This design comes from an exercise in tuning for small area and a short achievable clock period on the open sky130 flow, not from production work. At most, simulation tests tie the RTL to the original design; equivalence was not proved. Some runs may be left out. An edit can pass the tests and still lose a function that they never use. Only the layout flow was run in runs 2 to 12; the RTL was not checked for function there.

### I/O nets highlighted, run 1

The bar under the picture is 200 um long.
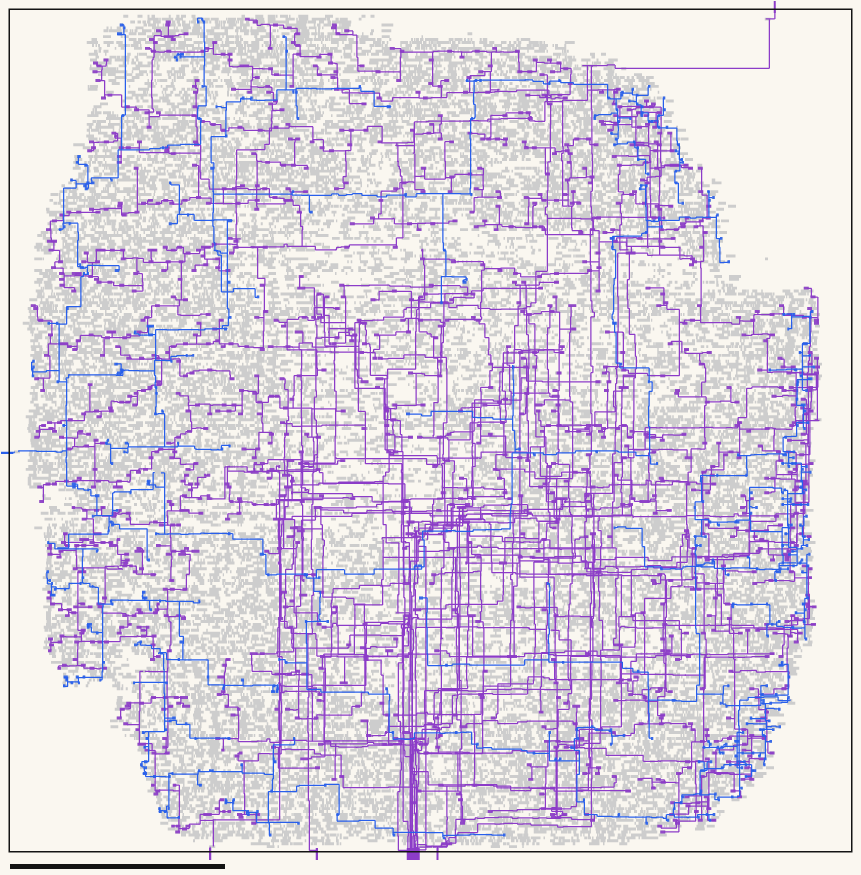
### Worst path highlighted, run 1

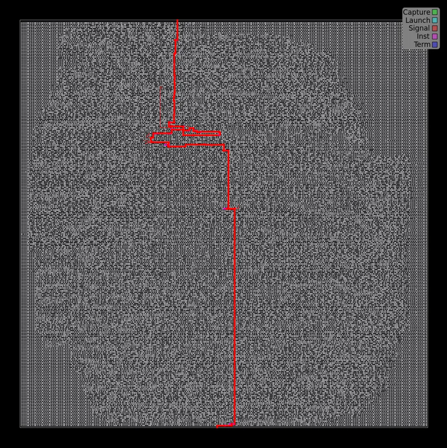
### Placement density heat map, run 1

39 x 39 tiles, from dark blue (low) to red (high), 0 to 100% covered.
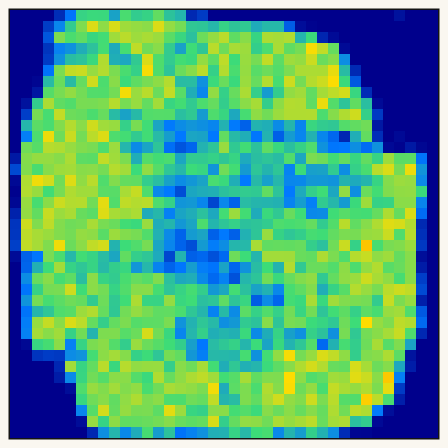
<file path="design/flow/design.v">
module transposed_block(clk , reset ,normal_signal ,coeff,to_register, summed_signal);
	parameter N = 16;								 
 	input clk;
 	input reset;
 	input signed [N-1:0] normal_signal;
 	input signed [N-1:0] coeff;
 	input signed [2*N-1:0] to_register;
 	output signed [2*N-1:0] summed_signal;
	wire signed [2*N-1:0] mul;
	(* preserve_for_debug *) reg signed [2*N-1:0] delayed_signal;
	always@(posedge clk) begin 
	   if(!reset)
	       delayed_signal <= 0;
	   else 
	       delayed_signal <= to_register ;
	end 
	assign mul = coeff * normal_signal ;
	assign summed_signal = mul + delayed_signal ;
endmodule
module FIR_transposed(clk , reset , noisy_signal , filtered_real );
	parameter N = 16;								 
	parameter T = 51;								 
	input 					        clk ;
	input 					        reset;				   
	input 	signed [N-1:0] 		    noisy_signal;          
	output 	signed [N-1:0] 		filtered_real; 	   
	reg signed [N-1:0] coeff [0:T-1];
	wire signed [2*N-1:0] summed_signal [0:T-1];
	wire signed [2*N-1:0] to_register [0:T-2];
	assign summed_signal[0] = noisy_signal * coeff[T-1];
  genvar i;
  generate
    for (i = 0; i < T-1; i = i + 1) begin : gen_block  
     transposed_block O_FIR (
        .clk(clk),
        .reset(reset),
        .normal_signal(noisy_signal),
        .coeff(coeff[T-2-i]),
        .to_register(summed_signal[i]),    
        .summed_signal(summed_signal[i+1])   
      );
    end
  endgenerate
  wire [31:0] filtered_signal;
  assign filtered_signal = summed_signal[T-1];
  assign filtered_real = filtered_signal[31:16];
  initial begin 
    $readmemb("coefficients.mem" , coeff);
    end 
endmodule
</file>
<file path="design/flow/config.mk">
export PLATFORM = sky130hd
export DESIGN_NAME = FIR_transposed
export DESIGN_NICKNAME = FIR_transposed
export VERILOG_FILES = /design/flow/design.v
export SDC_FILE = /design/flow/constraint.sdc
export NUM_CORES = 8
export LEC_CHECK = 0
export CAP_MARGIN = 20
export CORE_MARGIN = 2
export CORE_UTILIZATION = 40
export SETUP_SLACK_MARGIN = 0.5
export SLEW_MARGIN = 20
</file>
<file path="design/flow/run.sh">
#!/bin/bash
# synth_recipe.tcl (not shown) runs the flow's synth.tcl, then flattens the netlist and writes it again
# the make line also repeats each setting of config.mk as NAME=value (left out here)
make -C /OpenROAD-flow-scripts/flow DESIGN_CONFIG=/design/flow/config.mk WORK_HOME=/design/flow/orfs CLKGATE_MAP_FILE= SYNTH_SCRIPT=/design/flow/synth_recipe.tcl finish
</file>
<file path="design/flow/constraint.sdc">
create_clock -name core_clock -period 13.0 [get_ports {clk}]
set_input_delay 2.6000 -clock core_clock [delete_from_list [all_inputs] [get_ports {clk}]]
set_output_delay 2.6000 -clock core_clock [all_outputs]
set_load 0.01 [all_outputs]
</file>
<file path="design/flow/coefficients.mem">
1111111111111101
1111111111101011
1111111111011010
1111111111001011
1111111111000101
1111111111010010
1111111111111010
0000000000111110
0000000010010011
0000000011011111
0000000100000010
0000000011011010
0000000001010001
1111111101101110
1111111001010110
1111110101010001
1111110010111110
1111110011111101
1111111001010110
0000000011100011
0000010010000000
0000100011000111
0000110100100100
0001000011101001
0001001101110111
0001010001011111
0001001101110111
0001000011101001
0000110100100100
0000100011000111
0000010010000000
0000000011100011
1111111001010110
1111110011111101
1111110010111110
1111110101010001
1111111001010110
1111111101101110
0000000001010001
0000000011011010
0000000100000010
0000000011011111
0000000010010011
0000000000111110
1111111111111010
1111111111010010
1111111111000101
1111111111001011
1111111111011010
1111111111101011
1111111111111101
</file>
==> metrics.md, run 1 <==
| Metric | Value |
|---|---|
| Slowest cell on crit path | fa_4 |
| Diode count | 55 |
| Crit-path most repeated cell | buf_4 |
| Area Growth Syn to Fin | 9.28% |
| Top-count cell post-synth | inv_1 |
| Post-CTS Setup Bufs | 0 |
| Area share of the leading cell type in the synthesized netlist | 32.9% |
| Slew at the pin with the worst max-slew slack | 1.31 ns |
| Total track usage | 31.1% |
| Max FFs per register | 1600 |
| GRT busiest layer | met2 |
| Mapped cell area | 242000 um^2 |
| FFs & Latches | 1600 |
| First-pass GRT wire length | 1350 mm |
| Sequential cell area | 32000 um^2 |
| Top Metal Used | met5 |
| Crit-path leading delay family | adder cells |
| M1 WL | 427 mm |
| DRC viols | 0 |
| Fill cells | 58296 |
| Grt met1 use | 44.9% |
| Clk_skew | 0.128 ns |
| Height of the die | 782 um |
| Worst Reg-to-Reg Cells | 19 |
| Multi-input gate share of the layout cell area | 70.3% |
| Vias in the first global route | 176815 |
| Count of cell types in the netlist | 102 |
| FF-to-FF setup slack | 6.01 ns |
| Worst hold path depth | 1 |
| Final Cycle Share | 94.9% |
| Max_slew headroom | 12.5% |
| Most frequent cells after synthesis | inv_1 (6553), ha_1 (4322), fa_1 (3980), dfxtp_1 (1600), nor2_1 (1533) |
| Largest net degree at the start of global routing | 131 |
| Commonest non-fill, non-tap cell in the layout | inv_1 |
| Row count | 285 |
| Share of flip-flops with an asynchronous set or reset | 0% |
| Worst Path Max Fanout | 8 |
| WHS | 0.432 ns |
| Setup violators final | 0 |
| Largest buffer count on any clock path | 4 |
| Hold Path Sink | gen_block[22].O_FIR.delayed_signal[1] |
| GR met3 Demand/Resource | 5.97% |
| Sequential share of cell area | 12.1% |
| Critical path class | input port to output port |
| CP arrival | 9.73 ns |
| R2r startpoint | gen_block[13].O_FIR.delayed_signal[15] |
| Critical path data required time | 10.40 ns |
| Sequential fraction of the synthesis area | 13.2% |
| Hold-fix buffers, CTS | 0 |
| Fmax | 81.1 MHz |
| CTS Sinks | 1600 |
| H-tree Lvls | 4 |
| Overflow after GRT | 0 |
| Nets@finish | 33874 |
| CTS clk-pin slew, worst paths | 0.06 ns |
| Unrepaired setup endpoints after global routing | no |
| Post-Route WL | 949 mm |
| Status | complete, no violations |
| Critical path buffers and inverters | 8 |
| Commonest non-fill, non-tap cells in the layout | inv_1 (6517), ha_1 (4290), fa_1 (3959), dfxtp_1 (1600), nor2_1 (1532) |
| GRT met2 Usage | 45.3% |
-- 'I/O nets highlighted' (at the start) --
Blue is `reset`, bits 1, direction input, edge left, end cells 497, buffers 9, wire 10800 um. Purple is `noisy_signal`, bits 16, direction input, edge 15 bottom, 1 top, end cells 1383, buffers 71, wire 48.7 mm.
port buffer count: 33
# IOs: 34

-- 'Worst path highlighted' (at the start) --
fin util: 43.9%
setup TNS: 0 ns
non-filler cells, final: 33836
fin crit period: 12.33 ns

-- 'Placement density heat map' (at the start) --
0.20% of the tiles are over 75% full. The fullest tile reaches 78%. The mean over all tiles is 42%. The emptiest ninth of the die: top right.
Initial Utilization: 40.2%
Core Area: 603000 um^2

-- run 1: worst max-delay path by stage --
stage,end,cells past startpoint
finish,filtered_real[2],21
global placement,filtered_real[15],28
global route,filtered_real[8],29
detailed placement,filtered_real[15],28
CTS,filtered_real[15],25
floorplan,filtered_real[15],21
-- run 1: kinds of logic after synthesis --
kind of cell / after synthesis / share of synthesized area, %
AO/OA/AOI/OAI: 3233 / 8.69
XOR/XNOR: 1192 / 4.31
adder cells (fa/ha/maj): 8302 / 55.2
buffers and inverters: 6765 / 10.5
flip-flops: 1600 / 13.2
multiplexers: 28 / 0.116
AND/OR/NAND/NOR: 3960 / 7.97
-- run 1: worst reg2reg max path: cells and delay by family, from the launching register on --
| family | cells | cell delay, ns |
|---|---|---|
| buffers and inverters | 5 | 0.55 |
| XOR/XNOR | 1 | 0.28 |
| AO/OA/AOI/OAI | 5 | 2.34 |
| adder cells (fa/ha/maj) | 6 | 2.94 |
| flip-flops | 1 | 0.32 |
| AND/OR/NAND/NOR | 2 | 0.43 |
--- run 2: outline of the changes from run 1 ---
design/flow/design.v: 50 -> 5011 lines; modules unchanged: 0
  FA: new, 9 lines
  HA: new, 8 lines
  RADD: new, 6 lines
  YADD: new, 8 lines
  INV: new, 5 lines
  FIR_transposed: edited, 31 -> 4975 lines
  removed: transposed_block
==> module YADD as of run 2 <==
module YADD(r, u, v, y);
  input [31:0] r;
  input [31:0] u;
  input [31:0] v;
  output [15:0] y;
  wire [31:0] t = r + u + v;
  assign y = t[31:16];
endmodule
==> module FA as of run 2 <==
module FA(a, b, c, s, co);
  input a;
  input b;
  input c;
  output s;
  output co;
  assign s = a ^ b ^ c;
  assign co = (a & b) | (a & c) | (b & c);
endmodule
==> module RADD as of run 2 <==
module RADD(a, b, r);
  input [31:0] a;
  input [31:0] b;
  output [31:0] r;
  assign r = a + b + 32'h9fe03134;
endmodule
==> module HA as of run 2 <==
module HA(a, b, s, co);
  input a;
  input b;
  output s;
  output co;
  assign s = a ^ b;
  assign co = a & b;
endmodule
==> module INV as of run 2 <==
module INV(a, y);
  input a;
  output y;
  assign y = ~a;
endmodule
--- a/design/flow/config.mk
+++ b/design/flow/config.mk
@@ -6,7 +6,9 @@
 export NUM_CORES = 8
 export LEC_CHECK = 0
+export ABC_CLOCK_PERIOD_IN_PS = 2000
 export CAP_MARGIN = 20
 export CORE_MARGIN = 2
 export CORE_UTILIZATION = 40
-export SETUP_SLACK_MARGIN = 0.5
+export SETUP_SLACK_MARGIN = 5
 export SLEW_MARGIN = 20
+export SYNTH_HIERARCHICAL = 1
removed: design/flow/coefficients.mem
### Selected gate families, run 2

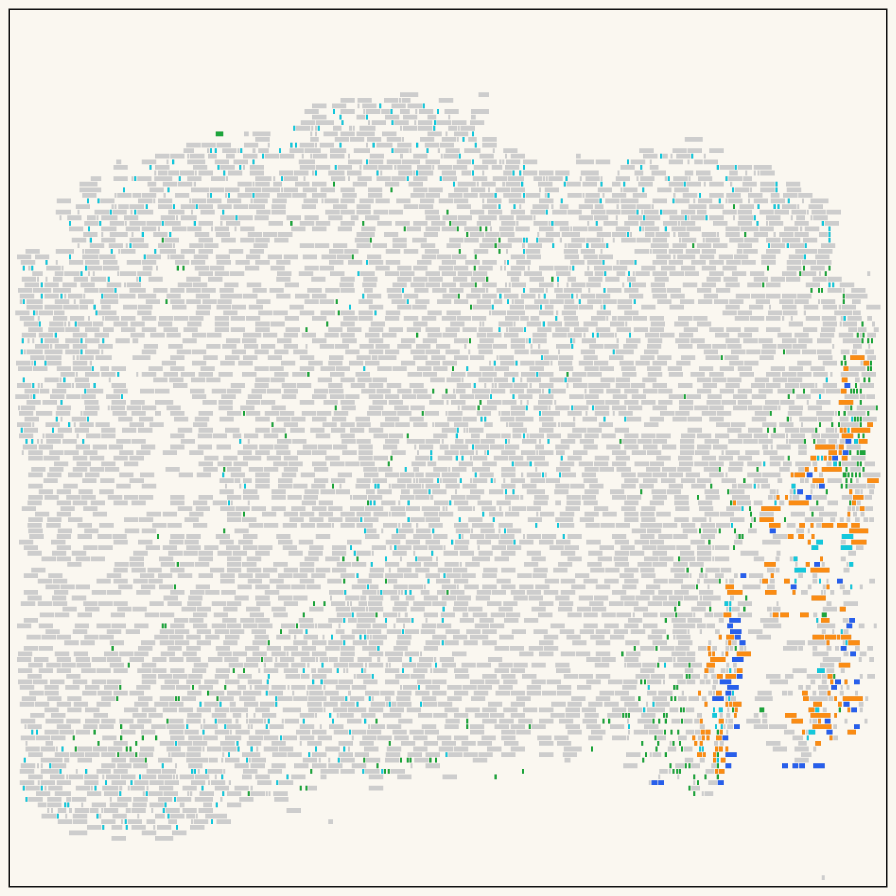
Cyan is nor cells, cells 459, most used nor2_1, where all over the die. Orange is aoi and oai cells, cells 141, most used a21oi_1. Blue is xor and xnor cells, cells 47, most used xnor2_1, where bottom right. Green is inv cells, cells 299, most used inv_1.
non-filler cells, final: 7377
multi-input gate share of the layout cell area: 67.1%
commonest non-fill, non-tap cell in the layout: fa_1

### Placement density heat map, run 2

21 x 21 tiles, from dark blue (low) to red (high), 0 to 100% covered.
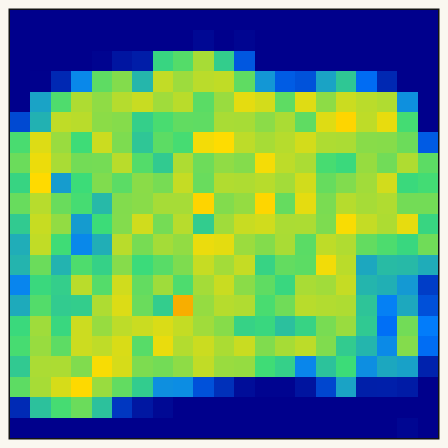
23% of the tiles are nearly empty. The fullest tile reaches 80%. The mean over all tiles is 42%.
Core Area: 176000 um^2
Initial Utilization: 40.4%
fin util: 44.3%

==> run 2 against run 1 <==
Global-route usage decreased by 6.7 points. Still clean. Worst setup slack gained 4.4 ns. Core utilization up 0.40 points. Synthesized cell count is 81% lower. First-iteration DRC count down 82%. Critical endpoint is now filtered_real[13]. Flip-flop and latch count fell by 721.
==> metrics.md, run 2 <==
| Metric | Value |
|---|---|
| Largest buffer count on any clock path | 3 (-1) |
| Diode count | 0 (-100%) |
| Clk_skew | 0.0470 ns (-0.0808 ns) |
| Simple-Gate Fraction of Synth Area | 5.54% (-2.4 points) |
| Nets@finish | 7327 (-78%) |
| Port buffer count | 33 (unchanged) |
| Top-count cell post-synth | fa_1 |
| Slew at the pin with the worst max-slew slack | 0.994 ns (-0.319 ns) |
| Adder-cell share of the synthesized area | 64.1% (+8.9 points) |
| Vias in the first global route | 44437 (-75%) |
| Setup TNS | 0 ns (unchanged) |
| CTS clk-pin slew, worst paths | 0.06 ns (about the same) |
| Overflow after GRT | 0 (unchanged) |
| Critical path class | input port to output port |
| Grt met1 use | 32.1% (-13 points) |
| Sequential fraction of the synthesis area | 24.7% (+11 points) |
| Worst Path Max Fanout | 6 (-2) |
| Slowest cell on crit path | fa_1 |
| Commonest non-fill, non-tap cells in the layout | fa_1 (2122), dfxtp_1 (873), nand2_1 (493), nor2_1 (443), inv_1 (286) |
| Status | complete, no violations |
| Unrepaired setup endpoints after global routing | yes |
| Final Cycle Share | 61.1% (-34 points) |
| Compound-Gate Fraction of Synth Area | 1.78% (-6.9 points) |
| Critical path buffers and inverters | 6 (-2) |
| H-tree Lvls | 3 (-1) |
| Mux contribution to synthesized area | 0% (-0.12 points) |
| Area Growth Syn to Fin | 9.74% |
| WHS | 0.366 ns (-0.0653 ns) |
| Largest family of logic cells by synthesized area | adder cells |
| Count of cell types in the netlist | 60 (-41%) |
| GRT met2 Usage | 38.1% (-7.2 points) |
| M1 WL | 85.4 mm (-80%) |
| CTS Sinks | 879 (-45%) |
| Row count | 154 (-46%) |
| Fill cells | 16007 (-73%) |
| FFs & Latches | 879 (-45%) |
| Setup violators final | 0 (unchanged) |
| Crit-path leading delay family | compound AO/OA/AOI/OAI gates |
| Area share of the leading cell type in the synthesized netlist | 60.9% (+28 points) |
| GRT busiest layer | met2 |
| Most frequent cells after synthesis | fa_1 (2168), dfxtp_1 (879), nand2_1 (502), nor2_1 (446), inv_1 (298) |
| R2r startpoint | h26[8] |
| CP arrival | 5.35 ns (-4.38 ns) |
| First-pass GRT wire length | 310 mm (-77%) |
### Worst path highlighted, run 2

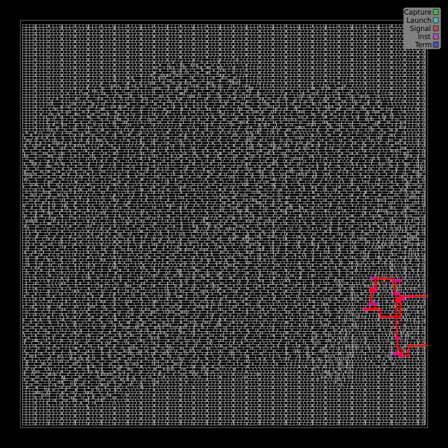
fin crit period: 7.95 ns
min setup slack post-route: 5.05 ns

### I/O nets highlighted, run 2

The bar under the picture is 100 um long.
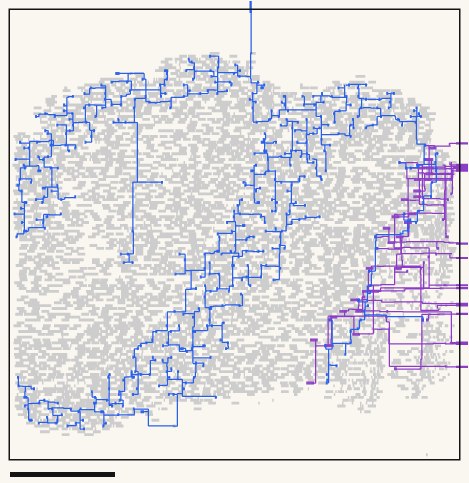
Purple is `noisy_signal`, bits 16, direction input, edge right, end cells 61, buffers 17, wire 2480 um. Blue is `reset`, bits 1, direction input, edge top, end cells 461, buffers 5, wire 5350 um.

## run 2: cell types whose count changed in the layout (fill, tap and decap cells not counted), sizes merged, moves of 355 or more
| cell | delta |
|---|---|
| and2 | -355 |
| xor2 | -504 |
| o21ai | -547 |
| fa | -1812 |
| a21o | -536 |
| ha | -4139 |
| buf | -363 |
| nor2 | -1085 |
| xnor2 | -641 |
| inv | -6252 |
| a21oi | -881 |
| dfxtp | -721 |
## run 2: through the flow
| stage | instances | utilization (%) | instance area, um^2 |
|---|---|---|---|
| final | 7377 | 44.3 | 78200 |
| after detailed placement | 7159 | 41.7 | 73500 |
| after CTS | 7353 | 43.8 | 77400 |
| after global placement | 7159 | 41.7 | 73500 |
| after floorplan | 4893 | - | 71400 |
| after global routing | 7377 | 44.3 | 78200 |
## run 2: what timing repair did
action | 4_1_cts | 5_1_grt
gates resized for setup | 198 | 185
buffers inserted | 18 | 23
setup endpoints to repair | 17 | 17
pin swaps | 31 | 59
gates cloned | 1 | 1
## run 2: worst paths after layout
kind	to	slack, ns	depth (start not counted)
setup reg to reg	T1a[19]	5.14	17
hold / removal	h37[11]	0.37	1
hold reg to reg	h37[11]	0.37	1
setup / recovery	filtered_real[13]	5.05	14
### Cell sizes after repair, run 2

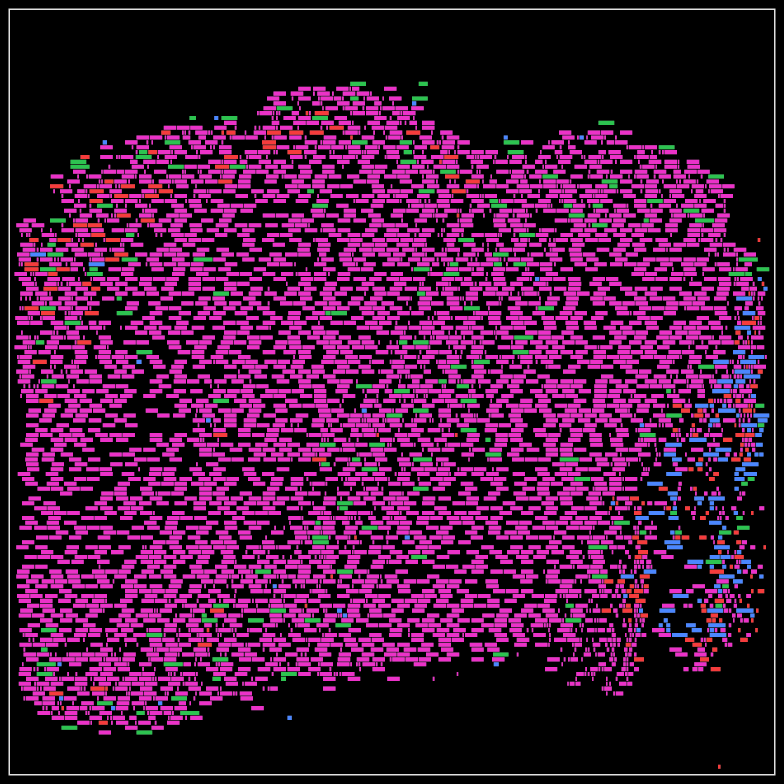

--- run 3 (diff from run 2) ---
==> design/flow/flow/run.sh (new file) <==
#!/bin/bash
# Standard layout with a larger setup-repair margin.
bash standard.sh SETUP_SLACK_MARGIN=6 finish > standard.log 2>&1
==> design/flow/standard.sh (new file) <==
#!/bin/bash
# synth_recipe.tcl (not shown) runs the flow's synth.tcl, then flattens the netlist and writes it again
# the make line also repeats each setting of config.mk as NAME=value (left out here)
make -C /OpenROAD-flow-scripts/flow DESIGN_CONFIG=/design/flow/config.mk WORK_HOME=/design/flow/orfs CLKGATE_MAP_FILE= SYNTH_SCRIPT=/design/flow/synth_recipe.tcl "${@:-finish}"
removed: design/flow/run.sh
### Cell sizes after repair, run 3

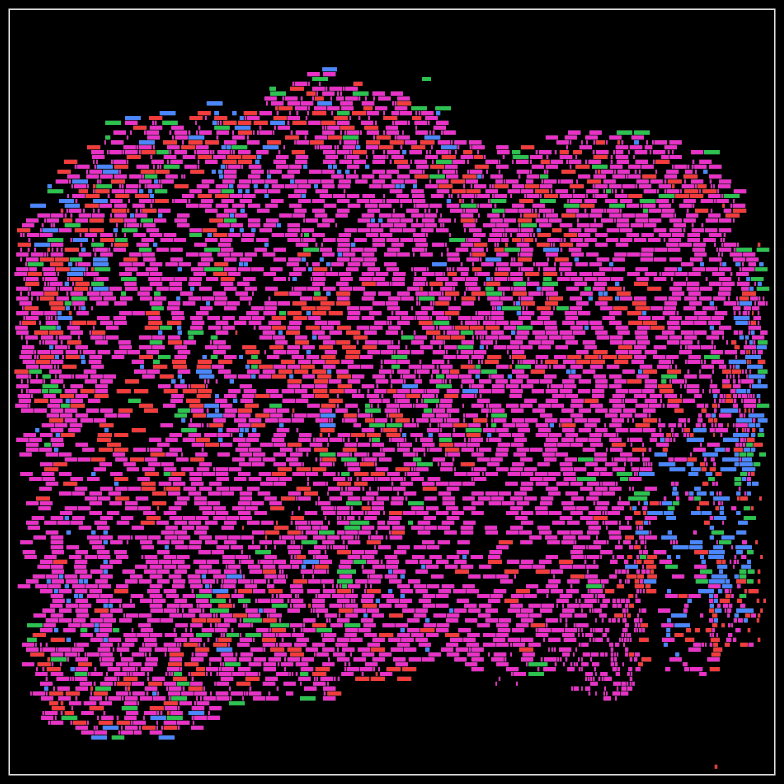
Magenta is _0 and _1 cells, cells 4059, share 77%. Red is _2 cells, cells 637, share 12%. Blue is _3 and _4 cells, cells 372, share 7.0%. Green is _6 and larger, cells 219, share 4.1%.
min setup slack post-route: 5.08 ns
Area Growth Syn to Fin: 15.4%
Non-clock buffers: 339
fin area: 82200 um^2

### Selected gate families, run 3

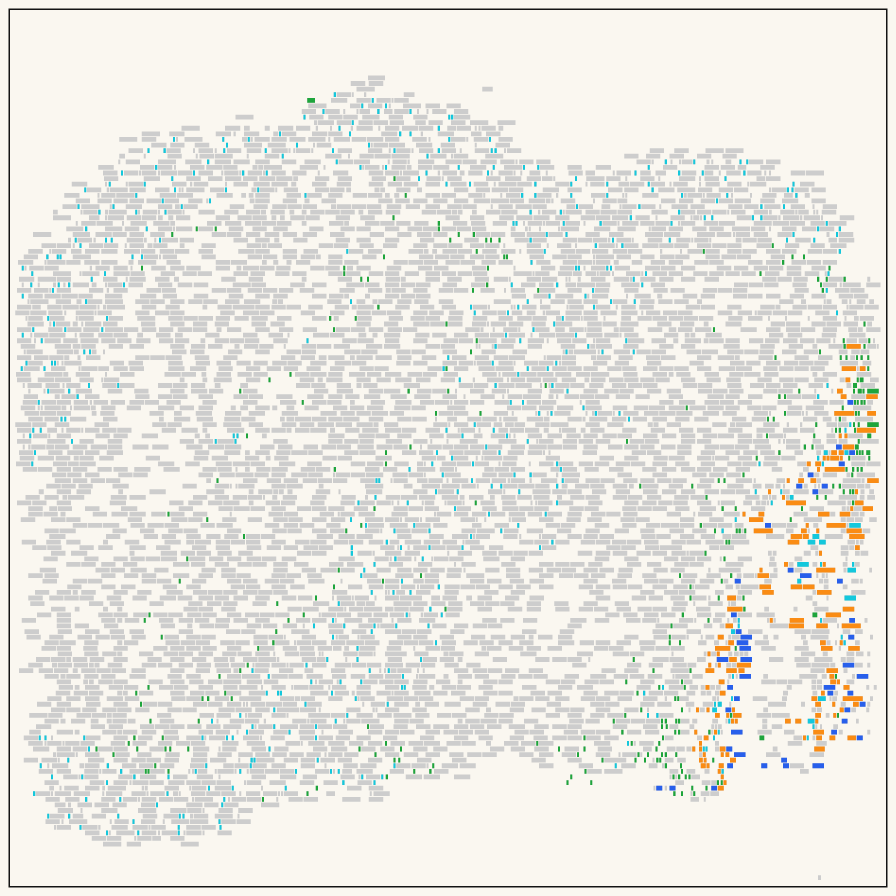
Green is inv cells, cells 299, most used inv_1. Blue is xor and xnor cells, cells 47, most used xnor2_1, where bottom right. Orange is aoi and oai cells, cells 141, most used a21oi_1. Cyan is nor cells, cells 459, most used nor2_1, where all over the die.
non-filler cells, final: 7629
multi-input gate share of the layout cell area: 65.6%

==> run 3 against run 2 <==
Global-route usage up 0.83 points. Die area stayed put. Wire length increased by 3.5%. Final area grew 5.1%. Fmax grew 0.40%. Core utilization rose by 2.3 points. Register-to-register slack better by 0.51 ns. Worst setup slack improved by 0.031 ns. Clock skew grew 0.0029 ns. Critical endpoint is now filtered_real[14].
==> metrics.md, run 3 <==
| Metric | Value |
|---|---|
| Largest buffer count on any clock path | 3 (unchanged) |
| Critical Path Stages | 14 (unchanged) |
| Max_slew headroom | 29.9% |
| Die ar. | 182000 um^2 |
| Critical Path Start | noisy_signal[15] |
| Port buffer count | 33 (unchanged) |
| DRC viols | 0 |
| Worst r2r dst | T1a[19] |
| Area share of the leading cell type in the synthesized netlist | 60.9% (unchanged) |
| Mapped cell area | 71300 um^2 |
| Setup crit start kind | input port |
| Layout cell share with drive strength beyond 1 | 23.2% |
| Endpoint class of the critical path | output port |
| Critical path buffers and inverters | 5 (-1) |
| Detailed Place HPWL | 183 mm |
| Height of the die | 426 um |
| Row count | 154 (unchanged) |
| Critical Path Max Stage Delay | 0.52 ns |
| Multi-input comb cells | 3598 |
| Vias in the first global route | 45540 (+2.5%) |
| Unrepaired setup endpoints after global routing | yes |
| Commonest non-fill, non-tap cells in the layout | fa_1 (1758), dfxtp_1 (815), nand2_1 (492), nor2_1 (443), fa_2 (410) |
| Max-capacitance violation count | 0 |
| Worst Reg-to-Reg Cells | 19 (+2) |
| Initial antenna violation count | 3 |
| Most frequent cells after synthesis | fa_1 (2168), dfxtp_1 (879), nand2_1 (502), nor2_1 (446), inv_1 (298) |
| Nets@finish | 7580 (+3.5%) |
| Core Area | 176000 um^2 (unchanged) |
| NonClk Buf Share | 3.93% |
| H-tree Lvls | 3 (unchanged) |
| Worst hold path depth | 1 (unchanged) |
| Commonest non-fill, non-tap cell in the layout | fa_1 |
| Adder-cell share of the synthesized area | 64.1% (unchanged) |
| CTS buffer count | 94 |
| Fill cells | 15580 (-2.7%) |
| Post-synthesis cell count | 4876 |
| Slew at the pin with the worst max-slew slack | 1.05 ns (+0.0577 ns) |
| Total track usage | 25.2% |
| Cell Area, Placed | 73900 um^2 (+0.47%) |
| Setup TNS | 0 ns (unchanged) |
| CP arrival | 5.32 ns (-0.03 ns) |
| Sequential fraction of the synthesis area | 24.7% (unchanged) |
| Tap Count | 2340 |
| Dominant class by area | multi-input gates |
| Critical path class | input port to output port |
| Count of cell types in the netlist | 60 (unchanged) |
| Final Cycle Share | 60.9% (-0.24 points) |
| Overflow after GRT | 0 (unchanged) |
| Crit path to | filtered_real[14] |
| Crit-path leading delay family | adder cells |
| Top FF cell, synth | dfxtp_1 |
| CTS Sinks | 879 (unchanged) |
| Setup violators final | 0 (unchanged) |
| Area share of xor/xnor cells in the synthesized design | 0.578% |
| R2r startpoint | h25[8] |
| Worst Path Max Fanout | 5 (-1) |
| Sequential share of cell area | 21.5% |
| Hold-fix buffers, CTS | 0 |
| Inverters | 299 |
| Slowest cell on crit path | fa_1 |
| Top-count cell post-synth | fa_1 |
| Clk_skew | 0.0499 ns (+0.00289 ns) |
| Mux contribution to synthesized area | 0% (unchanged) |
| Hold Path Sink | h37[6] |
| Initial Utilization | 40.4% (unchanged) |
| Largest family of logic cells by synthesized area | adder cells |
| Simple-Gate Fraction of Synth Area | 5.54% (unchanged) |
| DRT Pass-1 Iters | 5 |
| Largest cells by area after synthesis | fa_1 (61%), dfxtp_1 (25%), ha_1 (3.2%), nand2_1 (2.6%), nor2_1 (2.3%) |
| FF-to-FF setup slack | 5.65 ns (+0.51 ns) |
| Synth area leader | fa_1 |
| Status | complete, no violations |
| Compound-Gate Fraction of Synth Area | 1.78% (unchanged) |
| # IOs | 34 |
| CTS clk-pin slew, worst paths | 0.05 ns (about the same) |
| FFs & Latches | 879 (unchanged) |
| Die X | 426 um |
| Diode count | 2 (+2) |
| First-pass GRT wire length | 321 mm (+3.5%) |
### I/O nets highlighted, run 3

The bar under the picture is 100 um long.
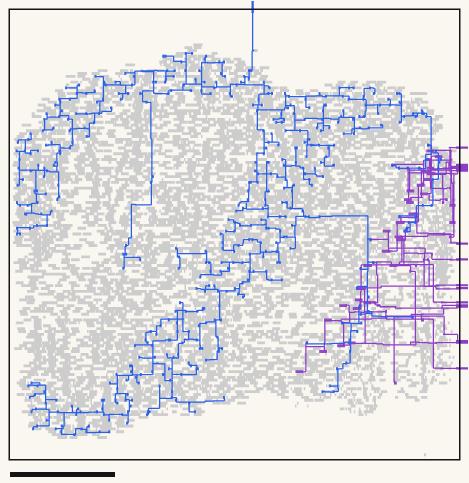
Blue is `reset`, bits 1, direction input, edge top, end cells 461, buffers 5, wire 5300 um. Purple is `noisy_signal`, bits 16, direction input, edge right, end cells 61, buffers 23, wire 2690 um.

### Worst path highlighted, run 3

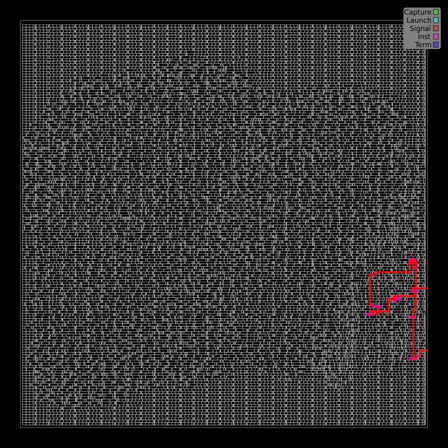
fin crit period: 7.92 ns
fin util: 46.6%

## run 3: cell counts after synthesis
Identical to the previous run, type by type.
## run 3: per-layer routing
layer | track usage [%] | vias to the layer above | routed length (um)
li1 | - | 15534 | -
met1 | 33.1 | 21613 | 88000
met3 | 5.25 | 486 | 15400
met4 | 11.8 | 4 | 12500
met5 | 0 | - | 27
met2 | 40.3 | 1483 | 105000
## run 3: through the flow
step / utilization, % / hold WS (ns) / setup slack [ns] / cells
after detailed placement: 41.9 / 0.355 / 2.88 / 7158
after global routing: 46.6 / 0.379 / 4.98 / 7627
after floorplan: - / 0.351 / 4.83 / 4893
final: 46.6 / 0.367 / 5.08 / 7629
after global placement: 41.9 / 0.353 / 2.89 / 7158
after CTS: 45.8 / 0.368 / 4.99 / 7538
## run 3: what timing repair did
item | 4_1_cts | 5_1_grt
buffers inserted | 207 | 89
pin swaps | 216 | 186
cloned | 1 | 0
endpoints found under the setup margin | 37 | 32
resized for setup | 682 | 205
### Placement density heat map, run 3

21 x 21 tiles, from dark blue (low) to red (high), 0 to 100% covered.
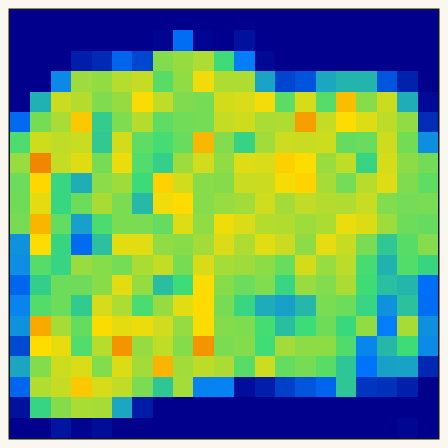

--- run 4 (diff from run 3) ---
==> design/flow/flow/run.sh (replaced) <==
#!/bin/bash
# Standard layout with a larger setup-repair margin.
bash standard.sh SETUP_SLACK_MARGIN=7 finish > standard.log 2>&1
### Placement density heat map, run 4

21 x 21 tiles, from dark blue (low) to red (high), 0 to 100% covered.
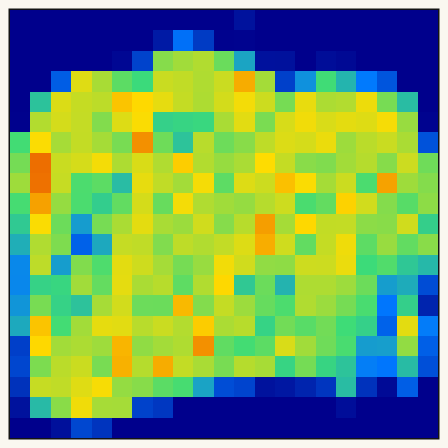
5.2% of the tiles are over 75% full. 20% of the tiles are nearly empty. The densest ninth of the die: middle. The mean over all tiles is 45%. The fullest tile reaches 88%.
fin util: 47.4%

### Worst path highlighted, run 4

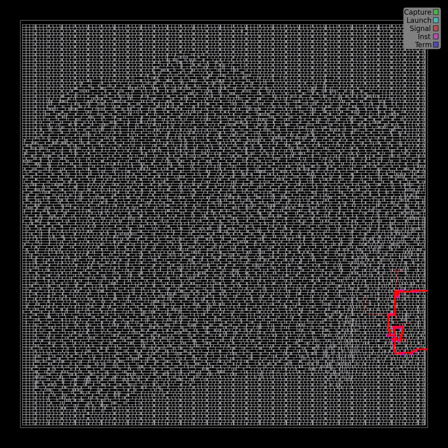
fin crit period: 7.90 ns
non-filler cells, final: 7656

==> run 4 against run 3 <==
Count of clock-buffer cells in the layout rose by 9. Global-route usage down 0.11 points. Core utilization up 0.86 points. Clock skew down 0.0043 ns. Synthesized area is the same. Synthesized cell count unchanged. Die area is the same.
==> metrics.md, run 4 <==
| Metric | Value |
|---|---|
| Setup violators final | 0 (unchanged) |
| CP arrival | 5.30 ns (-0.02 ns) |
| Clock latency on the worst-skew pair | 0.72 ns |
| Layout cell share with drive strength beyond 1 | 29.8% (+6.5 points) |
| Worst Hold Launch | h36[11] |
| Worst hold path depth | 1 (unchanged) |
| DRC viols | 0 (unchanged) |
| Initial antenna violation count | 3 (unchanged) |
| Endpoint class of the critical path | output port |
| Overflow after GRT | 0 (unchanged) |
| FF-to-FF setup slack | 5.72 ns (+0.07 ns) |
| Most frequent cells after synthesis | fa_1 (2168), dfxtp_1 (879), nand2_1 (502), nor2_1 (446), inv_1 (298) |
| Vias in the first global route | 45340 (-0.44%) |
| # IOs | 34 (unchanged) |
| CTS buffer count | 96 (+2.1%) |
| Port buffer count | 33 (unchanged) |
| Max-capacitance violation count | 0 (unchanged) |
| Max_slew headroom | 37.1% (+7.1 points) |
| Grt met1 use | 32.5% (-0.60 points) |
| Clk_skew | 0.0456 ns (-0.00427 ns) |
| Met3 Wirelength | 16.5 mm (+7.3%) |
| Top FF cell, synth | dfxtp_1 |
| First-pass GRT wire length | 318 mm (-1.0%) |
| Area share of the leading cell type in the synthesized netlist | 60.9% (unchanged) |
| Cell Area, Placed | 74500 um^2 (+0.85%) |
| DRT iter0 DRCs | 3132 |
| Share of flip-flops with an asynchronous set or reset | 0% |
| Top Metal Used | met5 |
| Pre-CTS setup slack | 2.88 ns (-0.00598 ns) |
| Commonest non-fill, non-tap cell in the layout | fa_1 |
| DRT Pass-1 Iters | 7 (+2) |
| Critical Path Max Stage Delay | 0.59 ns (+0.07 ns) |
| Setup TNS | 0 ns (unchanged) |
| H-tree Lvls | 3 (unchanged) |
| Nets@finish | 7605 (+0.33%) |
| Slew at the pin with the worst max-slew slack | 0.944 ns (-0.107 ns) |
| GRT met2 Usage | 40.1% (-0.15 points) |
| Top-count cell post-synth | fa_1 |
| Height of the die | 426 um (unchanged) |
| Row count | 154 (unchanged) |
| Hold Path Sink | h37[11] |
| Critical Path Stages | 14 (unchanged) |
| CTS Sinks | 879 (unchanged) |
| Core Area | 176000 um^2 (unchanged) |
| Slowest cell on crit path | fa_2 |
| Cts repair resizes | 779 (+14%) |
| Worst Reg-to-Reg Cells | 16 (-3) |
| Post-synthesis cell count | 4876 (unchanged) |
| Diode count | 0 (-2) |
| Count of cell types in the netlist | 60 (unchanged) |
| Worst Path Max Fanout | 7 (+2) |
| Initial Utilization | 40.4% (unchanged) |
| Die ar. | 182000 um^2 (unchanged) |
| Post-placement cell count | 7156 (-0.028%) |
| GR met3 Demand/Resource | 5.83% (+0.58 points) |
| Setup crit start kind | input port |
| R2r startpoint | h12[4] |
| Critical Path Start | noisy_signal[15] |
| Status | complete, no violations |
| Critical path data required time | 10.40 ns |
| Post-CTS Setup Bufs | 219 (+5.8%) |
| Worst-path cell chain | buf_12, clkinvlp_4, buf_12, buf_12, fa_2, ha_4, a21o_1, a21o_1, a21o_1, a21oi_1, o21ai_0, a221oi_2, xnor2_1, buf_2 |
| Detailed Place HPWL | 182 mm (-0.60%) |
| Mapped cell area | 71300 um^2 (unchanged) |
| GRT busiest layer | met2 |
| Hold-fix buffers, CTS | 0 (unchanged) |
| CTS clk-pin slew, worst paths | 0.07 ns (+0.02 ns) |
| Largest buffer count on any clock path | 3 (unchanged) |
| Synth area leader | fa_1 |
| #FFs+latches synth | 879 |
| Worst r2r dst | T1a[19] |
| Die X | 426 um (unchanged) |
| DR WL met2 | 105 mm (-0.30%) |
| Unrepaired setup endpoints after global routing | yes |
| Crit-path leading delay family | compound AO/OA/AOI/OAI gates |
| Critical path buffers and inverters | 5 (unchanged) |
| Commonest non-fill, non-tap cells in the layout | fa_1 (1477), dfxtp_1 (792), fa_2 (691), nand2_1 (488), nor2_1 (439) |
| Final Cycle Share | 60.8% (-0.14 points) |
| M1 WL | 86.1 mm (-2.1%) |
| Critical path class | input port to output port |
| Crit path to | filtered_real[13] |
| Total track usage | 25.1% (-0.11 points) |
| Largest cells by area after synthesis | fa_1 (61%), dfxtp_1 (25%), ha_1 (3.2%), nand2_1 (2.6%), nor2_1 (2.3%) |
| Sequential fraction of the synthesis area | 24.7% (unchanged) |
| WHS | 0.362 ns (-0.00502 ns) |
| Hold Fails Final Rpt | 0 |
### Cell sizes after repair, run 4

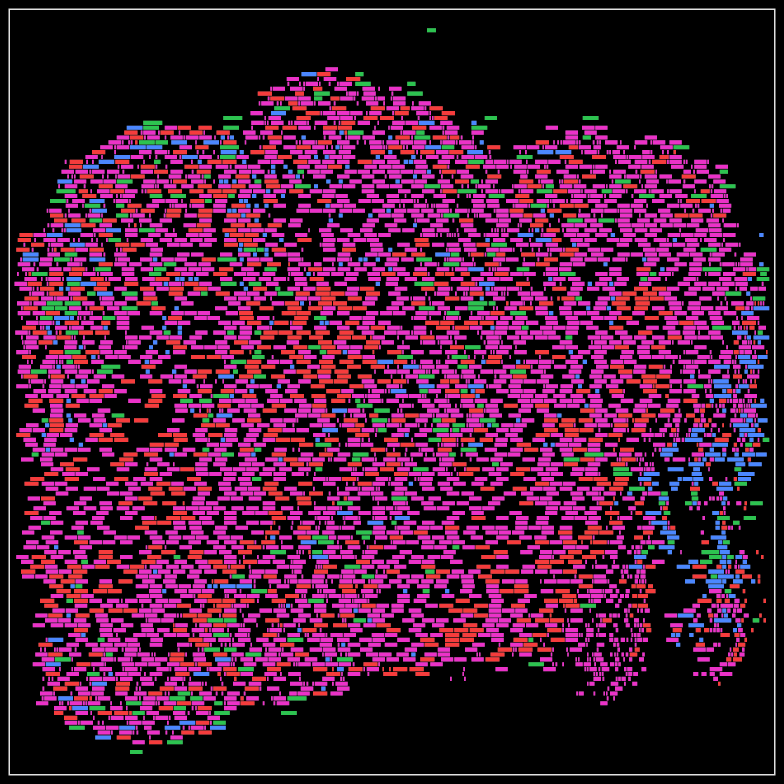
Red is _2 cells, cells 940, share 18%. Green is _6 and larger, cells 261, share 4.9%. Magenta is _0 and _1 cells, cells 3734, share 70%. Blue is _3 and _4 cells, cells 381, share 7.2%.
Area Growth Syn to Fin: 17.5%
min setup slack post-route: 5.10 ns
fin area: 83700 um^2

### I/O nets highlighted, run 4

The bar under the picture is 100 um long.
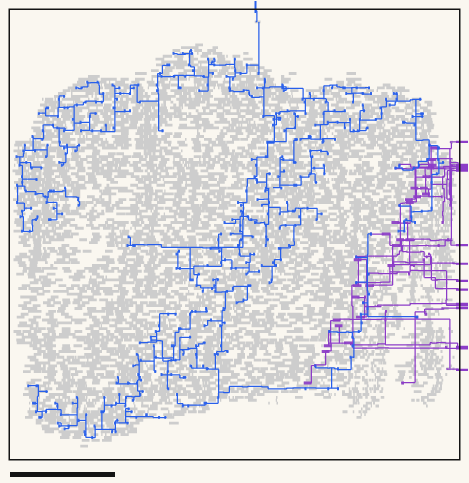
Purple is `noisy_signal`, bits 16, direction input, edge right, end cells 61, buffers 19, wire 2600 um. Blue is `reset`, bits 1, direction input, edge top, end cells 461, buffers 5, wire 5310 um.

## run 4: changes by cell type in the layout (fill, tap and decap cells not counted), sizes merged
cell	change
buf	+23
clkbuf	+9
bufinv	+4
clkinv	-4
diode	-2
inv	-2
clkinvlp	-1
## run 4: cells by family (layout without fill, tap and decap cells)
family	after synthesis	in the layout	synth area share, %
other	1	18	0.00526
and+or+nand+nor	1009	1009	5.54
xor gates and xnor gates	47	47	0.578
DFF	879	879	24.7
adders and majority gates	2351	2351	64.1
AOI/OAI and AO/OA	173	173	1.78
buffers and inverters	416	839	3.29
## run 4: layout make-up
cell class / count / area, um^2
Clock buffer: 129 / 2770
Multi-Input combinational cell: 3598 / 54800
Timing Repair Buffer: 362 / 3620
Timing Repair inverter: 1 / 7.51
Inverter: 298 / 1140
Tap cell: 2340 / 2930
Clock inverter: 49 / 683
Fill cell: 15399 / 92800
Sequential cell: 879 / 17800
### Selected gate families, run 4

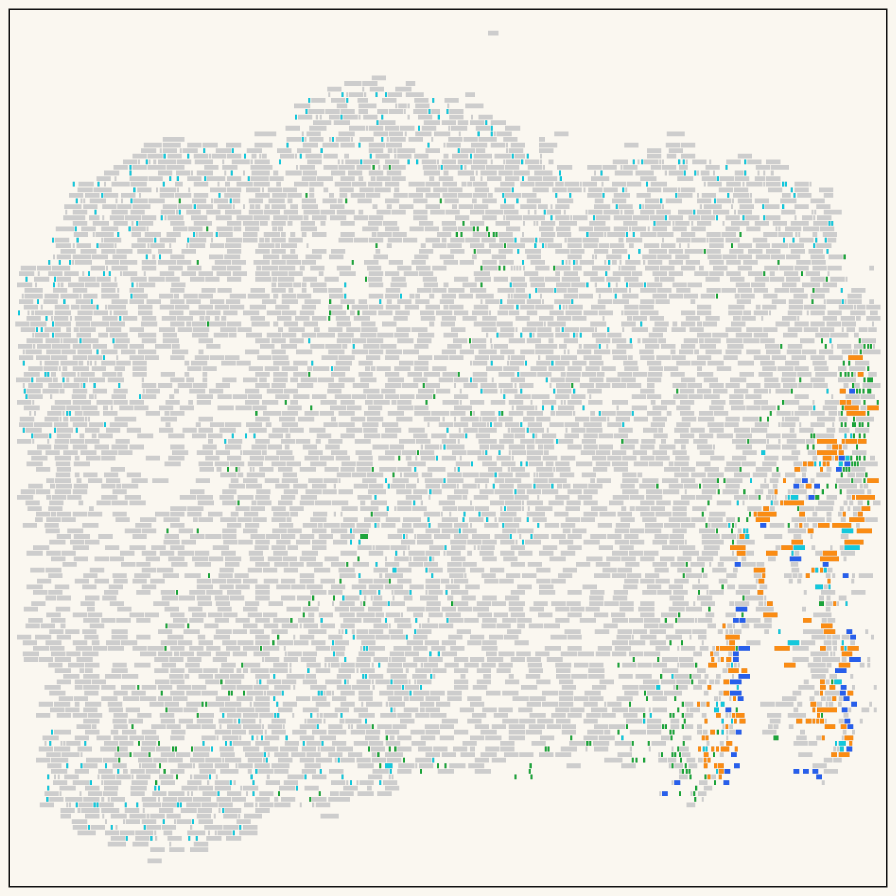

--- run 5 (diff from run 4) ---
--- a/design/flow/design.v
+++ b/design/flow/design.v
@@ -29,6 +29,60 @@
   wire [31:0] t = r + u + v;
   assign y = t[31:16];
 endmodule
+module YSEL(r, x, y);
+  input [31:0] r;
+  input [15:0] x;
+  output [15:0] y;
+  wire [15:0] d;
+  XOR2M u_d0 (.a(x[0]), .b(1'b1), .y(d[0]));
+  genvar i;
+  generate
+    for (i = 1; i < 16; i = i + 1) begin : g_d
+      XOR2M u_d (.a(x[i]), .b(x[i-1]), .y(d[i]));
+    end
+  endgenerate
+  wire [15:0] s = r[15:0] ^ d;
+  wire [15:0] xm1 = {x[14:0], 1'b1};
+  wire [15:0] c = (r[15:0] & ~x) | (r[15:0] & ~xm1) | (~x & ~xm1);
+  wire [15:0] A = s;
+  wire [15:0] B = {c[14:0], 1'b0};
+  wire [15:0] g0 = A & B;
+  wire [15:0] p0 = A | B;
+  wire [7:0] g1, p1;
+  wire [3:0] g2, p2;
+  wire [1:0] g3, p3;
+  generate
+    for (i = 0; i < 8; i = i + 1) begin : l1
+      assign g1[i] = g0[2*i+1] | (p0[2*i+1] & g0[2*i]);
+      assign p1[i] = p0[2*i+1] & p0[2*i];
+    end
+    for (i = 0; i < 4; i = i + 1) begin : l2
+      assign g2[i] = g1[2*i+1] | (p1[2*i+1] & g1[2*i]);
+      assign p2[i] = p1[2*i+1] & p1[2*i];
+    end
+    for (i = 0; i < 2; i = i + 1) begin : l3
+      assign g3[i] = g2[2*i+1] | (p2[2*i+1] & g2[2*i]);
+      assign p3[i] = p2[2*i+1] & p2[2*i];
+    end
+  endgenerate
+  wire b = g3[1] | (p3[1] & g3[0]);
+  wire a = c[15];
+  wire e = ~x[15];
+  wire [15:0] rh = r[31:16];
+  wire [15:0] qm2 = rh - 16'd2;
+  wire [15:0] qm1 = rh - 16'd1;
+  wire [15:0] qp1 = rh + 16'd1;
+  wire [15:0] qp2 = rh + 16'd2;
+  wire [15:0] t0 = e ? (a ? qm1 : qm2) : (a ? qp1 : rh);
+  wire [15:0] t1 = e ? (a ? rh : qm1) : (a ? qp2 : qp1);
+  assign y = b ? t1 : t0;
+endmodule
+module XOR2M(a, b, y);
+  input a;
+  input b;
+  output y;
+  assign y = a ^ b;
+endmodule
 module INV(a, y);
   input a;
   output y;
@@ -5004,8 +5058,7 @@
   wire [31:0] sb = {1'b0, ~Sb[30], 1'b0, 1'b0, 1'b0, 1'b0, 1'b0, 1'b0, Sb[23], Sb[22], ~Sb[21], 1'b0, ~Sb[19], ~Sb[18], Sb[17], 1'b0, ~Sb[15], Sb[14], 1'b0, 1'b0, 1'b0, ~Sb[10], Sb[9], Sb[8], Sb[7], 1'b0, 1'b0, Sb[4], Sb[3], 1'b0, Sb[1], 1'b0};
   wire [31:0] r;
   RADD u_radd (.a(sa), .b(sb), .r(r));
-  wire [31:0] xn = ~{{16{x[15]}}, x};
   wire [15:0] y;
-  YADD u_yadd (.r(r), .u(xn), .v({xn[30:0], 1'b0}), .y(y));
+  YSEL u_ysel (.r(r), .x(x), .y(y));
   assign filtered_real = y;
 endmodule
### Selected gate families, run 5

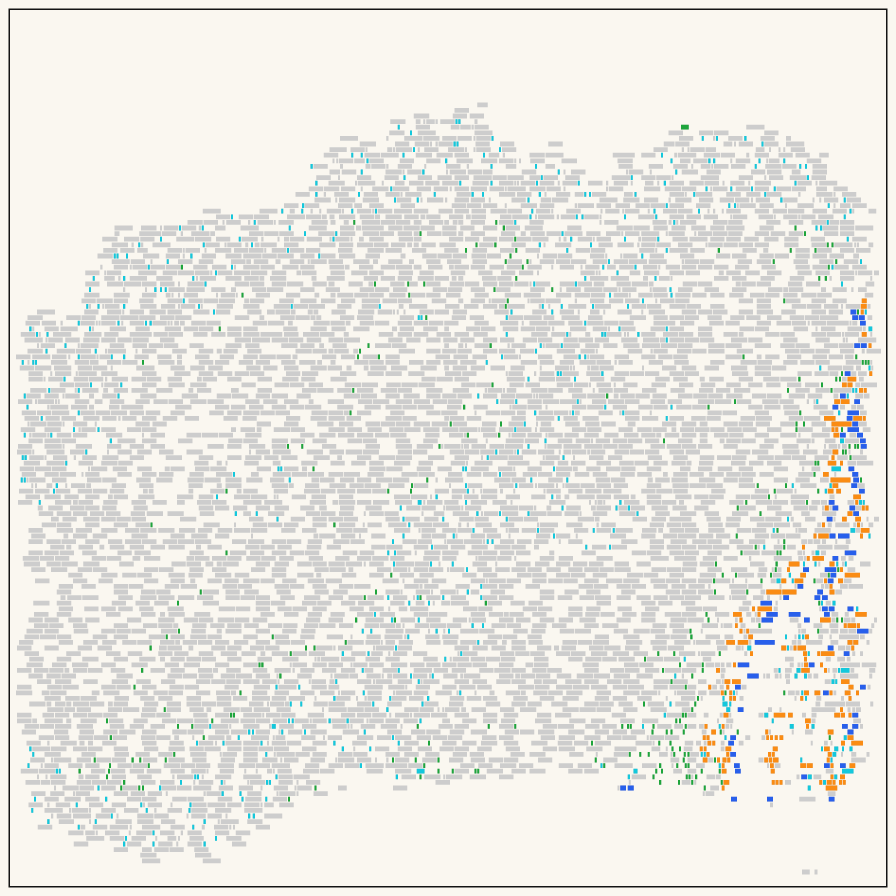
Blue is xor and xnor cells, cells 78, most used xor2_1. Orange is aoi and oai cells, cells 175, most used a21oi_1. Green is inv cells, cells 263, most used inv_1. Cyan is nor cells, cells 488, most used nor2_1, where all over the die.
non-filler cells, final: 7619
multi-input gate share of the layout cell area: 65.9%

### I/O nets highlighted, run 5

The bar under the picture is 100 um long.
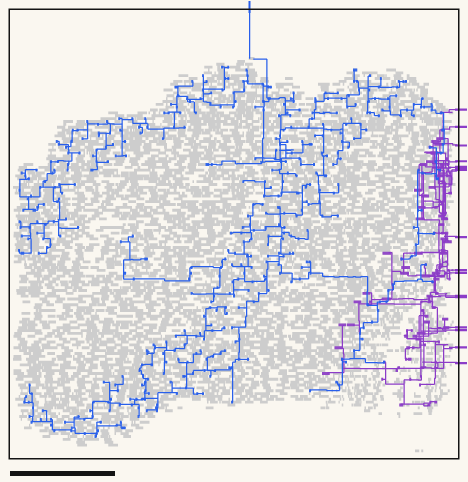
Purple is `noisy_signal`, bits 16, direction input, edge right, end cells 118, buffers 22, wire 2780 um. Blue is `reset`, bits 1, direction input, edge top, end cells 461, buffers 5, wire 5450 um.

==> run 5 against run 4 <==
Still clean. First-iteration DRC count up 11%. Clock skew decreased by 0.013 ns. Core utilization fell by 1.0 points. Global-route usage is 0.23 points lower. Non-clock buffer count fell by 60. Wire length is 0.68% lower. Count of clock-buffer cells in the layout shrank 8. Synthesized area fell by 0.28%. Critical path depth increased by 2. Critical endpoint is now filtered_real[2]. Largest cell class unchanged.
==> metrics.md, run 5 <==
| Metric | Value |
|---|---|
| Nets@finish | 7515 (-1.2%) |
| Share of flip-flops with an asynchronous set or reset | 0% (unchanged) |
| GRT met2 Usage | 39.8% (-0.34 points) |
| Area share of the leading cell type in the synthesized netlist | 60.2% (-0.68 points) |
| CTS clk-pin slew, worst paths | 0.07 ns (about the same) |
| Fill cells | 15542 (+0.93%) |
| Commonest non-fill, non-tap cells in the layout | fa_1 (1491), dfxtp_1 (797), fa_2 (647), nand2_1 (500), nor2_1 (456) |
| CP arrival | 5.52 ns (+0.22 ns) |
| Slew at the pin with the worst max-slew slack | 1.07 ns (+0.121 ns) |
| Max-capacitance violation count | 0 (unchanged) |
| Pre-CTS setup slack | 3.50 ns (+0.624 ns) |
| Top FF cell, synth | dfxtp_1 |
| Final Cycle Share | 62.5% (+1.7 points) |
| GR met3 Demand/Resource | 4.90% (-0.93 points) |
| Largest cells by area after synthesis | fa_1 (60%), dfxtp_1 (25%), ha_1 (2.8%), nand2_1 (2.7%), nor2_1 (2.4%) |
| Post-placement cell count | 7195 (+0.54%) |
| Height of the die | 425 um (-0.14%) |
| Count of cell types in the netlist | 73 (+22%) |
| Post-synthesis cell count | 4919 (+0.88%) |
| Worst Path Max Fanout | 8 (+1) |
| Die X | 425 um (-0.14%) |
| First-pass GRT wire length | 318 mm (+0.11%) |
| Max_slew headroom | 29.0% (-8.1 points) |
| Top-count cell post-synth | fa_1 |
| CTS buffer count | 92 (-4.2%) |
| Commonest non-fill, non-tap cell in the layout | fa_1 |
| Mapped cell area | 71100 um^2 (-0.28%) |
| Total track usage | 24.9% (-0.23 points) |
| Vias in the first global route | 45530 (+0.42%) |
| Status | complete, no violations |
| Port buffer count | 33 (unchanged) |
| Synth area leader | fa_1 |
| Compound-Gate Fraction of Synth Area | 2.03% (+0.25 points) |
| CTS Sinks | 879 (unchanged) |
| Hold Fails Final Rpt | 0 (unchanged) |
| Row count | 154 (unchanged) |
| #FFs+latches synth | 879 (unchanged) |
| Mux contribution to synthesized area | 0.0282% (+0.028 points) |
| Area Growth Syn to Fin | 15.2% |
| Clk_skew | 0.0321 ns (-0.0135 ns) |
| Critical path buffers and inverters | 6 (+1) |
| Sequential fraction of the synthesis area | 24.8% (+0.069 points) |
| Grt met1 use | 33.3% (+0.88 points) |
| Simple-Gate Fraction of Synth Area | 5.84% (+0.31 points) |
| DRT iter0 DRCs | 3483 (+11%) |
| Met3 Wirelength | 17.0 mm (+2.6%) |
| Largest family of logic cells by synthesized area | adder cells |
| # IOs | 34 (unchanged) |
| Detailed Place HPWL | 181 mm (-0.91%) |
| Initial antenna violation count | 1 (-2) |
| Setup crit start kind | input port |
| Critical path class | input port to output port |
| Worst-path cell chain | buf_12, xor2_2, xnor2_1, or3b_4, maj3_2, maj3_2, a311o_1, o211ai_4, buf_6, buf_6, buf_16, buf_12, nand3_2, o2111ai_2, o41ai_2, buf_2 |
| Endpoint class of the critical path | output port |
### Placement density heat map, run 5

21 x 21 tiles, from dark blue (low) to red (high), 0 to 100% covered.
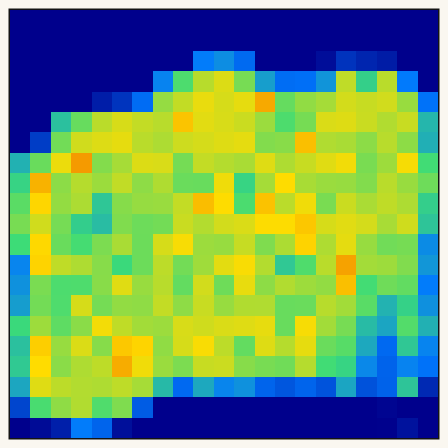
The mean over all tiles is 44%. The emptiest ninth of the die: top left. 23% of the tiles are nearly empty.
Initial Utilization: 40.3%
Core Area: 176000 um^2
fin util: 46.4%

### Worst path highlighted, run 5

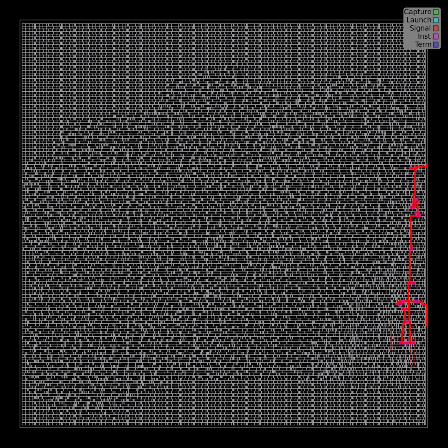
fin crit period: 8.12 ns
min setup slack post-route: 4.88 ns

[run 5: cell types whose count changed after synthesis, moves of 7 or more]
cell / before / now
clkbuf_1: 3 / 16
fa_1: 2168 / 2138
ha_1: 183 / 158
inv_1: 298 / 263
maj3_1: 0 / 10
nor2_1: 446 / 463
nor3_1: 5 / 12
o21ai_0: 16 / 31
xor2_1: 13 / 40
[run 5: path summary, 6_finish.rpt]
path | start | endpoint | slack, ns | depth (start not counted)
setup reg to reg | h13[4] | T1a[19] | 5.64 | 17
setup / recovery | noisy_signal[5] | filtered_real[2] | 4.88 | 16
hold / removal | h36[13] | h37[13] | 0.36 | 1
hold reg to reg | h36[13] | h37[13] | 0.36 | 1
[run 5: timing repair]
| action | CTS | global route |
|---|---|---|
| setup buffers | 171 | 76 |
| pin swaps | 238 | 137 |
| gates cloned | 4 | 1 |
| endpoints found under the setup margin | 76 | 71 |
| gates resized for setup | 613 | 173 |
[run 5: area by class of cell]
type                    count  area [um^2]  share of cell area [%]
repair buffers            302         2940                    3.59
clock buffers             121         2560                    3.13
clock inverters            51          729                   0.891
flip-flops and latches    879        17700                    21.7
well taps                2340         2930                    3.58
inverters                 263          995                    1.22
multi-input cells        3663        54000                    65.9
### Cell sizes after repair, run 5

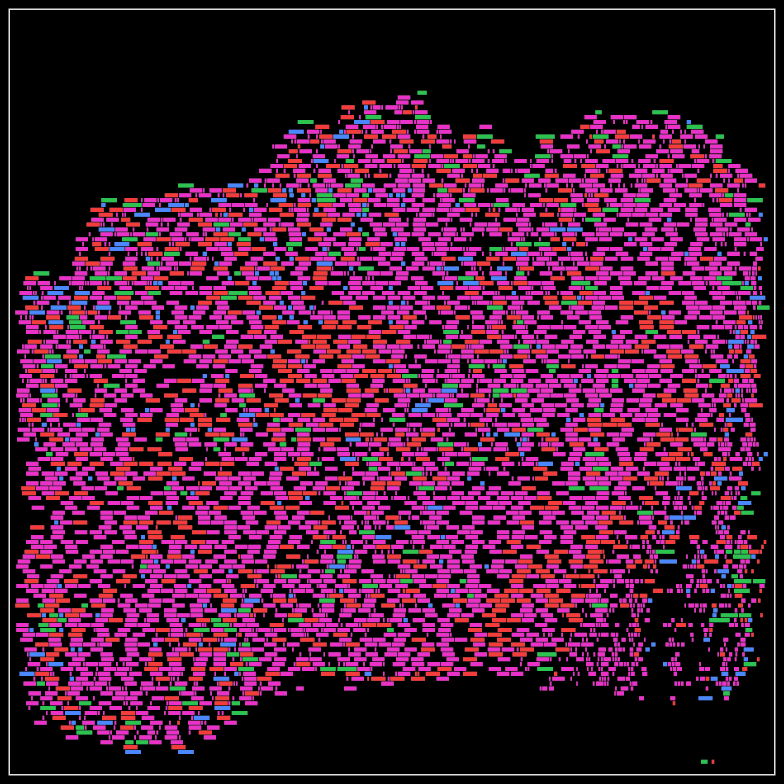

--- run 6 (diff from run 5) ---
==> design/flow/run.sh (new file) <==
#!/bin/bash
# synth_recipe.tcl (not shown) runs the flow's synth.tcl, then flattens the netlist and writes it again
# the make line also repeats each setting of config.mk as NAME=value (left out here)
make -C /OpenROAD-flow-scripts/flow DESIGN_CONFIG=/design/flow/config.mk WORK_HOME=/design/flow/orfs CLKGATE_MAP_FILE= SYNTH_SCRIPT=/design/flow/synth_recipe.tcl finish
removed: design/flow/flow/run.sh
removed: design/flow/standard.sh
### Cell sizes after repair, run 6

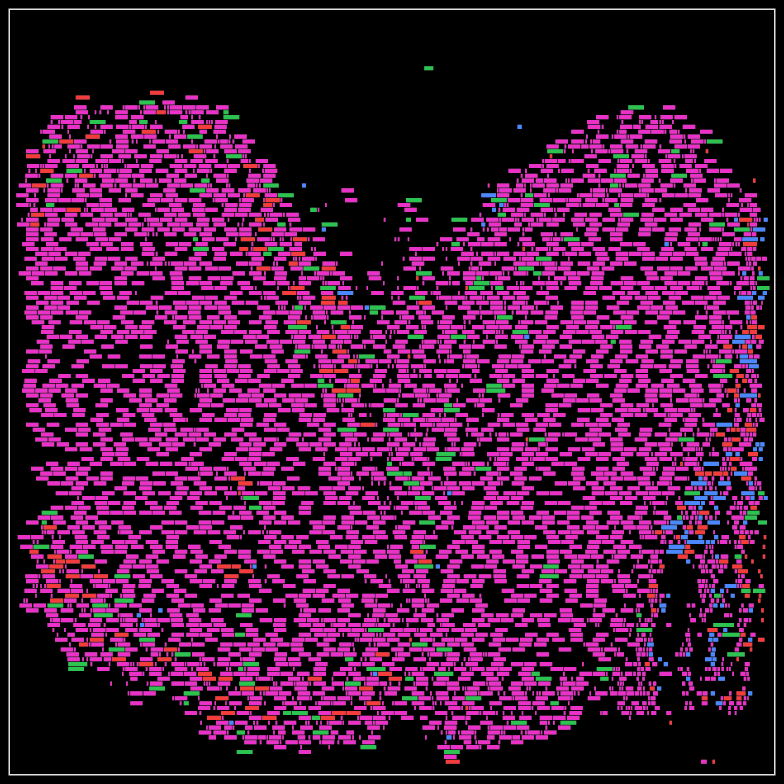
Blue is _3 and _4 cells, cells 111, share 2.2%. Green is _6 and larger, cells 164, share 3.2%. Magenta is _0 and _1 cells, cells 4618, share 91%. Red is _2 cells, cells 192, share 3.8%.
min setup slack post-route: 4.99 ns
Non-clock buffers: 105
Area Growth Syn to Fin: 9.58%
fin area: 77900 um^2

### Worst path highlighted, run 6

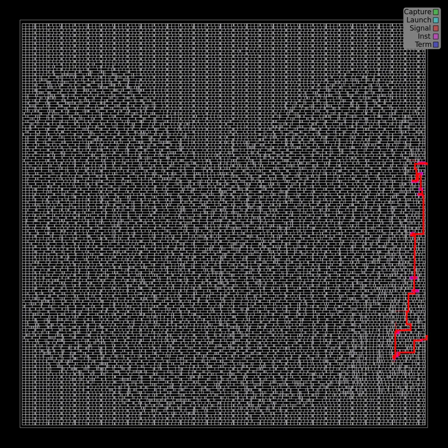
fin util: 44.2%
non-filler cells, final: 7425
fin crit period: 8.01 ns

### Placement density heat map, run 6

21 x 21 tiles, from dark blue (low) to red (high), 0 to 100% covered.
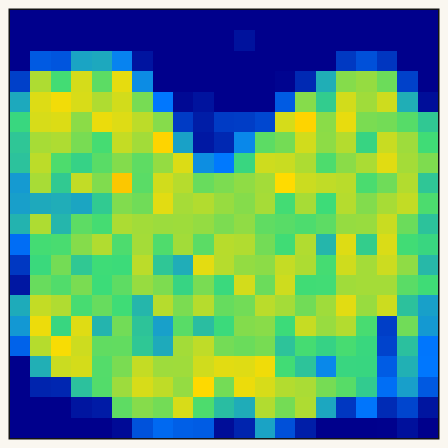
18% of the tiles are nearly empty. The mean over all tiles is 41%. 1.1% of the tiles are over 75% full. The emptiest ninth of the die: top middle.

### Selected gate families, run 6

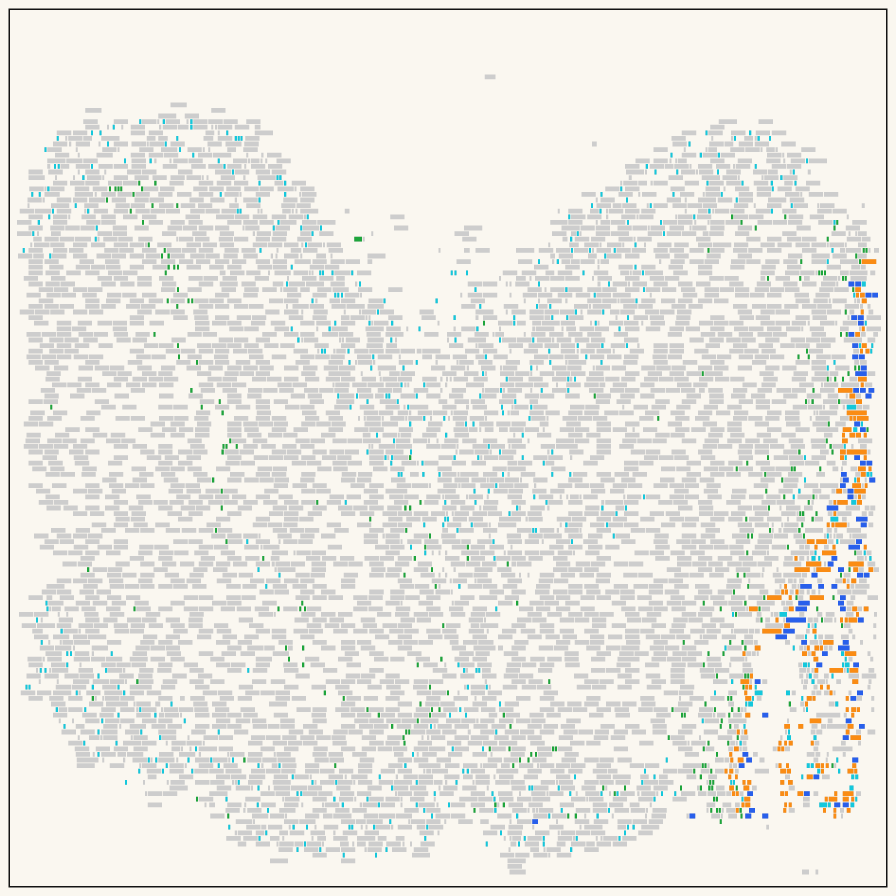
Orange is aoi and oai cells, cells 175, most used a21oi_1. Cyan is nor cells, cells 488, most used nor2_1, where all over the die. Green is inv cells, cells 263, most used inv_1. Blue is xor and xnor cells, cells 78, most used xor2_1.
multi-input gate share of the layout cell area: 66.8%

==> run 6 against run 5 <==
Worst setup slack better by 0.11 ns. Still clean on timing, DRC and antenna. Die area unchanged. Worst hold slack worse by 0.027 ns. Critical path depth down 2. Synthesized area unchanged. Synthesized cell count unchanged. Count of clock-buffer cells in the layout up 10. Highest routed layer is now met5. Flip-flop and latch count unchanged. Non-clock buffer count down 197. Critical endpoint is now filtered_real[10]. Global-route usage up 1.6 points.
==> metrics.md, run 6 <==
| Metric | Value |
|---|---|
| Status | complete, no violations |
| Tap Count | 2340 (unchanged) |
| Worst Reg-to-Reg Cells | 17 (unchanged) |
| GR met3 Demand/Resource | 5.32% (+0.42 points) |
| Top FF cell, synth | dfxtp_1 |
| Hold Fails Final Rpt | 0 (unchanged) |
| Worst-path cell chain | buf_12, xor2_1, xnor2_1, or3b_4, maj3_2, maj3_2, a311o_1, o211ai_4, buf_12, buf_6, nor3_1, or2_4, a21o_1, buf_2 |
| Max-capacitance violation count | 0 (unchanged) |
| Nets@finish | 7321 (-2.6%) |
| DRT iter0 DRCs | 3367 (-3.3%) |
| Height of the die | 425 um (unchanged) |
| Initial Utilization | 40.3% (unchanged) |
| Grt met1 use | 34.1% (+0.78 points) |
| Sequential share of cell area | 22.6% (+0.95 points) |
| Top-count cell post-synth | fa_1 |
| Clock network share of area | 4.32% (+0.30 points) |
| Vias in the first global route | 45182 (-0.76%) |
| Critical Path Stages | 14 (-2) |
| Worst hold path depth | 1 (unchanged) |
| Endpoint class of the critical path | output port |
| Commonest non-fill, non-tap cells in the layout | fa_1 (2067), dfxtp_1 (866), nand2_1 (502), nor2_1 (460), inv_1 (261) |
| Post-synthesis cell count | 4919 (unchanged) |
| #FFs+latches synth | 879 (unchanged) |
| First-pass GRT wire length | 333 mm (+4.7%) |
| Inverters | 263 (unchanged) |
| Critical path class | input port to output port |
| Clk_skew | 0.0636 ns (+0.0315 ns) |
| Post-placement cell count | 7201 (+0.083%) |
| Share of flip-flops with an asynchronous set or reset | 0% (unchanged) |
| Final Cycle Share | 61.6% (-0.86 points) |
| Sequential cell area | 17600 um^2 (-0.70%) |
| CTS clk-pin slew, worst paths | 0.07 ns (about the same) |
| Fmax | 125 MHz |
| Setup crit start kind | input port |
| Multi-input comb cells | 3663 (unchanged) |
| Critical path buffers and inverters | 4 (-2) |
| CP arrival | 5.41 ns (-0.11 ns) |
| Max_slew headroom | 28.6% (-0.41 points) |
| CTS buffer count | 95 (+3.3%) |
| Die X | 425 um (unchanged) |
| Dominant class by area | multi-input gates |
| Worst Path Max Fanout | 7 (-1) |
| Mapped cell area | 71100 um^2 (unchanged) |
| Core Area | 176000 um^2 (unchanged) |
| Pre-CTS setup slack | 3.48 ns (-0.0194 ns) |
| Initial antenna violation count | 4 (+3) |
| # IOs | 34 (unchanged) |
| FFs & Latches | 879 (unchanged) |
| NonClk Buf Share | 1.20% (-2.4 points) |
| Detailed Place HPWL | 197 mm (+9.0%) |
| Slew at the pin with the worst max-slew slack | 1.06 ns (-0.00146 ns) |
| CTS Sinks | 879 (unchanged) |
| Commonest non-fill, non-tap cell in the layout | fa_1 |
| Multi-input gate area | 52000 um^2 (-3.6%) |
[run 6: cells by family after synthesis]
| family | share of synthesized area [%] |
|---|---|
| buffers and inverters | 3.18 |
| muxes | 0.0282 |
| AOI/OAI and AO/OA | 2.03 |
| adders and majority gates | 63.2 |
| DFF | 24.8 |
| other | 0.00528 |
| xor gates and xnor gates | 0.961 |
| and+or+nand+nor | 5.84 |
[run 6: path summary, 6_finish.rpt]
check,from,end,slack (ns)
worst max-delay path,noisy_signal[5],filtered_real[10],4.99
worst min-delay path,h36[10],h37[10],0.33
worst max register to register,h22[8],T1a[21],5.10
worst min register to register,h36[10],h37[10],0.33
[run 6: routing by layer]
layer  part of all wire (%)  wire length [um]
met4                    6.5             15000
met3                    7.4             17000
met2                     47            110000
met5                  0.018                41
met1                     39             89900
[run 6: Yosys stat by module (local to each module, per instance)]
module          cells inside  copies in the design
FA                         1                  2137
FIR_transposed          2044                     1
HA                         1                    92
INV                        1                     1
RADD                     329                     1
XOR2M                      1                    15
YSEL                     301                     1
[run 6: repair_timing]
action	in CTS	in global routing
setup endpoints to repair	18	21
gates cloned	3	0
pin swaps	29	47
gates resized for setup	212	162
setup buffers	21	25
endpoints found under the hold margin	0	0
--- run 7 (diff from run 6) ---
--- a/design/flow/config.mk
+++ b/design/flow/config.mk
@@ -5,7 +5,7 @@
 export SDC_FILE = /design/flow/constraint.sdc
 export NUM_CORES = 8
 export LEC_CHECK = 0
-export ABC_CLOCK_PERIOD_IN_PS = 2000
+export ABC_CLOCK_PERIOD_IN_PS = 500
 export CAP_MARGIN = 20
 export CORE_MARGIN = 2
 export CORE_UTILIZATION = 40
### I/O nets highlighted, run 7

The bar under the picture is 100 um long.
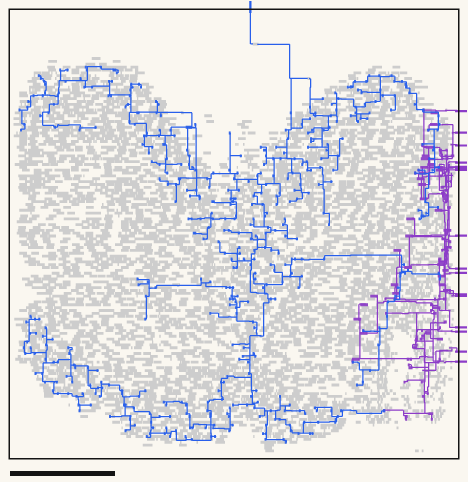
Purple is `noisy_signal`, bits 16, direction input, edge right, end cells 118, buffers 21, wire 2490 um. Blue is `reset`, bits 1, direction input, edge top, end cells 461, buffers 6, wire 5410 um.

==> run 7 against run 6 <==
Still clean on timing, DRC and antenna. Flip-flop and latch count is the same. Core utilization unchanged. Worst setup slack unchanged. Sequential share of layout area did not move. Synthesized cell count unchanged. Global-route usage stayed put. Via count unchanged. Cell count did not move. Fmax is the same. Final area stayed put. Critical endpoint unchanged.
==> metrics.md, run 7 <==
| Metric | Value |
|---|---|
| CP arrival | 5.41 ns (about the same) |
| Multi-input gate area | 52000 um^2 (unchanged) |
| Status | complete, no violations |
| Adder-cell share of the synthesized area | 63.2% (unchanged) |
| Hold Path Sink | h37[10] |
| Commonest non-fill, non-tap cell in the layout | fa_1 |
| Initial antenna violation count | 4 (unchanged) |
| #FFs+latches synth | 879 (unchanged) |
| Worst Path Max Fanout | 7 (unchanged) |
| Detailed Place HPWL | 197 mm (unchanged) |
| Pre-CTS setup slack | 3.48 ns (unchanged) |
| Worst Reg-to-Reg Cells | 17 (unchanged) |
| Met3 Wirelength | 17.0 mm (unchanged) |
| Fin area | 77900 um^2 (unchanged) |
| Slew at the pin with the worst max-slew slack | 1.06 ns (unchanged) |
| Commonest non-fill, non-tap cells in the layout | fa_1 (2067), dfxtp_1 (866), nand2_1 (502), nor2_1 (460), inv_1 (261) |
| Fmax | 125 MHz (unchanged) |
| Top FF cell, synth | dfxtp_1 |
| # IOs | 34 (unchanged) |
| Critical path buffers and inverters | 4 (unchanged) |
| Worst-path cell chain | buf_12, xor2_1, xnor2_1, or3b_4, maj3_2, maj3_2, a311o_1, o211ai_4, buf_12, buf_6, nor3_1, or2_4, a21o_1, buf_2 |
| Clock network share of area | 4.32% (unchanged) |
| FFs & Latches | 879 (unchanged) |
| Area share of xor/xnor cells in the synthesized design | 0.961% (unchanged) |
| GR met3 Demand/Resource | 5.32% (unchanged) |
| Fin crit period | 8.01 ns (unchanged) |
| Non-filler cells, final | 7425 (unchanged) |
| CTS Sinks | 879 (unchanged) |
| Multi-input comb cells | 3663 (unchanged) |
| Worst r2r dst | T1a[21] |
| Fin util | 44.2% (unchanged) |
| Grt met1 use | 34.1% (unchanged) |
| Post-synthesis cell count | 4919 (unchanged) |
| First-pass GRT wire length | 333 mm (unchanged) |
| Top-count cell post-synth | fa_1 |
| Worst Hold Launch | h36[10] |
| R2r startpoint | h22[8] |
| Core Area | 176000 um^2 (unchanged) |
| Largest family of logic cells by synthesized area | adder cells |
| Min setup slack post-route | 4.99 ns (unchanged) |
| NonClk Buf Share | 1.20% (unchanged) |
| Simple-Gate Fraction of Synth Area | 5.84% (unchanged) |
| Mapped cell area | 71100 um^2 (unchanged) |
| Non-clock buffers | 105 (unchanged) |
| Height of the die | 425 um (unchanged) |
| DR WL met2 | 110 mm (unchanged) |
| Endpoint class of the critical path | output port |
| Nets@finish | 7321 (unchanged) |
| Dominant class by area | multi-input gates |
| CTS buffer count | 95 (unchanged) |
| Inverters | 263 (unchanged) |
| Clk_skew | 0.0636 ns (unchanged) |
| Max-capacitance violation count | 0 (unchanged) |
| Hold Fails Final Rpt | 0 (unchanged) |
| Die X | 425 um (unchanged) |
| Area Growth Syn to Fin | 9.58% (unchanged) |
| CTS clk-pin slew, worst paths | 0.07 ns (about the same) |
| Worst hold path depth | 1 (unchanged) |
[run 7: cell counts in the layout (fill, tap and decap cells not counted)]
No cell type changed its count.
[run 7: worst max path at each step]
stage	startpoint	end	slack, ns	cells after the start
floorplan	noisy_signal[4]	filtered_real[2]	5.37	10
global placement	noisy_signal[14]	filtered_real[15]	3.49	11
detailed placement	noisy_signal[14]	filtered_real[15]	3.48	11
CTS	noisy_signal[5]	filtered_real[15]	4.91	14
global route	Sb[18]	filtered_real[13]	4.89	20
finish	noisy_signal[5]	filtered_real[10]	4.99	14
[run 7: timing repair]
| action | in CTS | in global routing |
|---|---|---|
| setup buffers | 21 | 25 |
| pin swaps | 29 | 47 |
| cloned | 3 | 0 |
| endpoints found under the setup margin | 18 | 21 |
| resized for setup | 212 | 162 |
| hold buffers | 0 | 0 |
--- run 8 (diff from run 7) ---
--- a/design/flow/config.mk
+++ b/design/flow/config.mk
@@ -5,7 +5,7 @@
 export SDC_FILE = /design/flow/constraint.sdc
 export NUM_CORES = 8
 export LEC_CHECK = 0
-export ABC_CLOCK_PERIOD_IN_PS = 500
+export ABC_CLOCK_PERIOD_IN_PS = 1000
 export CAP_MARGIN = 20
 export CORE_MARGIN = 2
 export CORE_UTILIZATION = 40
==> run 8 against run 7 <==
Flip-flop and latch count unchanged. Critical path depth unchanged. Synthesized area unchanged. First-iteration DRC count is the same. Non-clock buffer count unchanged. Still clean. Worst hold slack stayed put. Critical endpoint unchanged. Wire length unchanged. Global-route usage unchanged. Sequential share of layout area unchanged.
==> metrics.md, run 8 <==
| Metric | Value |
|---|---|
| Fin util | 44.2% (unchanged) |
| Top FF cell, synth | dfxtp_1 |
| Clock network share of area | 4.32% (unchanged) |
| Max-capacitance violation count | 0 (unchanged) |
| Hold Path Sink | h37[10] |
| Top-count cell post-synth | fa_1 |
| Height of the die | 425 um (unchanged) |
| Worst hold path depth | 1 (unchanged) |
| First-pass GRT wire length | 333 mm (unchanged) |
| Worst r2r dst | T1a[21] |
| FFs & Latches | 879 (unchanged) |
| Clk_skew | 0.0636 ns (unchanged) |
| Commonest non-fill, non-tap cells in the layout | fa_1 (2067), dfxtp_1 (866), nand2_1 (502), nor2_1 (460), inv_1 (261) |
| Non-filler cells, final | 7425 (unchanged) |
| Mapped cell area | 71100 um^2 (unchanged) |
| Fin area | 77900 um^2 (unchanged) |
| Pre-CTS setup slack | 3.48 ns (unchanged) |
| Worst Hold Launch | h36[10] |
| Slew at the pin with the worst max-slew slack | 1.06 ns (unchanged) |
| # IOs | 34 (unchanged) |
| Simple-Gate Fraction of Synth Area | 5.84% (unchanged) |
| Status | complete, no violations |
| Multi-input gate area | 52000 um^2 (unchanged) |
| Nets@finish | 7321 (unchanged) |
| Hold Fails Final Rpt | 0 (unchanged) |
| Fin crit period | 8.01 ns (unchanged) |
| Multi-input comb cells | 3663 (unchanged) |
| Critical path buffers and inverters | 4 (unchanged) |
| Min setup slack post-route | 4.99 ns (unchanged) |
| Worst Path Max Fanout | 7 (unchanged) |
| CP arrival | 5.41 ns (about the same) |
| Die X | 425 um (unchanged) |
| Area Growth Syn to Fin | 9.58% (unchanged) |
| Detailed Place HPWL | 197 mm (unchanged) |
| Initial antenna violation count | 4 (unchanged) |
| Core Area | 176000 um^2 (unchanged) |
| Area share of xor/xnor cells in the synthesized design | 0.961% (unchanged) |
| Worst-path cell chain | buf_12, xor2_1, xnor2_1, or3b_4, maj3_2, maj3_2, a311o_1, o211ai_4, buf_12, buf_6, nor3_1, or2_4, a21o_1, buf_2 |
| Largest family of logic cells by synthesized area | adder cells |
| CTS clk-pin slew, worst paths | 0.07 ns (about the same) |
| Fmax | 125 MHz (unchanged) |
| CTS buffer count | 95 (unchanged) |
==> run 8: layer usage <==
metal,vias to the layer above,global-route usage (%),wire length [um]
li1,15234,-,-
met2,1629,42.6,110000
met1,21878,34.1,89900
met4,6,13.4,15000
met5,-,0,41
met3,545,5.32,17000
==> run 8: worst max path at each step <==
stage	start	end	slack, ns	depth (start not counted)
3_3_place_gp	noisy_signal[14]	filtered_real[15]	3.49	11
5_1_grt	Sb[18]	filtered_real[13]	4.89	20
6_report	noisy_signal[5]	filtered_real[10]	4.99	14
4_1_cts	noisy_signal[5]	filtered_real[15]	4.91	14
2_1_floorplan	noisy_signal[4]	filtered_real[2]	5.37	10
3_5_place_dp	noisy_signal[14]	filtered_real[15]	3.48	11
==> run 8: repair_timing <==
| action | 4_1_cts | 5_1_grt |
|---|---|---|
| gates resized for setup | 212 | 162 |
| hold endpoints to repair | 0 | 0 |
| buffers inserted | 21 | 25 |
| gates cloned | 3 | 0 |
| pin swaps | 29 | 47 |
| setup endpoints to repair | 18 | 21 |
==> run 8: cell families after synthesis <==
logic type	count (synthesis)
flops	879
xor+xnor	78
buf+inv	393
compound gates	207
mux	2
other cells	1
simple gates	1051
fa+ha+maj	2308
--- run 9: outline of the changes from run 8 ---
design/flow/design.v: 5064 -> 5487 lines; modules unchanged: 7
  G_INV: new, 5 lines
  G_XOR2: new, 6 lines
  G_XNOR2: new, 6 lines
  G_NAND2: new, 6 lines
  G_NOR2: new, 6 lines
  G_AOI21: new, 7 lines
  G_OAI21: new, 7 lines
  G_MUX2: new, 7 lines
  G_MUX4: new, 10 lines
  QCAND: new, 11 lines
  FIR_transposed: edited, 4974 -> 5326 lines
==> module G_XNOR2 as of run 9 <==
module G_XNOR2(a, b, y);
  input a;
  input b;
  output y;
  assign y = ~(a ^ b);
endmodule
==> module G_MUX4 as of run 9 <==
module G_MUX4(a0, a1, a2, a3, s0, s1, y);
  input a0;
  input a1;
  input a2;
  input a3;
  input s0;
  input s1;
  output y;
  assign y = s1 ? (s0 ? a3 : a2) : (s0 ? a1 : a0);
endmodule
==> module QCAND as of run 9 <==
module QCAND(rh, qp1, qp2, qm1, qm2);
  input [15:0] rh;
  output [15:0] qp1;
  output [15:0] qp2;
  output [15:0] qm1;
  output [15:0] qm2;
  assign qp1 = rh + 16'd1;
  assign qp2 = rh + 16'd2;
  assign qm1 = rh - 16'd1;
  assign qm2 = rh - 16'd2;
endmodule
==> module G_OAI21 as of run 9 <==
module G_OAI21(a1, a2, b1, y);
  input a1;
  input a2;
  input b1;
  output y;
  assign y = ~((a1 | a2) & b1);
endmodule
==> module G_MUX2 as of run 9 <==
module G_MUX2(a0, a1, s, y);
  input a0;
  input a1;
  input s;
  output y;
  assign y = s ? a1 : a0;
endmodule
==> module G_NOR2 as of run 9 <==
module G_NOR2(a, b, y);
  input a;
  input b;
  output y;
  assign y = ~(a | b);
endmodule
==> module G_XOR2 as of run 9 <==
module G_XOR2(a, b, y);
  input a;
  input b;
  output y;
  assign y = a ^ b;
endmodule
==> module G_AOI21 as of run 9 <==
module G_AOI21(a1, a2, b1, y);
  input a1;
  input a2;
  input b1;
  output y;
  assign y = ~((a1 & a2) | b1);
endmodule
==> module G_NAND2 as of run 9 <==
module G_NAND2(a, b, y);
  input a;
  input b;
  output y;
  assign y = ~(a & b);
endmodule
==> module G_INV as of run 9 <==
module G_INV(a, y);
  input a;
  output y;
  assign y = ~a;
endmodule
--- a/design/flow/config.mk
+++ b/design/flow/config.mk
@@ -6,5 +6,5 @@
 export NUM_CORES = 8
 export LEC_CHECK = 0
-export ABC_CLOCK_PERIOD_IN_PS = 1000
+export ABC_CLOCK_PERIOD_IN_PS = 2000
 export CAP_MARGIN = 20
 export CORE_MARGIN = 2
### Placement density heat map, run 9

21 x 21 tiles, from dark blue (low) to red (high), 0 to 100% covered.
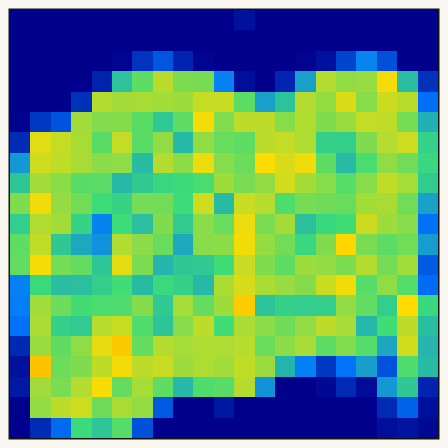
The emptiest ninth of the die: top left. 1.1% of the tiles are over 75% full. The mean over all tiles is 41%.
fin util: 43.9%
Core Area: 178000 um^2
Initial Utilization: 40.3%

### Worst path highlighted, run 9

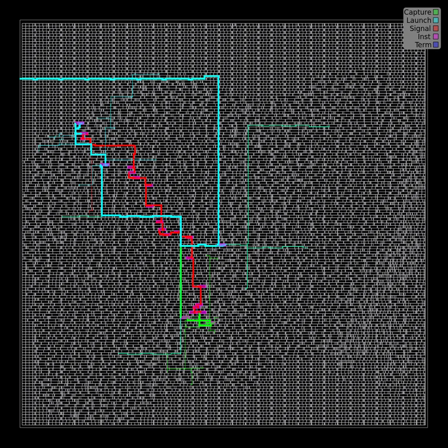
min setup slack post-route: 5.14 ns
fin crit period: 7.86 ns
non-filler cells, final: 7460

### I/O nets highlighted, run 9

The bar under the picture is 100 um long.
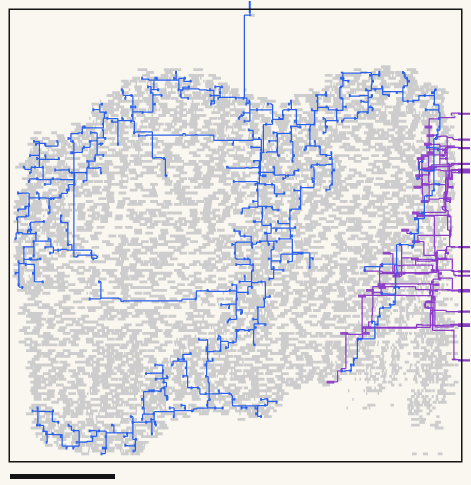
Blue is `reset`, bits 1, direction input, edge top, end cells 461, buffers 4, wire 5480 um. Purple is `noisy_signal`, bits 16, direction input, edge right, end cells 93, buffers 16, wire 2420 um.

### Cell sizes after repair, run 9

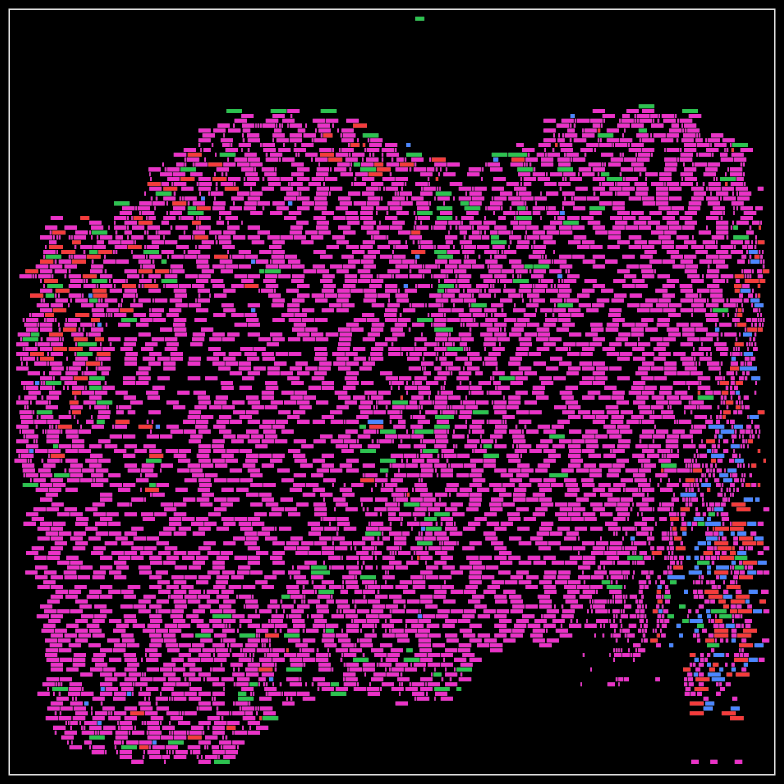
Magenta is _0 and _1 cells, cells 4646, share 91%. Red is _2 cells, cells 193, share 3.8%. Blue is _3 and _4 cells, cells 113, share 2.2%. Green is _6 and larger, cells 151, share 3.0%.
Area Growth Syn to Fin: 9.01%
fin area: 78400 um^2

==> run 9 against run 8 <==
Still clean. Flip-flop and latch count unchanged. First-iteration DRC count increased by 4.8%. Cell count increased by 0.47%. Worst setup slack improved by 0.15 ns. Register-to-register slack improved by 0.04 ns. Via count decreased by 1.0%. Count of clock-buffer cells in the layout decreased by 3.
==> metrics.md, run 9 <==
| Metric | Value |
|---|---|
| Status | complete, no violations |
| Area share of xor/xnor cells in the synthesized design | 1.39% (+0.43 points) |
| H-tree Lvls | 3 |
| Worst r2r dst | T1a[19] |
| Gpl congestion | 0.998 |
| Worst hold path depth | 1 (unchanged) |
| GRT met2 Usage | 39.0% (-3.7 points) |
| Avg Inst Size Synth | 14.5 um^2 |
| Cell Area, Placed | 74200 um^2 |
| Critical path data required time | 13.55 ns |
| DR WL met2 | 103 mm (-6.5%) |
| YS warnings | 7 |
| Post-synthesis cell count | 4953 |
| Largest net degree at the start of global routing | 196 |
| Fill cells | 16083 |
| Unrepaired setup endpoints after global routing | no |
| Crit-path most repeated cell | fa_1 |
| Die ar. | 183000 um^2 |
| Max-capacitance violation count | 0 (unchanged) |
| Worst Hold Launch | h36[9] |
| Detailed Place HPWL | 188 mm (-4.6%) |
| Clock latency on the worst-skew pair | 0.74 ns |
| Crit path to | T1a[19] |
| Worst Path Max Fanout | 4 (-3) |
| Sequential fraction of the synthesis area | 24.5% |
| Worst-path cell chain | ha_1, fa_1, fa_1, fa_1, fa_1, fa_1, fa_1, fa_1, fa_1, fa_1, fa_1, fa_1, inv_1, fa_1, fa_1, fa_1, fa_1, nor2_1 |
| Critical path buffers and inverters | 1 (-3) |
| Simple-Gate Fraction of Synth Area | 6.08% (+0.24 points) |
| Initial antenna violation count | 0 (-4) |
| CP arrival | 8.41 ns (+3.00 ns) |
| Largest cells by area after synthesis | fa_1 (60%), dfxtp_1 (24%), nand2_1 (2.8%), ha_1 (2.8%), nor2_1 (2.5%) |
| Slew Limit Fails | 0 |
| Hold Crit Class | flip-flop to flip-flop |
| Nets@finish | 7344 (+0.31%) |
| Mapped cell area | 71900 um^2 (+1.1%) |
| Commonest non-fill, non-tap cell in the layout | fa_1 |
| Hold Path Sink | h37[9] |
| Fmax | 127 MHz (+1.9%) |
| DRT iter0 DRCs | 3529 |
| M1 WL | 89.9 mm (about the same) |
| Setup TNS | 0 ns |
| Slew at the pin with the worst max-slew slack | 1.13 ns (+0.0664 ns) |
| GRT busiest layer | met2 |
| R2r startpoint | h17[4] |
| Most frequent cells after synthesis | fa_1 (2138), dfxtp_1 (879), nand2_1 (530), nor2_1 (483), inv_1 (254) |
| Critical path class | flip-flop to flip-flop |
| Biggest regs | Sa: 31 flops, T1a: 31 flops, T1b: 17 flops |
| Met3 Wirelength | 18.4 mm (+8.1%) |
| Largest family of logic cells by synthesized area | adder cells |
| WHS | 0.350 ns |
| Worst Reg-to-Reg Cells | 18 |
| GR met3 Demand/Resource | 6.20% (+0.88 points) |
| Overflow after GRT | 0 |
| CTS Sinks | 879 |
| CTS buffer count | 93 (-2.1%) |
| Grt met1 use | 33.0% (-1.1 points) |
| Critical Path Stages | 18 (+4) |
| Post-placement cell count | 7254 |
| Clk_skew | 0.0420 ns (-0.0216 ns) |
| CTS clk-pin slew, worst paths | 0.06 ns (about the same) |
| First-pass GRT wire length | 320 mm (-4.1%) |
| Height of the die | 428 um (+0.56%) |
| Top Metal Used | met4 |
| Pre-CTS setup slack | 4.60 ns (+1.12 ns) |
| Critical Path Start | h17[4] |
| Cts repair resizes | 82 (-61%) |
| Commonest non-fill, non-tap cells in the layout | fa_1 (2079), dfxtp_1 (871), nand2_1 (530), nor2_1 (481), inv_1 (251) |
| Post-CTS Setup Bufs | 7 (-67%) |
| Hold Fails Final Rpt | 0 (unchanged) |
| CTS root buf | clkbuf_16 |
| Critical Path Max Stage Delay | 0.57 ns |
| Top-count cell post-synth | fa_1 |
| Mux contribution to synthesized area | 1.65% |
| Vias per cell | 5.21 |
| # IOs | 34 (unchanged) |
| Die X | 428 um (+0.56%) |
| Share of flip-flops with an asynchronous set or reset | 0% |
| Multi-input gate area | 52700 um^2 (+1.3%) |
| Top FF cell, synth | dfxtp_1 |
| DRT Pass-1 Iters | 5 |
[run 9: cell count changes after synthesis, moves of 9 or more]
| cell | before | now |
|---|---|---|
| a21o_1 | 19 | 10 |
| xor2_1 | 40 | 52 |
| nand2_1 | 502 | 530 |
| nand4_1 | 10 | 23 |
| mux4_2 | 0 | 32 |
| mux2_4 | 0 | 31 |
| o21ai_0 | 31 | 18 |
| xnor2_1 | 38 | 62 |
| a21oi_1 | 52 | 28 |
| inv_1 | 263 | 254 |
| nor2_1 | 463 | 483 |
| buf_6 | 102 | 93 |
| maj3_1 | 10 | 0 |
[run 9: Yosys stat by module, one instance, submodules excluded, excerpt]
module   cell area (um^2)  flops+latches  times used  cells inside
G_MUX2               15.0              0          31             1
G_MUX4               22.5              0          32             1
G_OAI21              5.00              0           9             1
G_XOR2               8.76              0          30             1
HA                   12.5              0          92             1
INV                  3.75              0           1             1
QCAND                1160              0           1           165
RADD                 2300              0           1           333
[run 9: area by class of cell]
type	count	area share [%]
Clock buffer	128	3.43
Multi-Input combinational cell	3701	67.2
Inverter	254	1.23
Sequential cell	879	22.5
Timing Repair Buffer	101	1.21
Tap cell	2355	3.76
Antenna cell	2	0.00639
Clock inverter	40	0.636
### Selected gate families, run 9

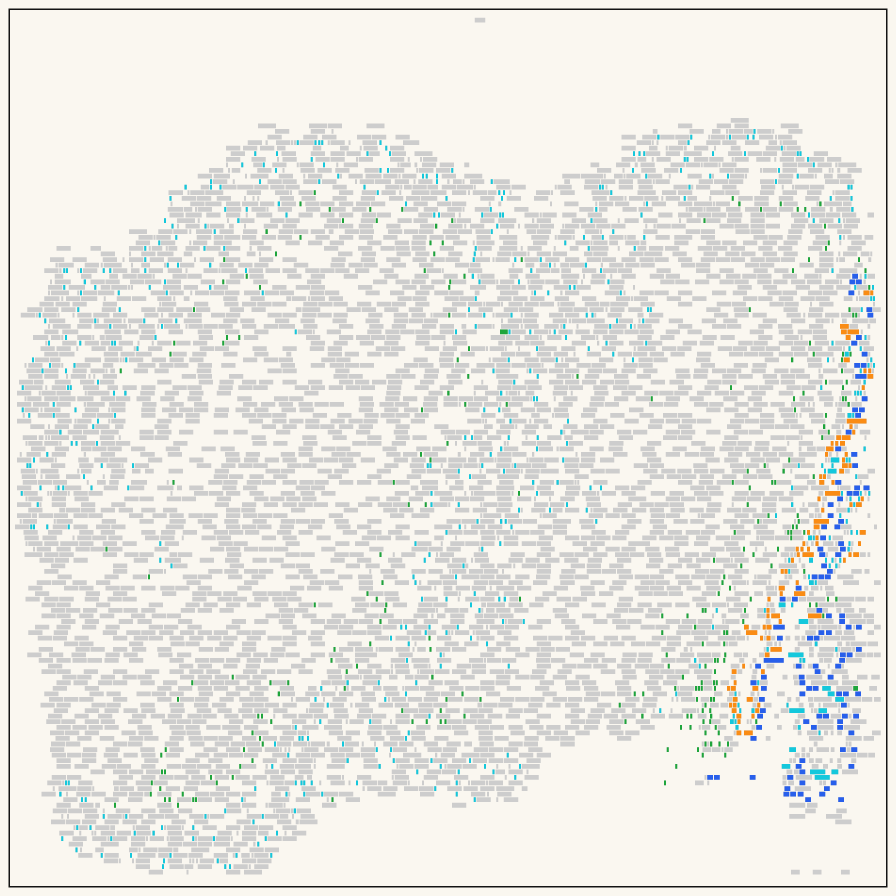

--- run 10: outline of the changes from run 9 ---
design/flow/design.v: 5487 -> 5415 lines; modules unchanged: 16
  RADD: edited, 6 -> 6 lines
  FIR_transposed: edited, 5326 -> 5254 lines
==> module RADD as of run 10 <==
module RADD(a, b, r);
  input [31:0] a;
  input [31:0] b;
  output [31:0] r;
  assign r = a + b + 32'ha0032461;
endmodule
### Selected gate families, run 10

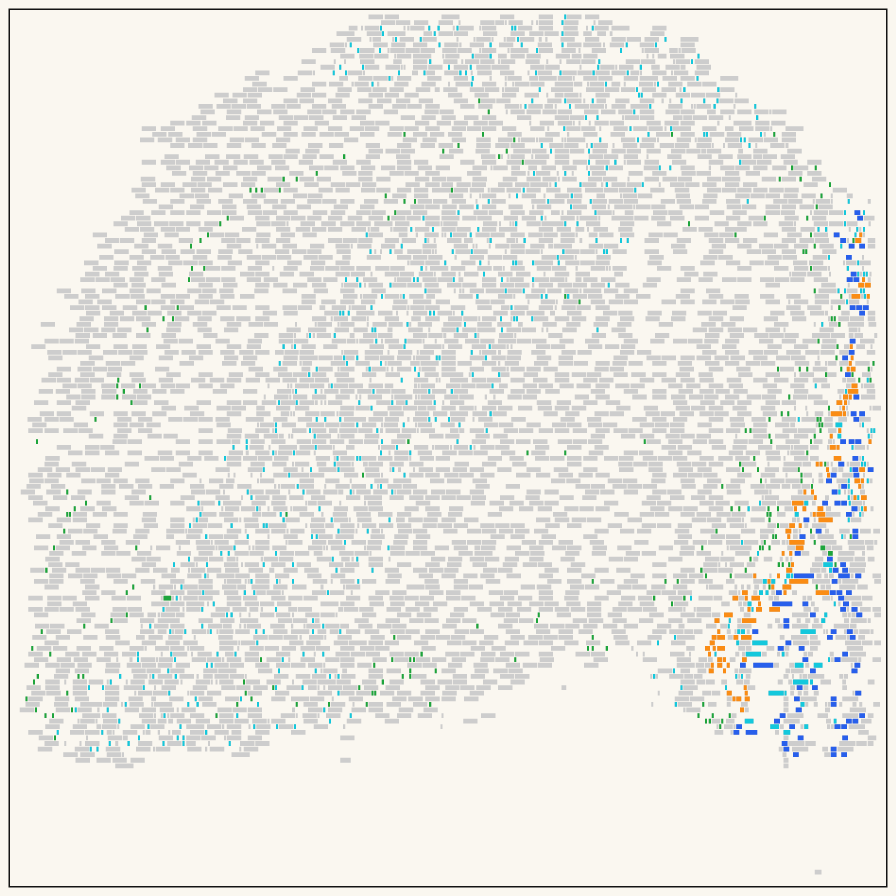
Orange is aoi and oai cells, cells 102, most used a21oi_1. Green is inv cells, cells 228, most used inv_1. Cyan is nor cells, cells 503, most used nor2_1, where all over the die. Blue is xor and xnor cells, cells 109, most used xnor2_1.
multi-input gate share of the layout cell area: 67.2%
non-filler cells, final: 7420

### Placement density heat map, run 10

21 x 21 tiles, from dark blue (low) to red (high), 0 to 100% covered.
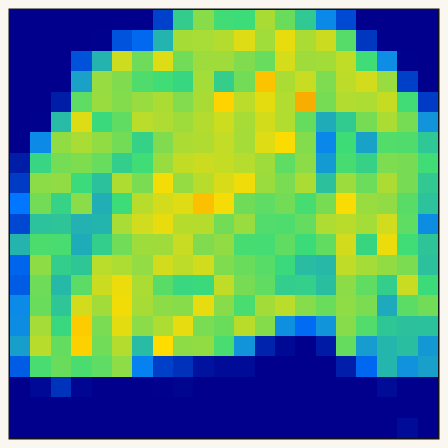
22% of the tiles are nearly empty. The mean over all tiles is 41%. The emptiest ninth of the die: bottom right. The fullest tile reaches 80%. 1.4% of the tiles are over 75% full.
Initial Utilization: 40.1%
fin util: 43.6%
Core Area: 178000 um^2

### Worst path highlighted, run 10

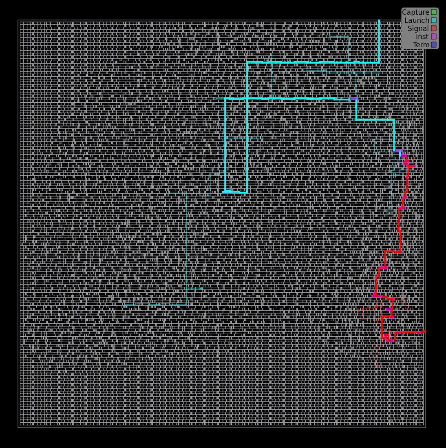
min setup slack post-route: 5.08 ns
fin crit period: 7.92 ns

### Cell sizes after repair, run 10

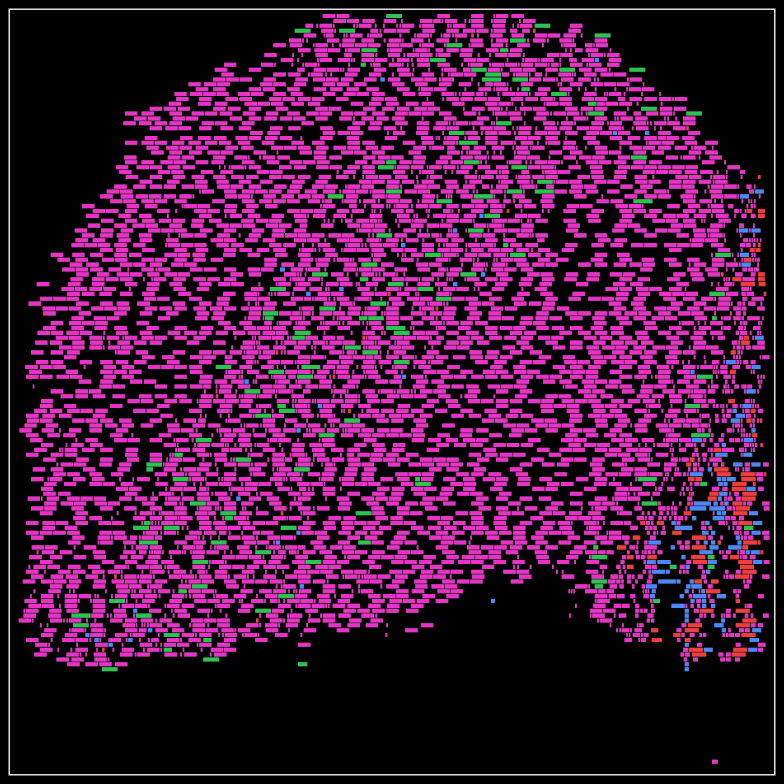
Magenta is _0 and _1 cells, cells 4699, share 93%. Red is _2 cells, cells 105, share 2.1%. Blue is _3 and _4 cells, cells 128, share 2.5%. Green is _6 and larger, cells 131, share 2.6%.
Area Growth Syn to Fin: 8.68%
Non-clock buffers: 102

==> run 10 against run 9 <==
Still clean. Die area is 0.72% lower. Clock skew is 0.048 ns higher. Worst setup slack worse by 0.060 ns. Global-route usage is 1.2 points higher. Fmax is 0.76% lower. Cell count is 0.54% lower. Non-clock buffer count is 1 higher. Flip-flop and latch count is 5 higher. Synthesized cell count is 0.69% lower. Via count hardly changed.
==> metrics.md, run 10 <==
| Metric | Value |
|---|---|
| YS warnings | 7 (unchanged) |
| CTS Sinks | 884 (+0.57%) |
| M1 WL | 94.6 mm (+5.3%) |
| Mapped cell area | 71300 um^2 (-0.73%) |
| # IOs | 34 (unchanged) |
| DRT Pass-1 Iters | 5 (unchanged) |
| GRT busiest layer | met2 |
| Die ar. | 182000 um^2 (-0.72%) |
| Most frequent cells after synthesis | fa_1 (2113), dfxtp_1 (884), nand2_1 (528), nor2_1 (473), inv_1 (227) |
| Inverters | 228 (-10%) |
| Dominant class by area | multi-input gates |
| First-pass GRT wire length | 328 mm (+2.6%) |
| Hold Path Sink | h47[11] |
| Slew at the pin with the worst max-slew slack | 1.03 ns (-0.102 ns) |
| Avg Inst Size Synth | 14.5 um^2 (about the same) |
| Largest net degree at the start of global routing | 119 (-39%) |
| Initial antenna violation count | 3 (+3) |
| Sequential fraction of the synthesis area | 24.8% (+0.32 points) |
| Fill cells | 16055 (-0.17%) |
| Commonest non-fill, non-tap cells in the layout | fa_1 (2112), dfxtp_1 (884), nand2_1 (528), nor2_1 (471), inv_1 (224) |
| Cell Area, Placed | 73800 um^2 (-0.53%) |
| Top Metal Used | met5 |
| Post-placement cell count | 7212 (-0.58%) |
| DR WL met2 | 104 mm (+1.5%) |
| Pre-CTS setup slack | 4.64 ns (+0.0415 ns) |
| WHS | 0.341 ns (-0.00920 ns) |
| Critical path class | flip-flop to output port |
| Vias per cell | 5.24 (+0.60%) |
| CP arrival | 5.32 ns (-3.09 ns) |
| Worst hold path depth | 1 (unchanged) |
| DRT iter0 DRCs | 3527 (-0.057%) |
| R2r startpoint | h12[12] |
| Top FF cell, synth | dfxtp_1 |
| Nets@finish | 7274 (-0.95%) |
| Hold Crit Class | flip-flop to flip-flop |
| Worst Reg-to-Reg Cells | 17 (-1) |
| Area share of xor/xnor cells in the synthesized design | 1.33% (-0.063 points) |
| CTS clk-pin slew, worst paths | 0.07 ns (about the same) |
| Biggest regs | Sa: 31 flops, T1a: 30 flops, Sb: 20 flops |
| Max-capacitance violation count | 0 (unchanged) |
| H-tree Lvls | 3 (unchanged) |
| Post-synthesis cell count | 4919 (-0.69%) |
| FFs & Latches | 884 (+0.57%) |
| Clock network share of area | 3.97% (-0.095 points) |
| Status | complete, no violations |
| Mux contribution to synthesized area | 1.74% (+0.089 points) |
| Multi-input gate area | 52100 um^2 (-1.1%) |
| Unrepaired setup endpoints after global routing | yes |
run 10: what timing repair did:
item,CTS,global route
setup buffers,33,8
pin swaps,19,6
cloned,1,0
setup endpoints to repair,16,16
gates resized for setup,80,30
run 10: worst max-delay path, stage by stage (launching register included):
cell	delay (ns)
dfxtp_1	0.30
ha_1	0.28
ha_2	0.21
fa_2	0.40
a21o_1	0.22
a311o_1	0.39
a21oi_4	0.24
o31ai_4	0.14
a21o_1	0.23
xor2_4	0.18
buf_4	0.17
nor4_4	0.19
buf_6	0.19
nand4_1	0.10
xnor2_1	0.16
mux4_2	0.47
mux2_4	0.27
clkdlybuf4s50_1	0.48
run 10: worst max-delay path by stage:
| stage | start | end | slack (ns) | depth (start not counted) |
|---|---|---|---|---|
| 5_1_grt | Sa[17] | filtered_real[13] | 4.87 | 18 |
| 2_1_floorplan | noisy_signal[6] | filtered_real[0] | 5.93 | 8 |
| 4_1_cts | Sa[1] | filtered_real[14] | 4.96 | 16 |
| 3_5_place_dp | noisy_signal[7] | filtered_real[14] | 4.64 | 11 |
| 3_3_place_gp | noisy_signal[7] | filtered_real[14] | 4.64 | 11 |
| 6_report | Sa[1] | filtered_real[13] | 5.08 | 17 |
### I/O nets highlighted, run 10

The bar under the picture is 100 um long.
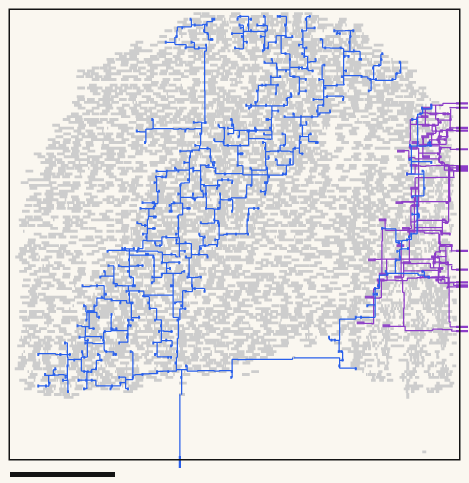

--- run 11 (diff from run 10) ---
==> design/flow/flow/run.sh (new file) <==
#!/bin/bash
# Standard layout with a larger setup-repair margin.
bash standard.sh SETUP_SLACK_MARGIN=7 finish > standard.log 2>&1
==> design/flow/standard.sh (new file) <==
#!/bin/bash
# synth_recipe.tcl (not shown) runs the flow's synth.tcl, then flattens the netlist and writes it again
# the make line also repeats each setting of config.mk as NAME=value (left out here)
make -C /OpenROAD-flow-scripts/flow DESIGN_CONFIG=/design/flow/config.mk WORK_HOME=/design/flow/orfs CLKGATE_MAP_FILE= SYNTH_SCRIPT=/design/flow/synth_recipe.tcl "${@:-finish}"
removed: design/flow/run.sh
### I/O nets highlighted, run 11

The bar under the picture is 100 um long.
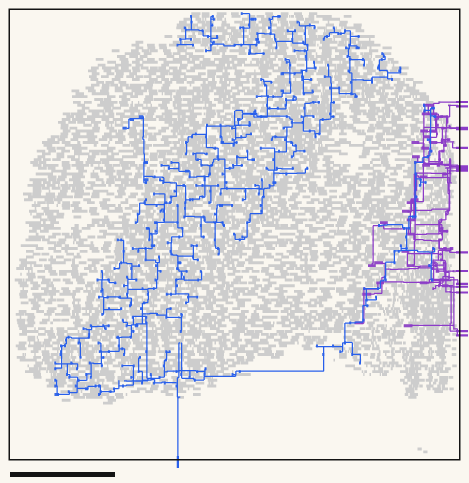
Purple is `noisy_signal`, bits 16, direction input, edge right, end cells 91, buffers 16, wire 2170 um. Blue is `reset`, bits 1, direction input, edge bottom, end cells 466, buffers 5, wire 5140 um.

### Cell sizes after repair, run 11

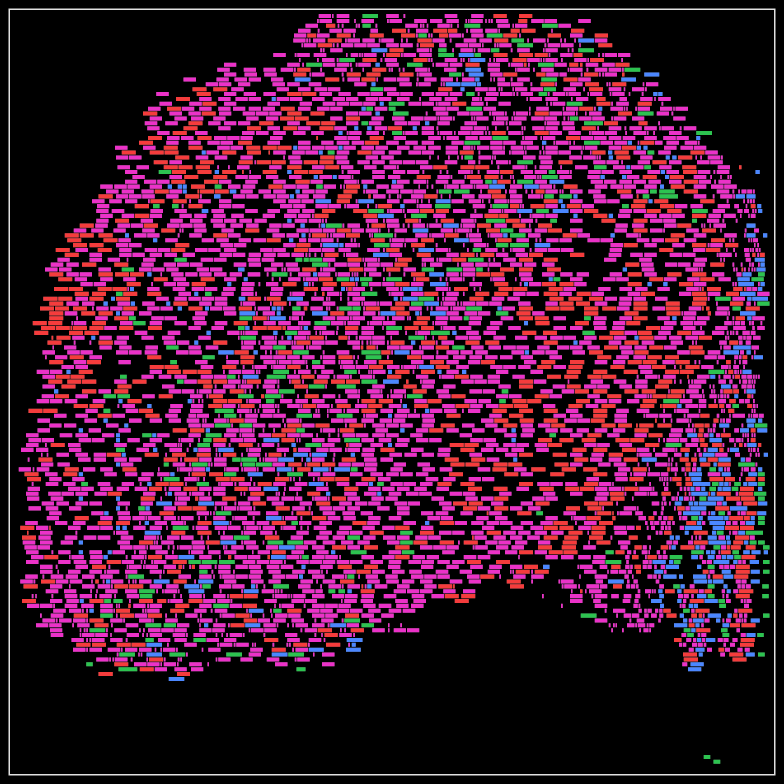
Magenta is _0 and _1 cells, cells 3675, share 69%. Green is _6 and larger, cells 279, share 5.2%. Blue is _3 and _4 cells, cells 420, share 7.8%. Red is _2 cells, cells 980, share 18%.
Area Growth Syn to Fin: 17.9%
fin area: 84100 um^2
Non-clock buffers: 383
min setup slack post-route: 5.46 ns

### Worst path highlighted, run 11

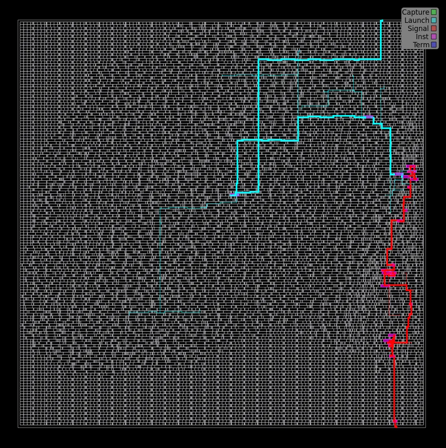
non-filler cells, final: 7709
fin crit period: 7.54 ns

### Placement density heat map, run 11

21 x 21 tiles, from dark blue (low) to red (high), 0 to 100% covered.
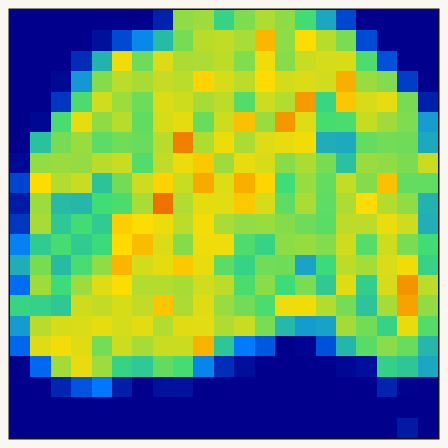
The fullest tile reaches 87%. 5.7% of the tiles are over 75% full. 22% of the tiles are nearly empty. The mean over all tiles is 45%.
fin util: 47.3%

==> run 11 against run 10 <==
Still clean. Sequential share of layout area shrank 1.5 points. Cell count grew 3.9%. Worst setup slack gained 0.39 ns. Via count grew 3.2%. Synthesized cell count is the same. Synthesized area is the same. Count of clock-buffer cells in the layout grew 17. Core utilization grew 3.7 points. Clock skew shrank 0.025 ns.
==> metrics.md, run 11 <==
| Metric | Value |
|---|---|
| DRT Pass-1 Iters | 7 (+2) |
| CTS Sinks | 884 (unchanged) |
| Hold Fails Final Rpt | 0 |
| Routed Antenna Nets | 0 |
| Worst Path Max Fanout | 4 |
| Gpl congestion | 0.957 |
| CTS buffer count | 92 |
| Slowest cell on crit path | mux4_2 |
| Top-count cell post-synth | fa_1 |
| Most frequent cells after synthesis | fa_1 (2113), dfxtp_1 (884), nand2_1 (528), nor2_1 (473), inv_1 (227) |
| Post-placement cell count | 7202 (-0.14%) |
| Max FFs per register | 31 |
| Critical Path Max Stage Delay | 0.47 ns (about the same) |
| Critical path buffers and inverters | 5 (+2) |
| Critical path data required time | 10.40 ns |
| # IOs | 34 (unchanged) |
| Port buffer count | 33 |
| Vias per cell | 5.21 (-0.65%) |
| Hold-fix buffers, CTS | 0 |
| Unrepaired setup endpoints after global routing | yes |
| Pre-CTS setup slack | 4.44 ns (-0.201 ns) |
| Post-synthesis cell count | 4919 (unchanged) |
| CTS clk-pin slew, worst paths | 0.06 ns (about the same) |
| Status | complete, no violations |
| Max-capacitance violation count | 0 (unchanged) |
| Setup crit start kind | flip-flop |
| Mapped cell area | 71300 um^2 (unchanged) |
| Die ar. | 182000 um^2 (unchanged) |
| Crit-path most repeated cell | buf_6 |
| Nets@finish | 7559 (+3.9%) |
| Mux contribution to synthesized area | 1.74% (unchanged) |
| H-tree Lvls | 3 (unchanged) |
| Area share of the leading cell type in the synthesized netlist | 59.3% |
| Initial Utilization | 40.1% (unchanged) |
| Initial antenna violation count | 1 (-2) |
| Hold Crit Class | flip-flop to flip-flop |
| Largest net degree at the start of global routing | 188 (+58%) |
| Crit-path leading delay family | compound AO/OA/AOI/OAI gates |
| Cts repair resizes | 686 (+760%) |
| Biggest regs | Sa: 31 flops, T1a: 30 flops, Sb: 20 flops |
| Core Area | 178000 um^2 (unchanged) |
| Largest family of logic cells by synthesized area | adder cells |
| DRT iter0 DRCs | 3687 (+4.5%) |
| First-pass GRT wire length | 336 mm (+2.5%) |
| WHS | 0.333 ns (-0.00747 ns) |
| Top FF cell, synth | dfxtp_1 |
| Avg Inst Size Synth | 14.5 um^2 (unchanged) |
| Slew at the pin with the worst max-slew slack | 1.03 ns (-0.00261 ns) |
| Largest cells by area after synthesis | fa_1 (59%), dfxtp_1 (25%), nand2_1 (2.8%), ha_1 (2.7%), nor2_1 (2.5%) |
| Worst-path cell chain | ha_4, ha_4, fa_2, a21o_1, a311o_1, a21oi_4, buf_6, o21ai_4, xor2_4, buf_6, buf_6, ha_4, buf_4, nand2_1, nor4_4, xor2_1, mux4_2, mux2_4, buf_6 |
| Diode count | 0 |
| Sequential fraction of the synthesis area | 24.8% (unchanged) |
| Commonest non-fill, non-tap cells in the layout | fa_1 (1382), dfxtp_1 (789), fa_2 (731), nand2_1 (509), nor2_1 (460) |
| Critical path class | flip-flop to output port |
| Post-CTS Setup Bufs | 218 (+560%) |
| Cell Area, Placed | 75200 um^2 (+1.8%) |
| DR vias | 40164 |
| YS warnings | 7 (unchanged) |
| CP arrival | 4.94 ns (-0.38 ns) |
| Area share of xor/xnor cells in the synthesized design | 1.33% (unchanged) |
| Endpoint class of the critical path | output port |
-- run 11: routing by layer --
metal	up-vias	track usage (%)	share of wire, %
met2	1607	40.7	46
met5	-	0	0.0055
li1	15857	-	-
met3	432	5.39	7.4
met1	22266	37.3	42
met4	2	11.6	5.4
-- run 11: path summary, 6_finish.rpt --
| check | cells after the start | end | slack, ns | from |
|---|---|---|---|---|
| worst max-delay path | 19 | filtered_real[14] | 5.46 | Sb[1] |
| worst min-delay path | 1 | h44[12] | 0.33 | h43[12] |
| worst max register to register | 16 | T1a[20] | 5.95 | h40[12] |
| worst min register to register | 1 | h44[12] | 0.33 | h43[12] |
-- run 11: cell type report --
type,count,area [um^2]
clock inverter,36,539
clock buffer,136,2700
sequential,884,17900
inverter,228,873
multi-input combinational,3687,55300
fill,15386,93700
tap,2355,2950
timing repair buffer,383,3890
### Selected gate families, run 11

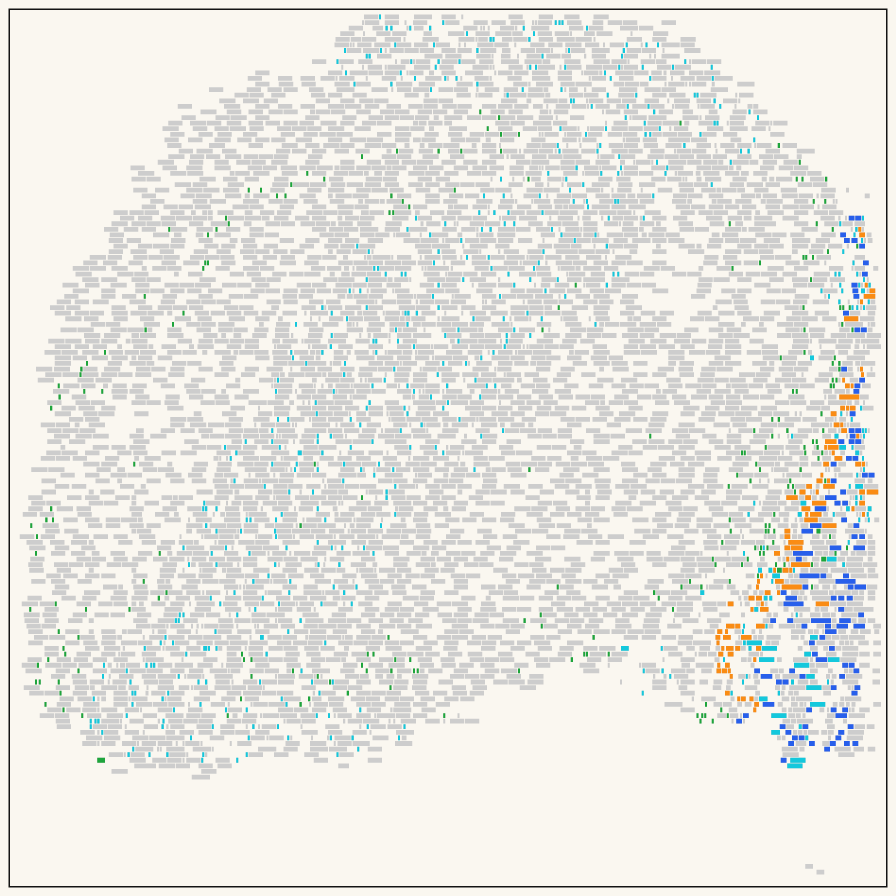

--- run 12 (diff from run 11) ---
==> design/flow/run.sh (new file) <==
#!/bin/bash
# synth_recipe.tcl (not shown) runs the flow's synth.tcl, then flattens the netlist and writes it again
# the make line also repeats each setting of config.mk as NAME=value (left out here)
make -C /OpenROAD-flow-scripts/flow DESIGN_CONFIG=/design/flow/config.mk WORK_HOME=/design/flow/orfs CLKGATE_MAP_FILE= SYNTH_SCRIPT=/design/flow/synth_recipe.tcl finish
--- a/design/flow/config.mk
+++ b/design/flow/config.mk
@@ -9,6 +9,8 @@
 export CAP_MARGIN = 20
 export CORE_MARGIN = 2
 export CORE_UTILIZATION = 40
+export CTS_BUF_LIST = sky130_fd_sc_hd__clkbuf_4 sky130_fd_sc_hd__clkbuf_8
+export CTS_CLUSTER_SIZE = 20
 export SETUP_SLACK_MARGIN = 5
 export SLEW_MARGIN = 20
 export SYNTH_HIERARCHICAL = 1
removed: design/flow/flow/run.sh
removed: design/flow/standard.sh
### Selected gate families, run 12

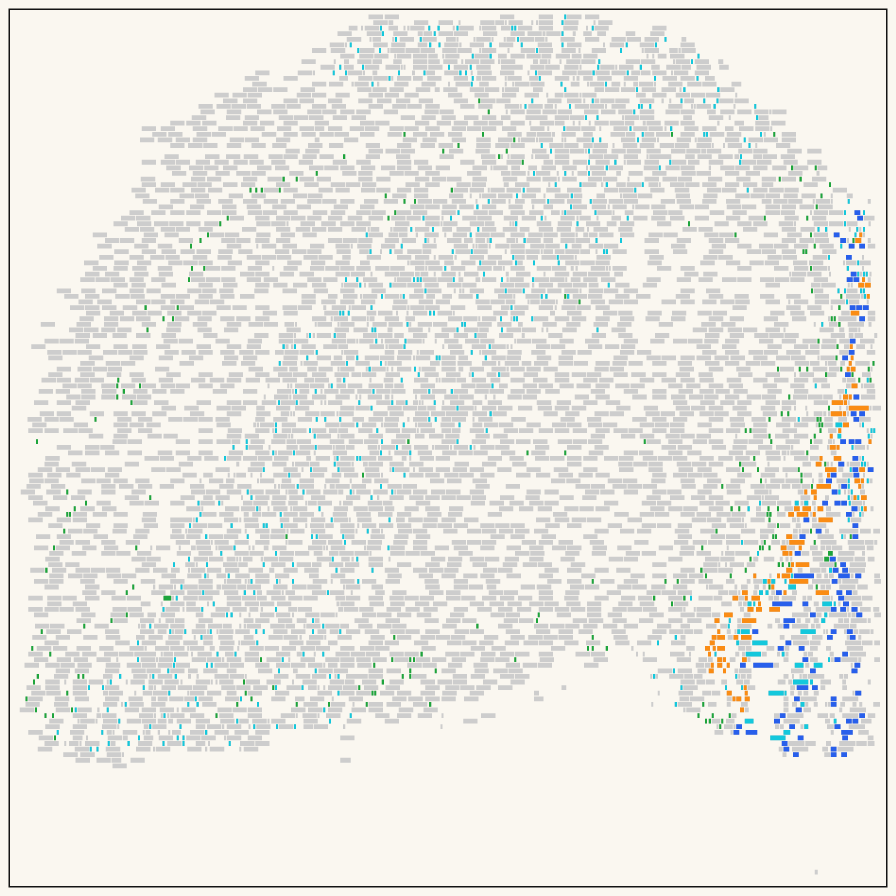
Green is inv cells, cells 228, most used inv_1. Orange is aoi and oai cells, cells 102, most used a21oi_1. Cyan is nor cells, cells 503, most used nor2_1, where all over the die. Blue is xor and xnor cells, cells 109, most used xnor2_1.
multi-input gate share of the layout cell area: 66.9%
non-filler cells, final: 7533

### I/O nets highlighted, run 12

The bar under the picture is 100 um long.
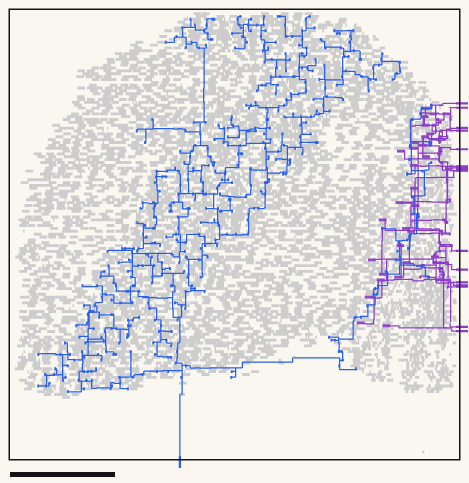
Purple is `noisy_signal`, bits 16, direction input, edge right, end cells 91, buffers 16, wire 2250 um. Blue is `reset`, bits 1, direction input, edge bottom, end cells 466, buffers 7, wire 5340 um.

==> run 12 against run 11 <==
Fmax down 4.7%. Still clean. Critical endpoint is now filtered_real[15]. Worst hold slack better by 0.012 ns. Synthesized cell count unchanged. Die area unchanged. Cell count down 2.3%. Clock skew up 0.00055 ns. Via count down 1.7%. Critical path depth unchanged. Flip-flop and latch count unchanged. Worst setup slack worse by 0.37 ns.
==> metrics.md, run 12 <==
| Metric | Value |
|---|---|
| Status | complete, no violations |
| Cts repair resizes | 104 (-85%) |
| Avg Inst Size Synth | 14.5 um^2 (unchanged) |
| Fin crit period | 7.91 ns (+0.373 ns) |
| FFs & Latches | 884 (unchanged) |
| Critical path class | flip-flop to output port |
| Port buffer count | 33 (unchanged) |
| Critical path data required time | 10.40 ns (about the same) |
| Inverters | 228 (unchanged) |
| Top-count cell post-synth | fa_1 |
| Unrepaired setup endpoints after global routing | yes |
| Largest family of logic cells by synthesized area | adder cells |
| Largest net degree at the start of global routing | 119 (-37%) |
| CTS clk-pin slew, worst paths | 0.06 ns (about the same) |
| Routed Antenna Nets | 0 (unchanged) |
### Placement density heat map, run 12

21 x 21 tiles, from dark blue (low) to red (high), 0 to 100% covered.
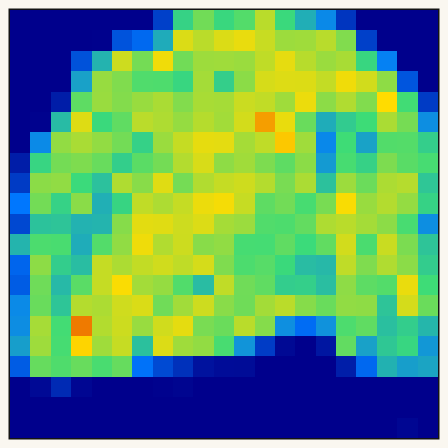
0.90% of the tiles are over 75% full. The mean over all tiles is 41%. The fullest tile reaches 86%. 23% of the tiles are nearly empty.
fin util: 43.9%

### Cell sizes after repair, run 12

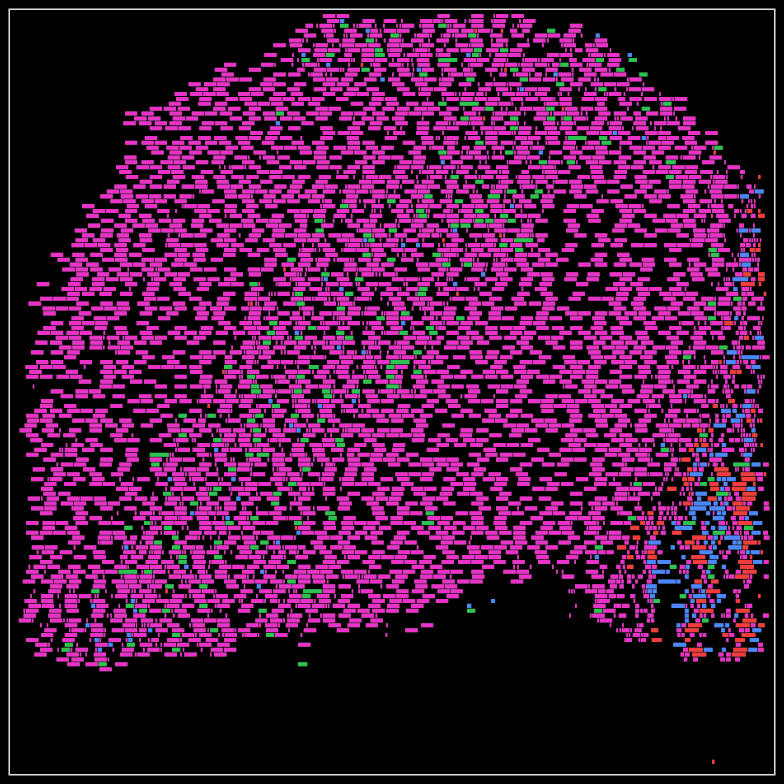
Blue is _3 and _4 cells, cells 179, share 3.5%. Red is _2 cells, cells 123, share 2.4%. Green is _6 and larger, cells 217, share 4.2%. Magenta is _0 and _1 cells, cells 4657, share 90%.
Area Growth Syn to Fin: 9.48%
fin area: 78100 um^2
min setup slack post-route: 5.09 ns
Non-clock buffers: 116

[run 12: through the flow]
stage,cells
final,7533
after global routing,7532
after CTS,7518
after detailed placement,7212
after global placement,7211
after floorplan,4931
[run 12: worst min-delay path by stage]
| stage | to | slack, ns | depth (start not counted) |
|---|---|---|---|
| 5_1_grt | h49[1] | 0.37 | 1 |
| 4_1_cts | h8[15] | 0.35 | 1 |
| 3_3_place_gp | h49[3] | 0.35 | 1 |
| 2_1_floorplan | h23[0] | 0.35 | 1 |
| 3_5_place_dp | h49[1] | 0.35 | 1 |
| 6_report | h8[15] | 0.35 | 1 |
[run 12: layer usage]
| metal | GRT usage [%] | vias to the layer above | part of all wire [%] |
|---|---|---|---|
| met5 | 0 | - | 0.010 |
| met2 | 39.8 | 1524 | 46 |
| met1 | 36.6 | 22069 | 42 |
| li1 | - | 15457 | - |
| met4 | 11.0 | 4 | 4.9 |
| met3 | 5.18 | 427 | 7.0 |

-- re-timing with driven ports --
No port has a modelled driver above. Below, the same layouts with a new extraction and two added sets of constraints. Step 1: set_driving_cell puts a clkbuf_16 on clk and a buf_2 on each other input, an assumption about the parent block. Step 2 also shifts input and output timing later by t, the mid clock arrival at the registers, as if the neighbouring blocks saw the same clock. Slacks: ideal / step 1 / step 2; pairs: ideal / step 1.
run	t (ns)	setup slack, ns	latest minus earliest clock arrival (ns)	worst slew at a driven data input, ns	pins driven straight from the clock port
run 1	1.145	0.665 / 0.575 / 0.575	0.134 / 0.134	0.29	1
run 2	0.786	5.053 / 4.983 / 4.983	0.047 / 0.047	0.10	1
run 3	0.794	5.084 / 5.013 / 5.013	0.064 / 0.064	0.07	1
run 4	0.781	5.102 / 5.035 / 5.035	0.048 / 0.048	0.09	1
run 5	0.797	4.877 / 4.821 / 4.821	0.033 / 0.033	0.07	1
run 6	0.799	4.988 / 4.940 / 4.940	0.065 / 0.066	0.06	1
run 7	0.799	4.988 / 4.940 / 4.940	0.065 / 0.066	0.06	1
run 8	0.799	4.988 / 4.940 / 4.940	0.065 / 0.066	0.06	1
run 9	0.795	5.137 / 5.137 / 5.137	0.054 / 0.054	0.05	1
run 10	0.769	5.076 / 4.996 / 5.232	0.094 / 0.095	0.07	1
run 11	0.789	5.463 / 5.381 / 5.691	0.065 / 0.066	0.07	1
run 12	0.924	5.090 / 5.010 / 5.259	0.065 / 0.065	0.07	1
After both steps every run listed still meets setup and hold. For run 1, which loses most, drivers alone change the setup slack by -0.090 ns; drivers and shift together by -0.090 ns.
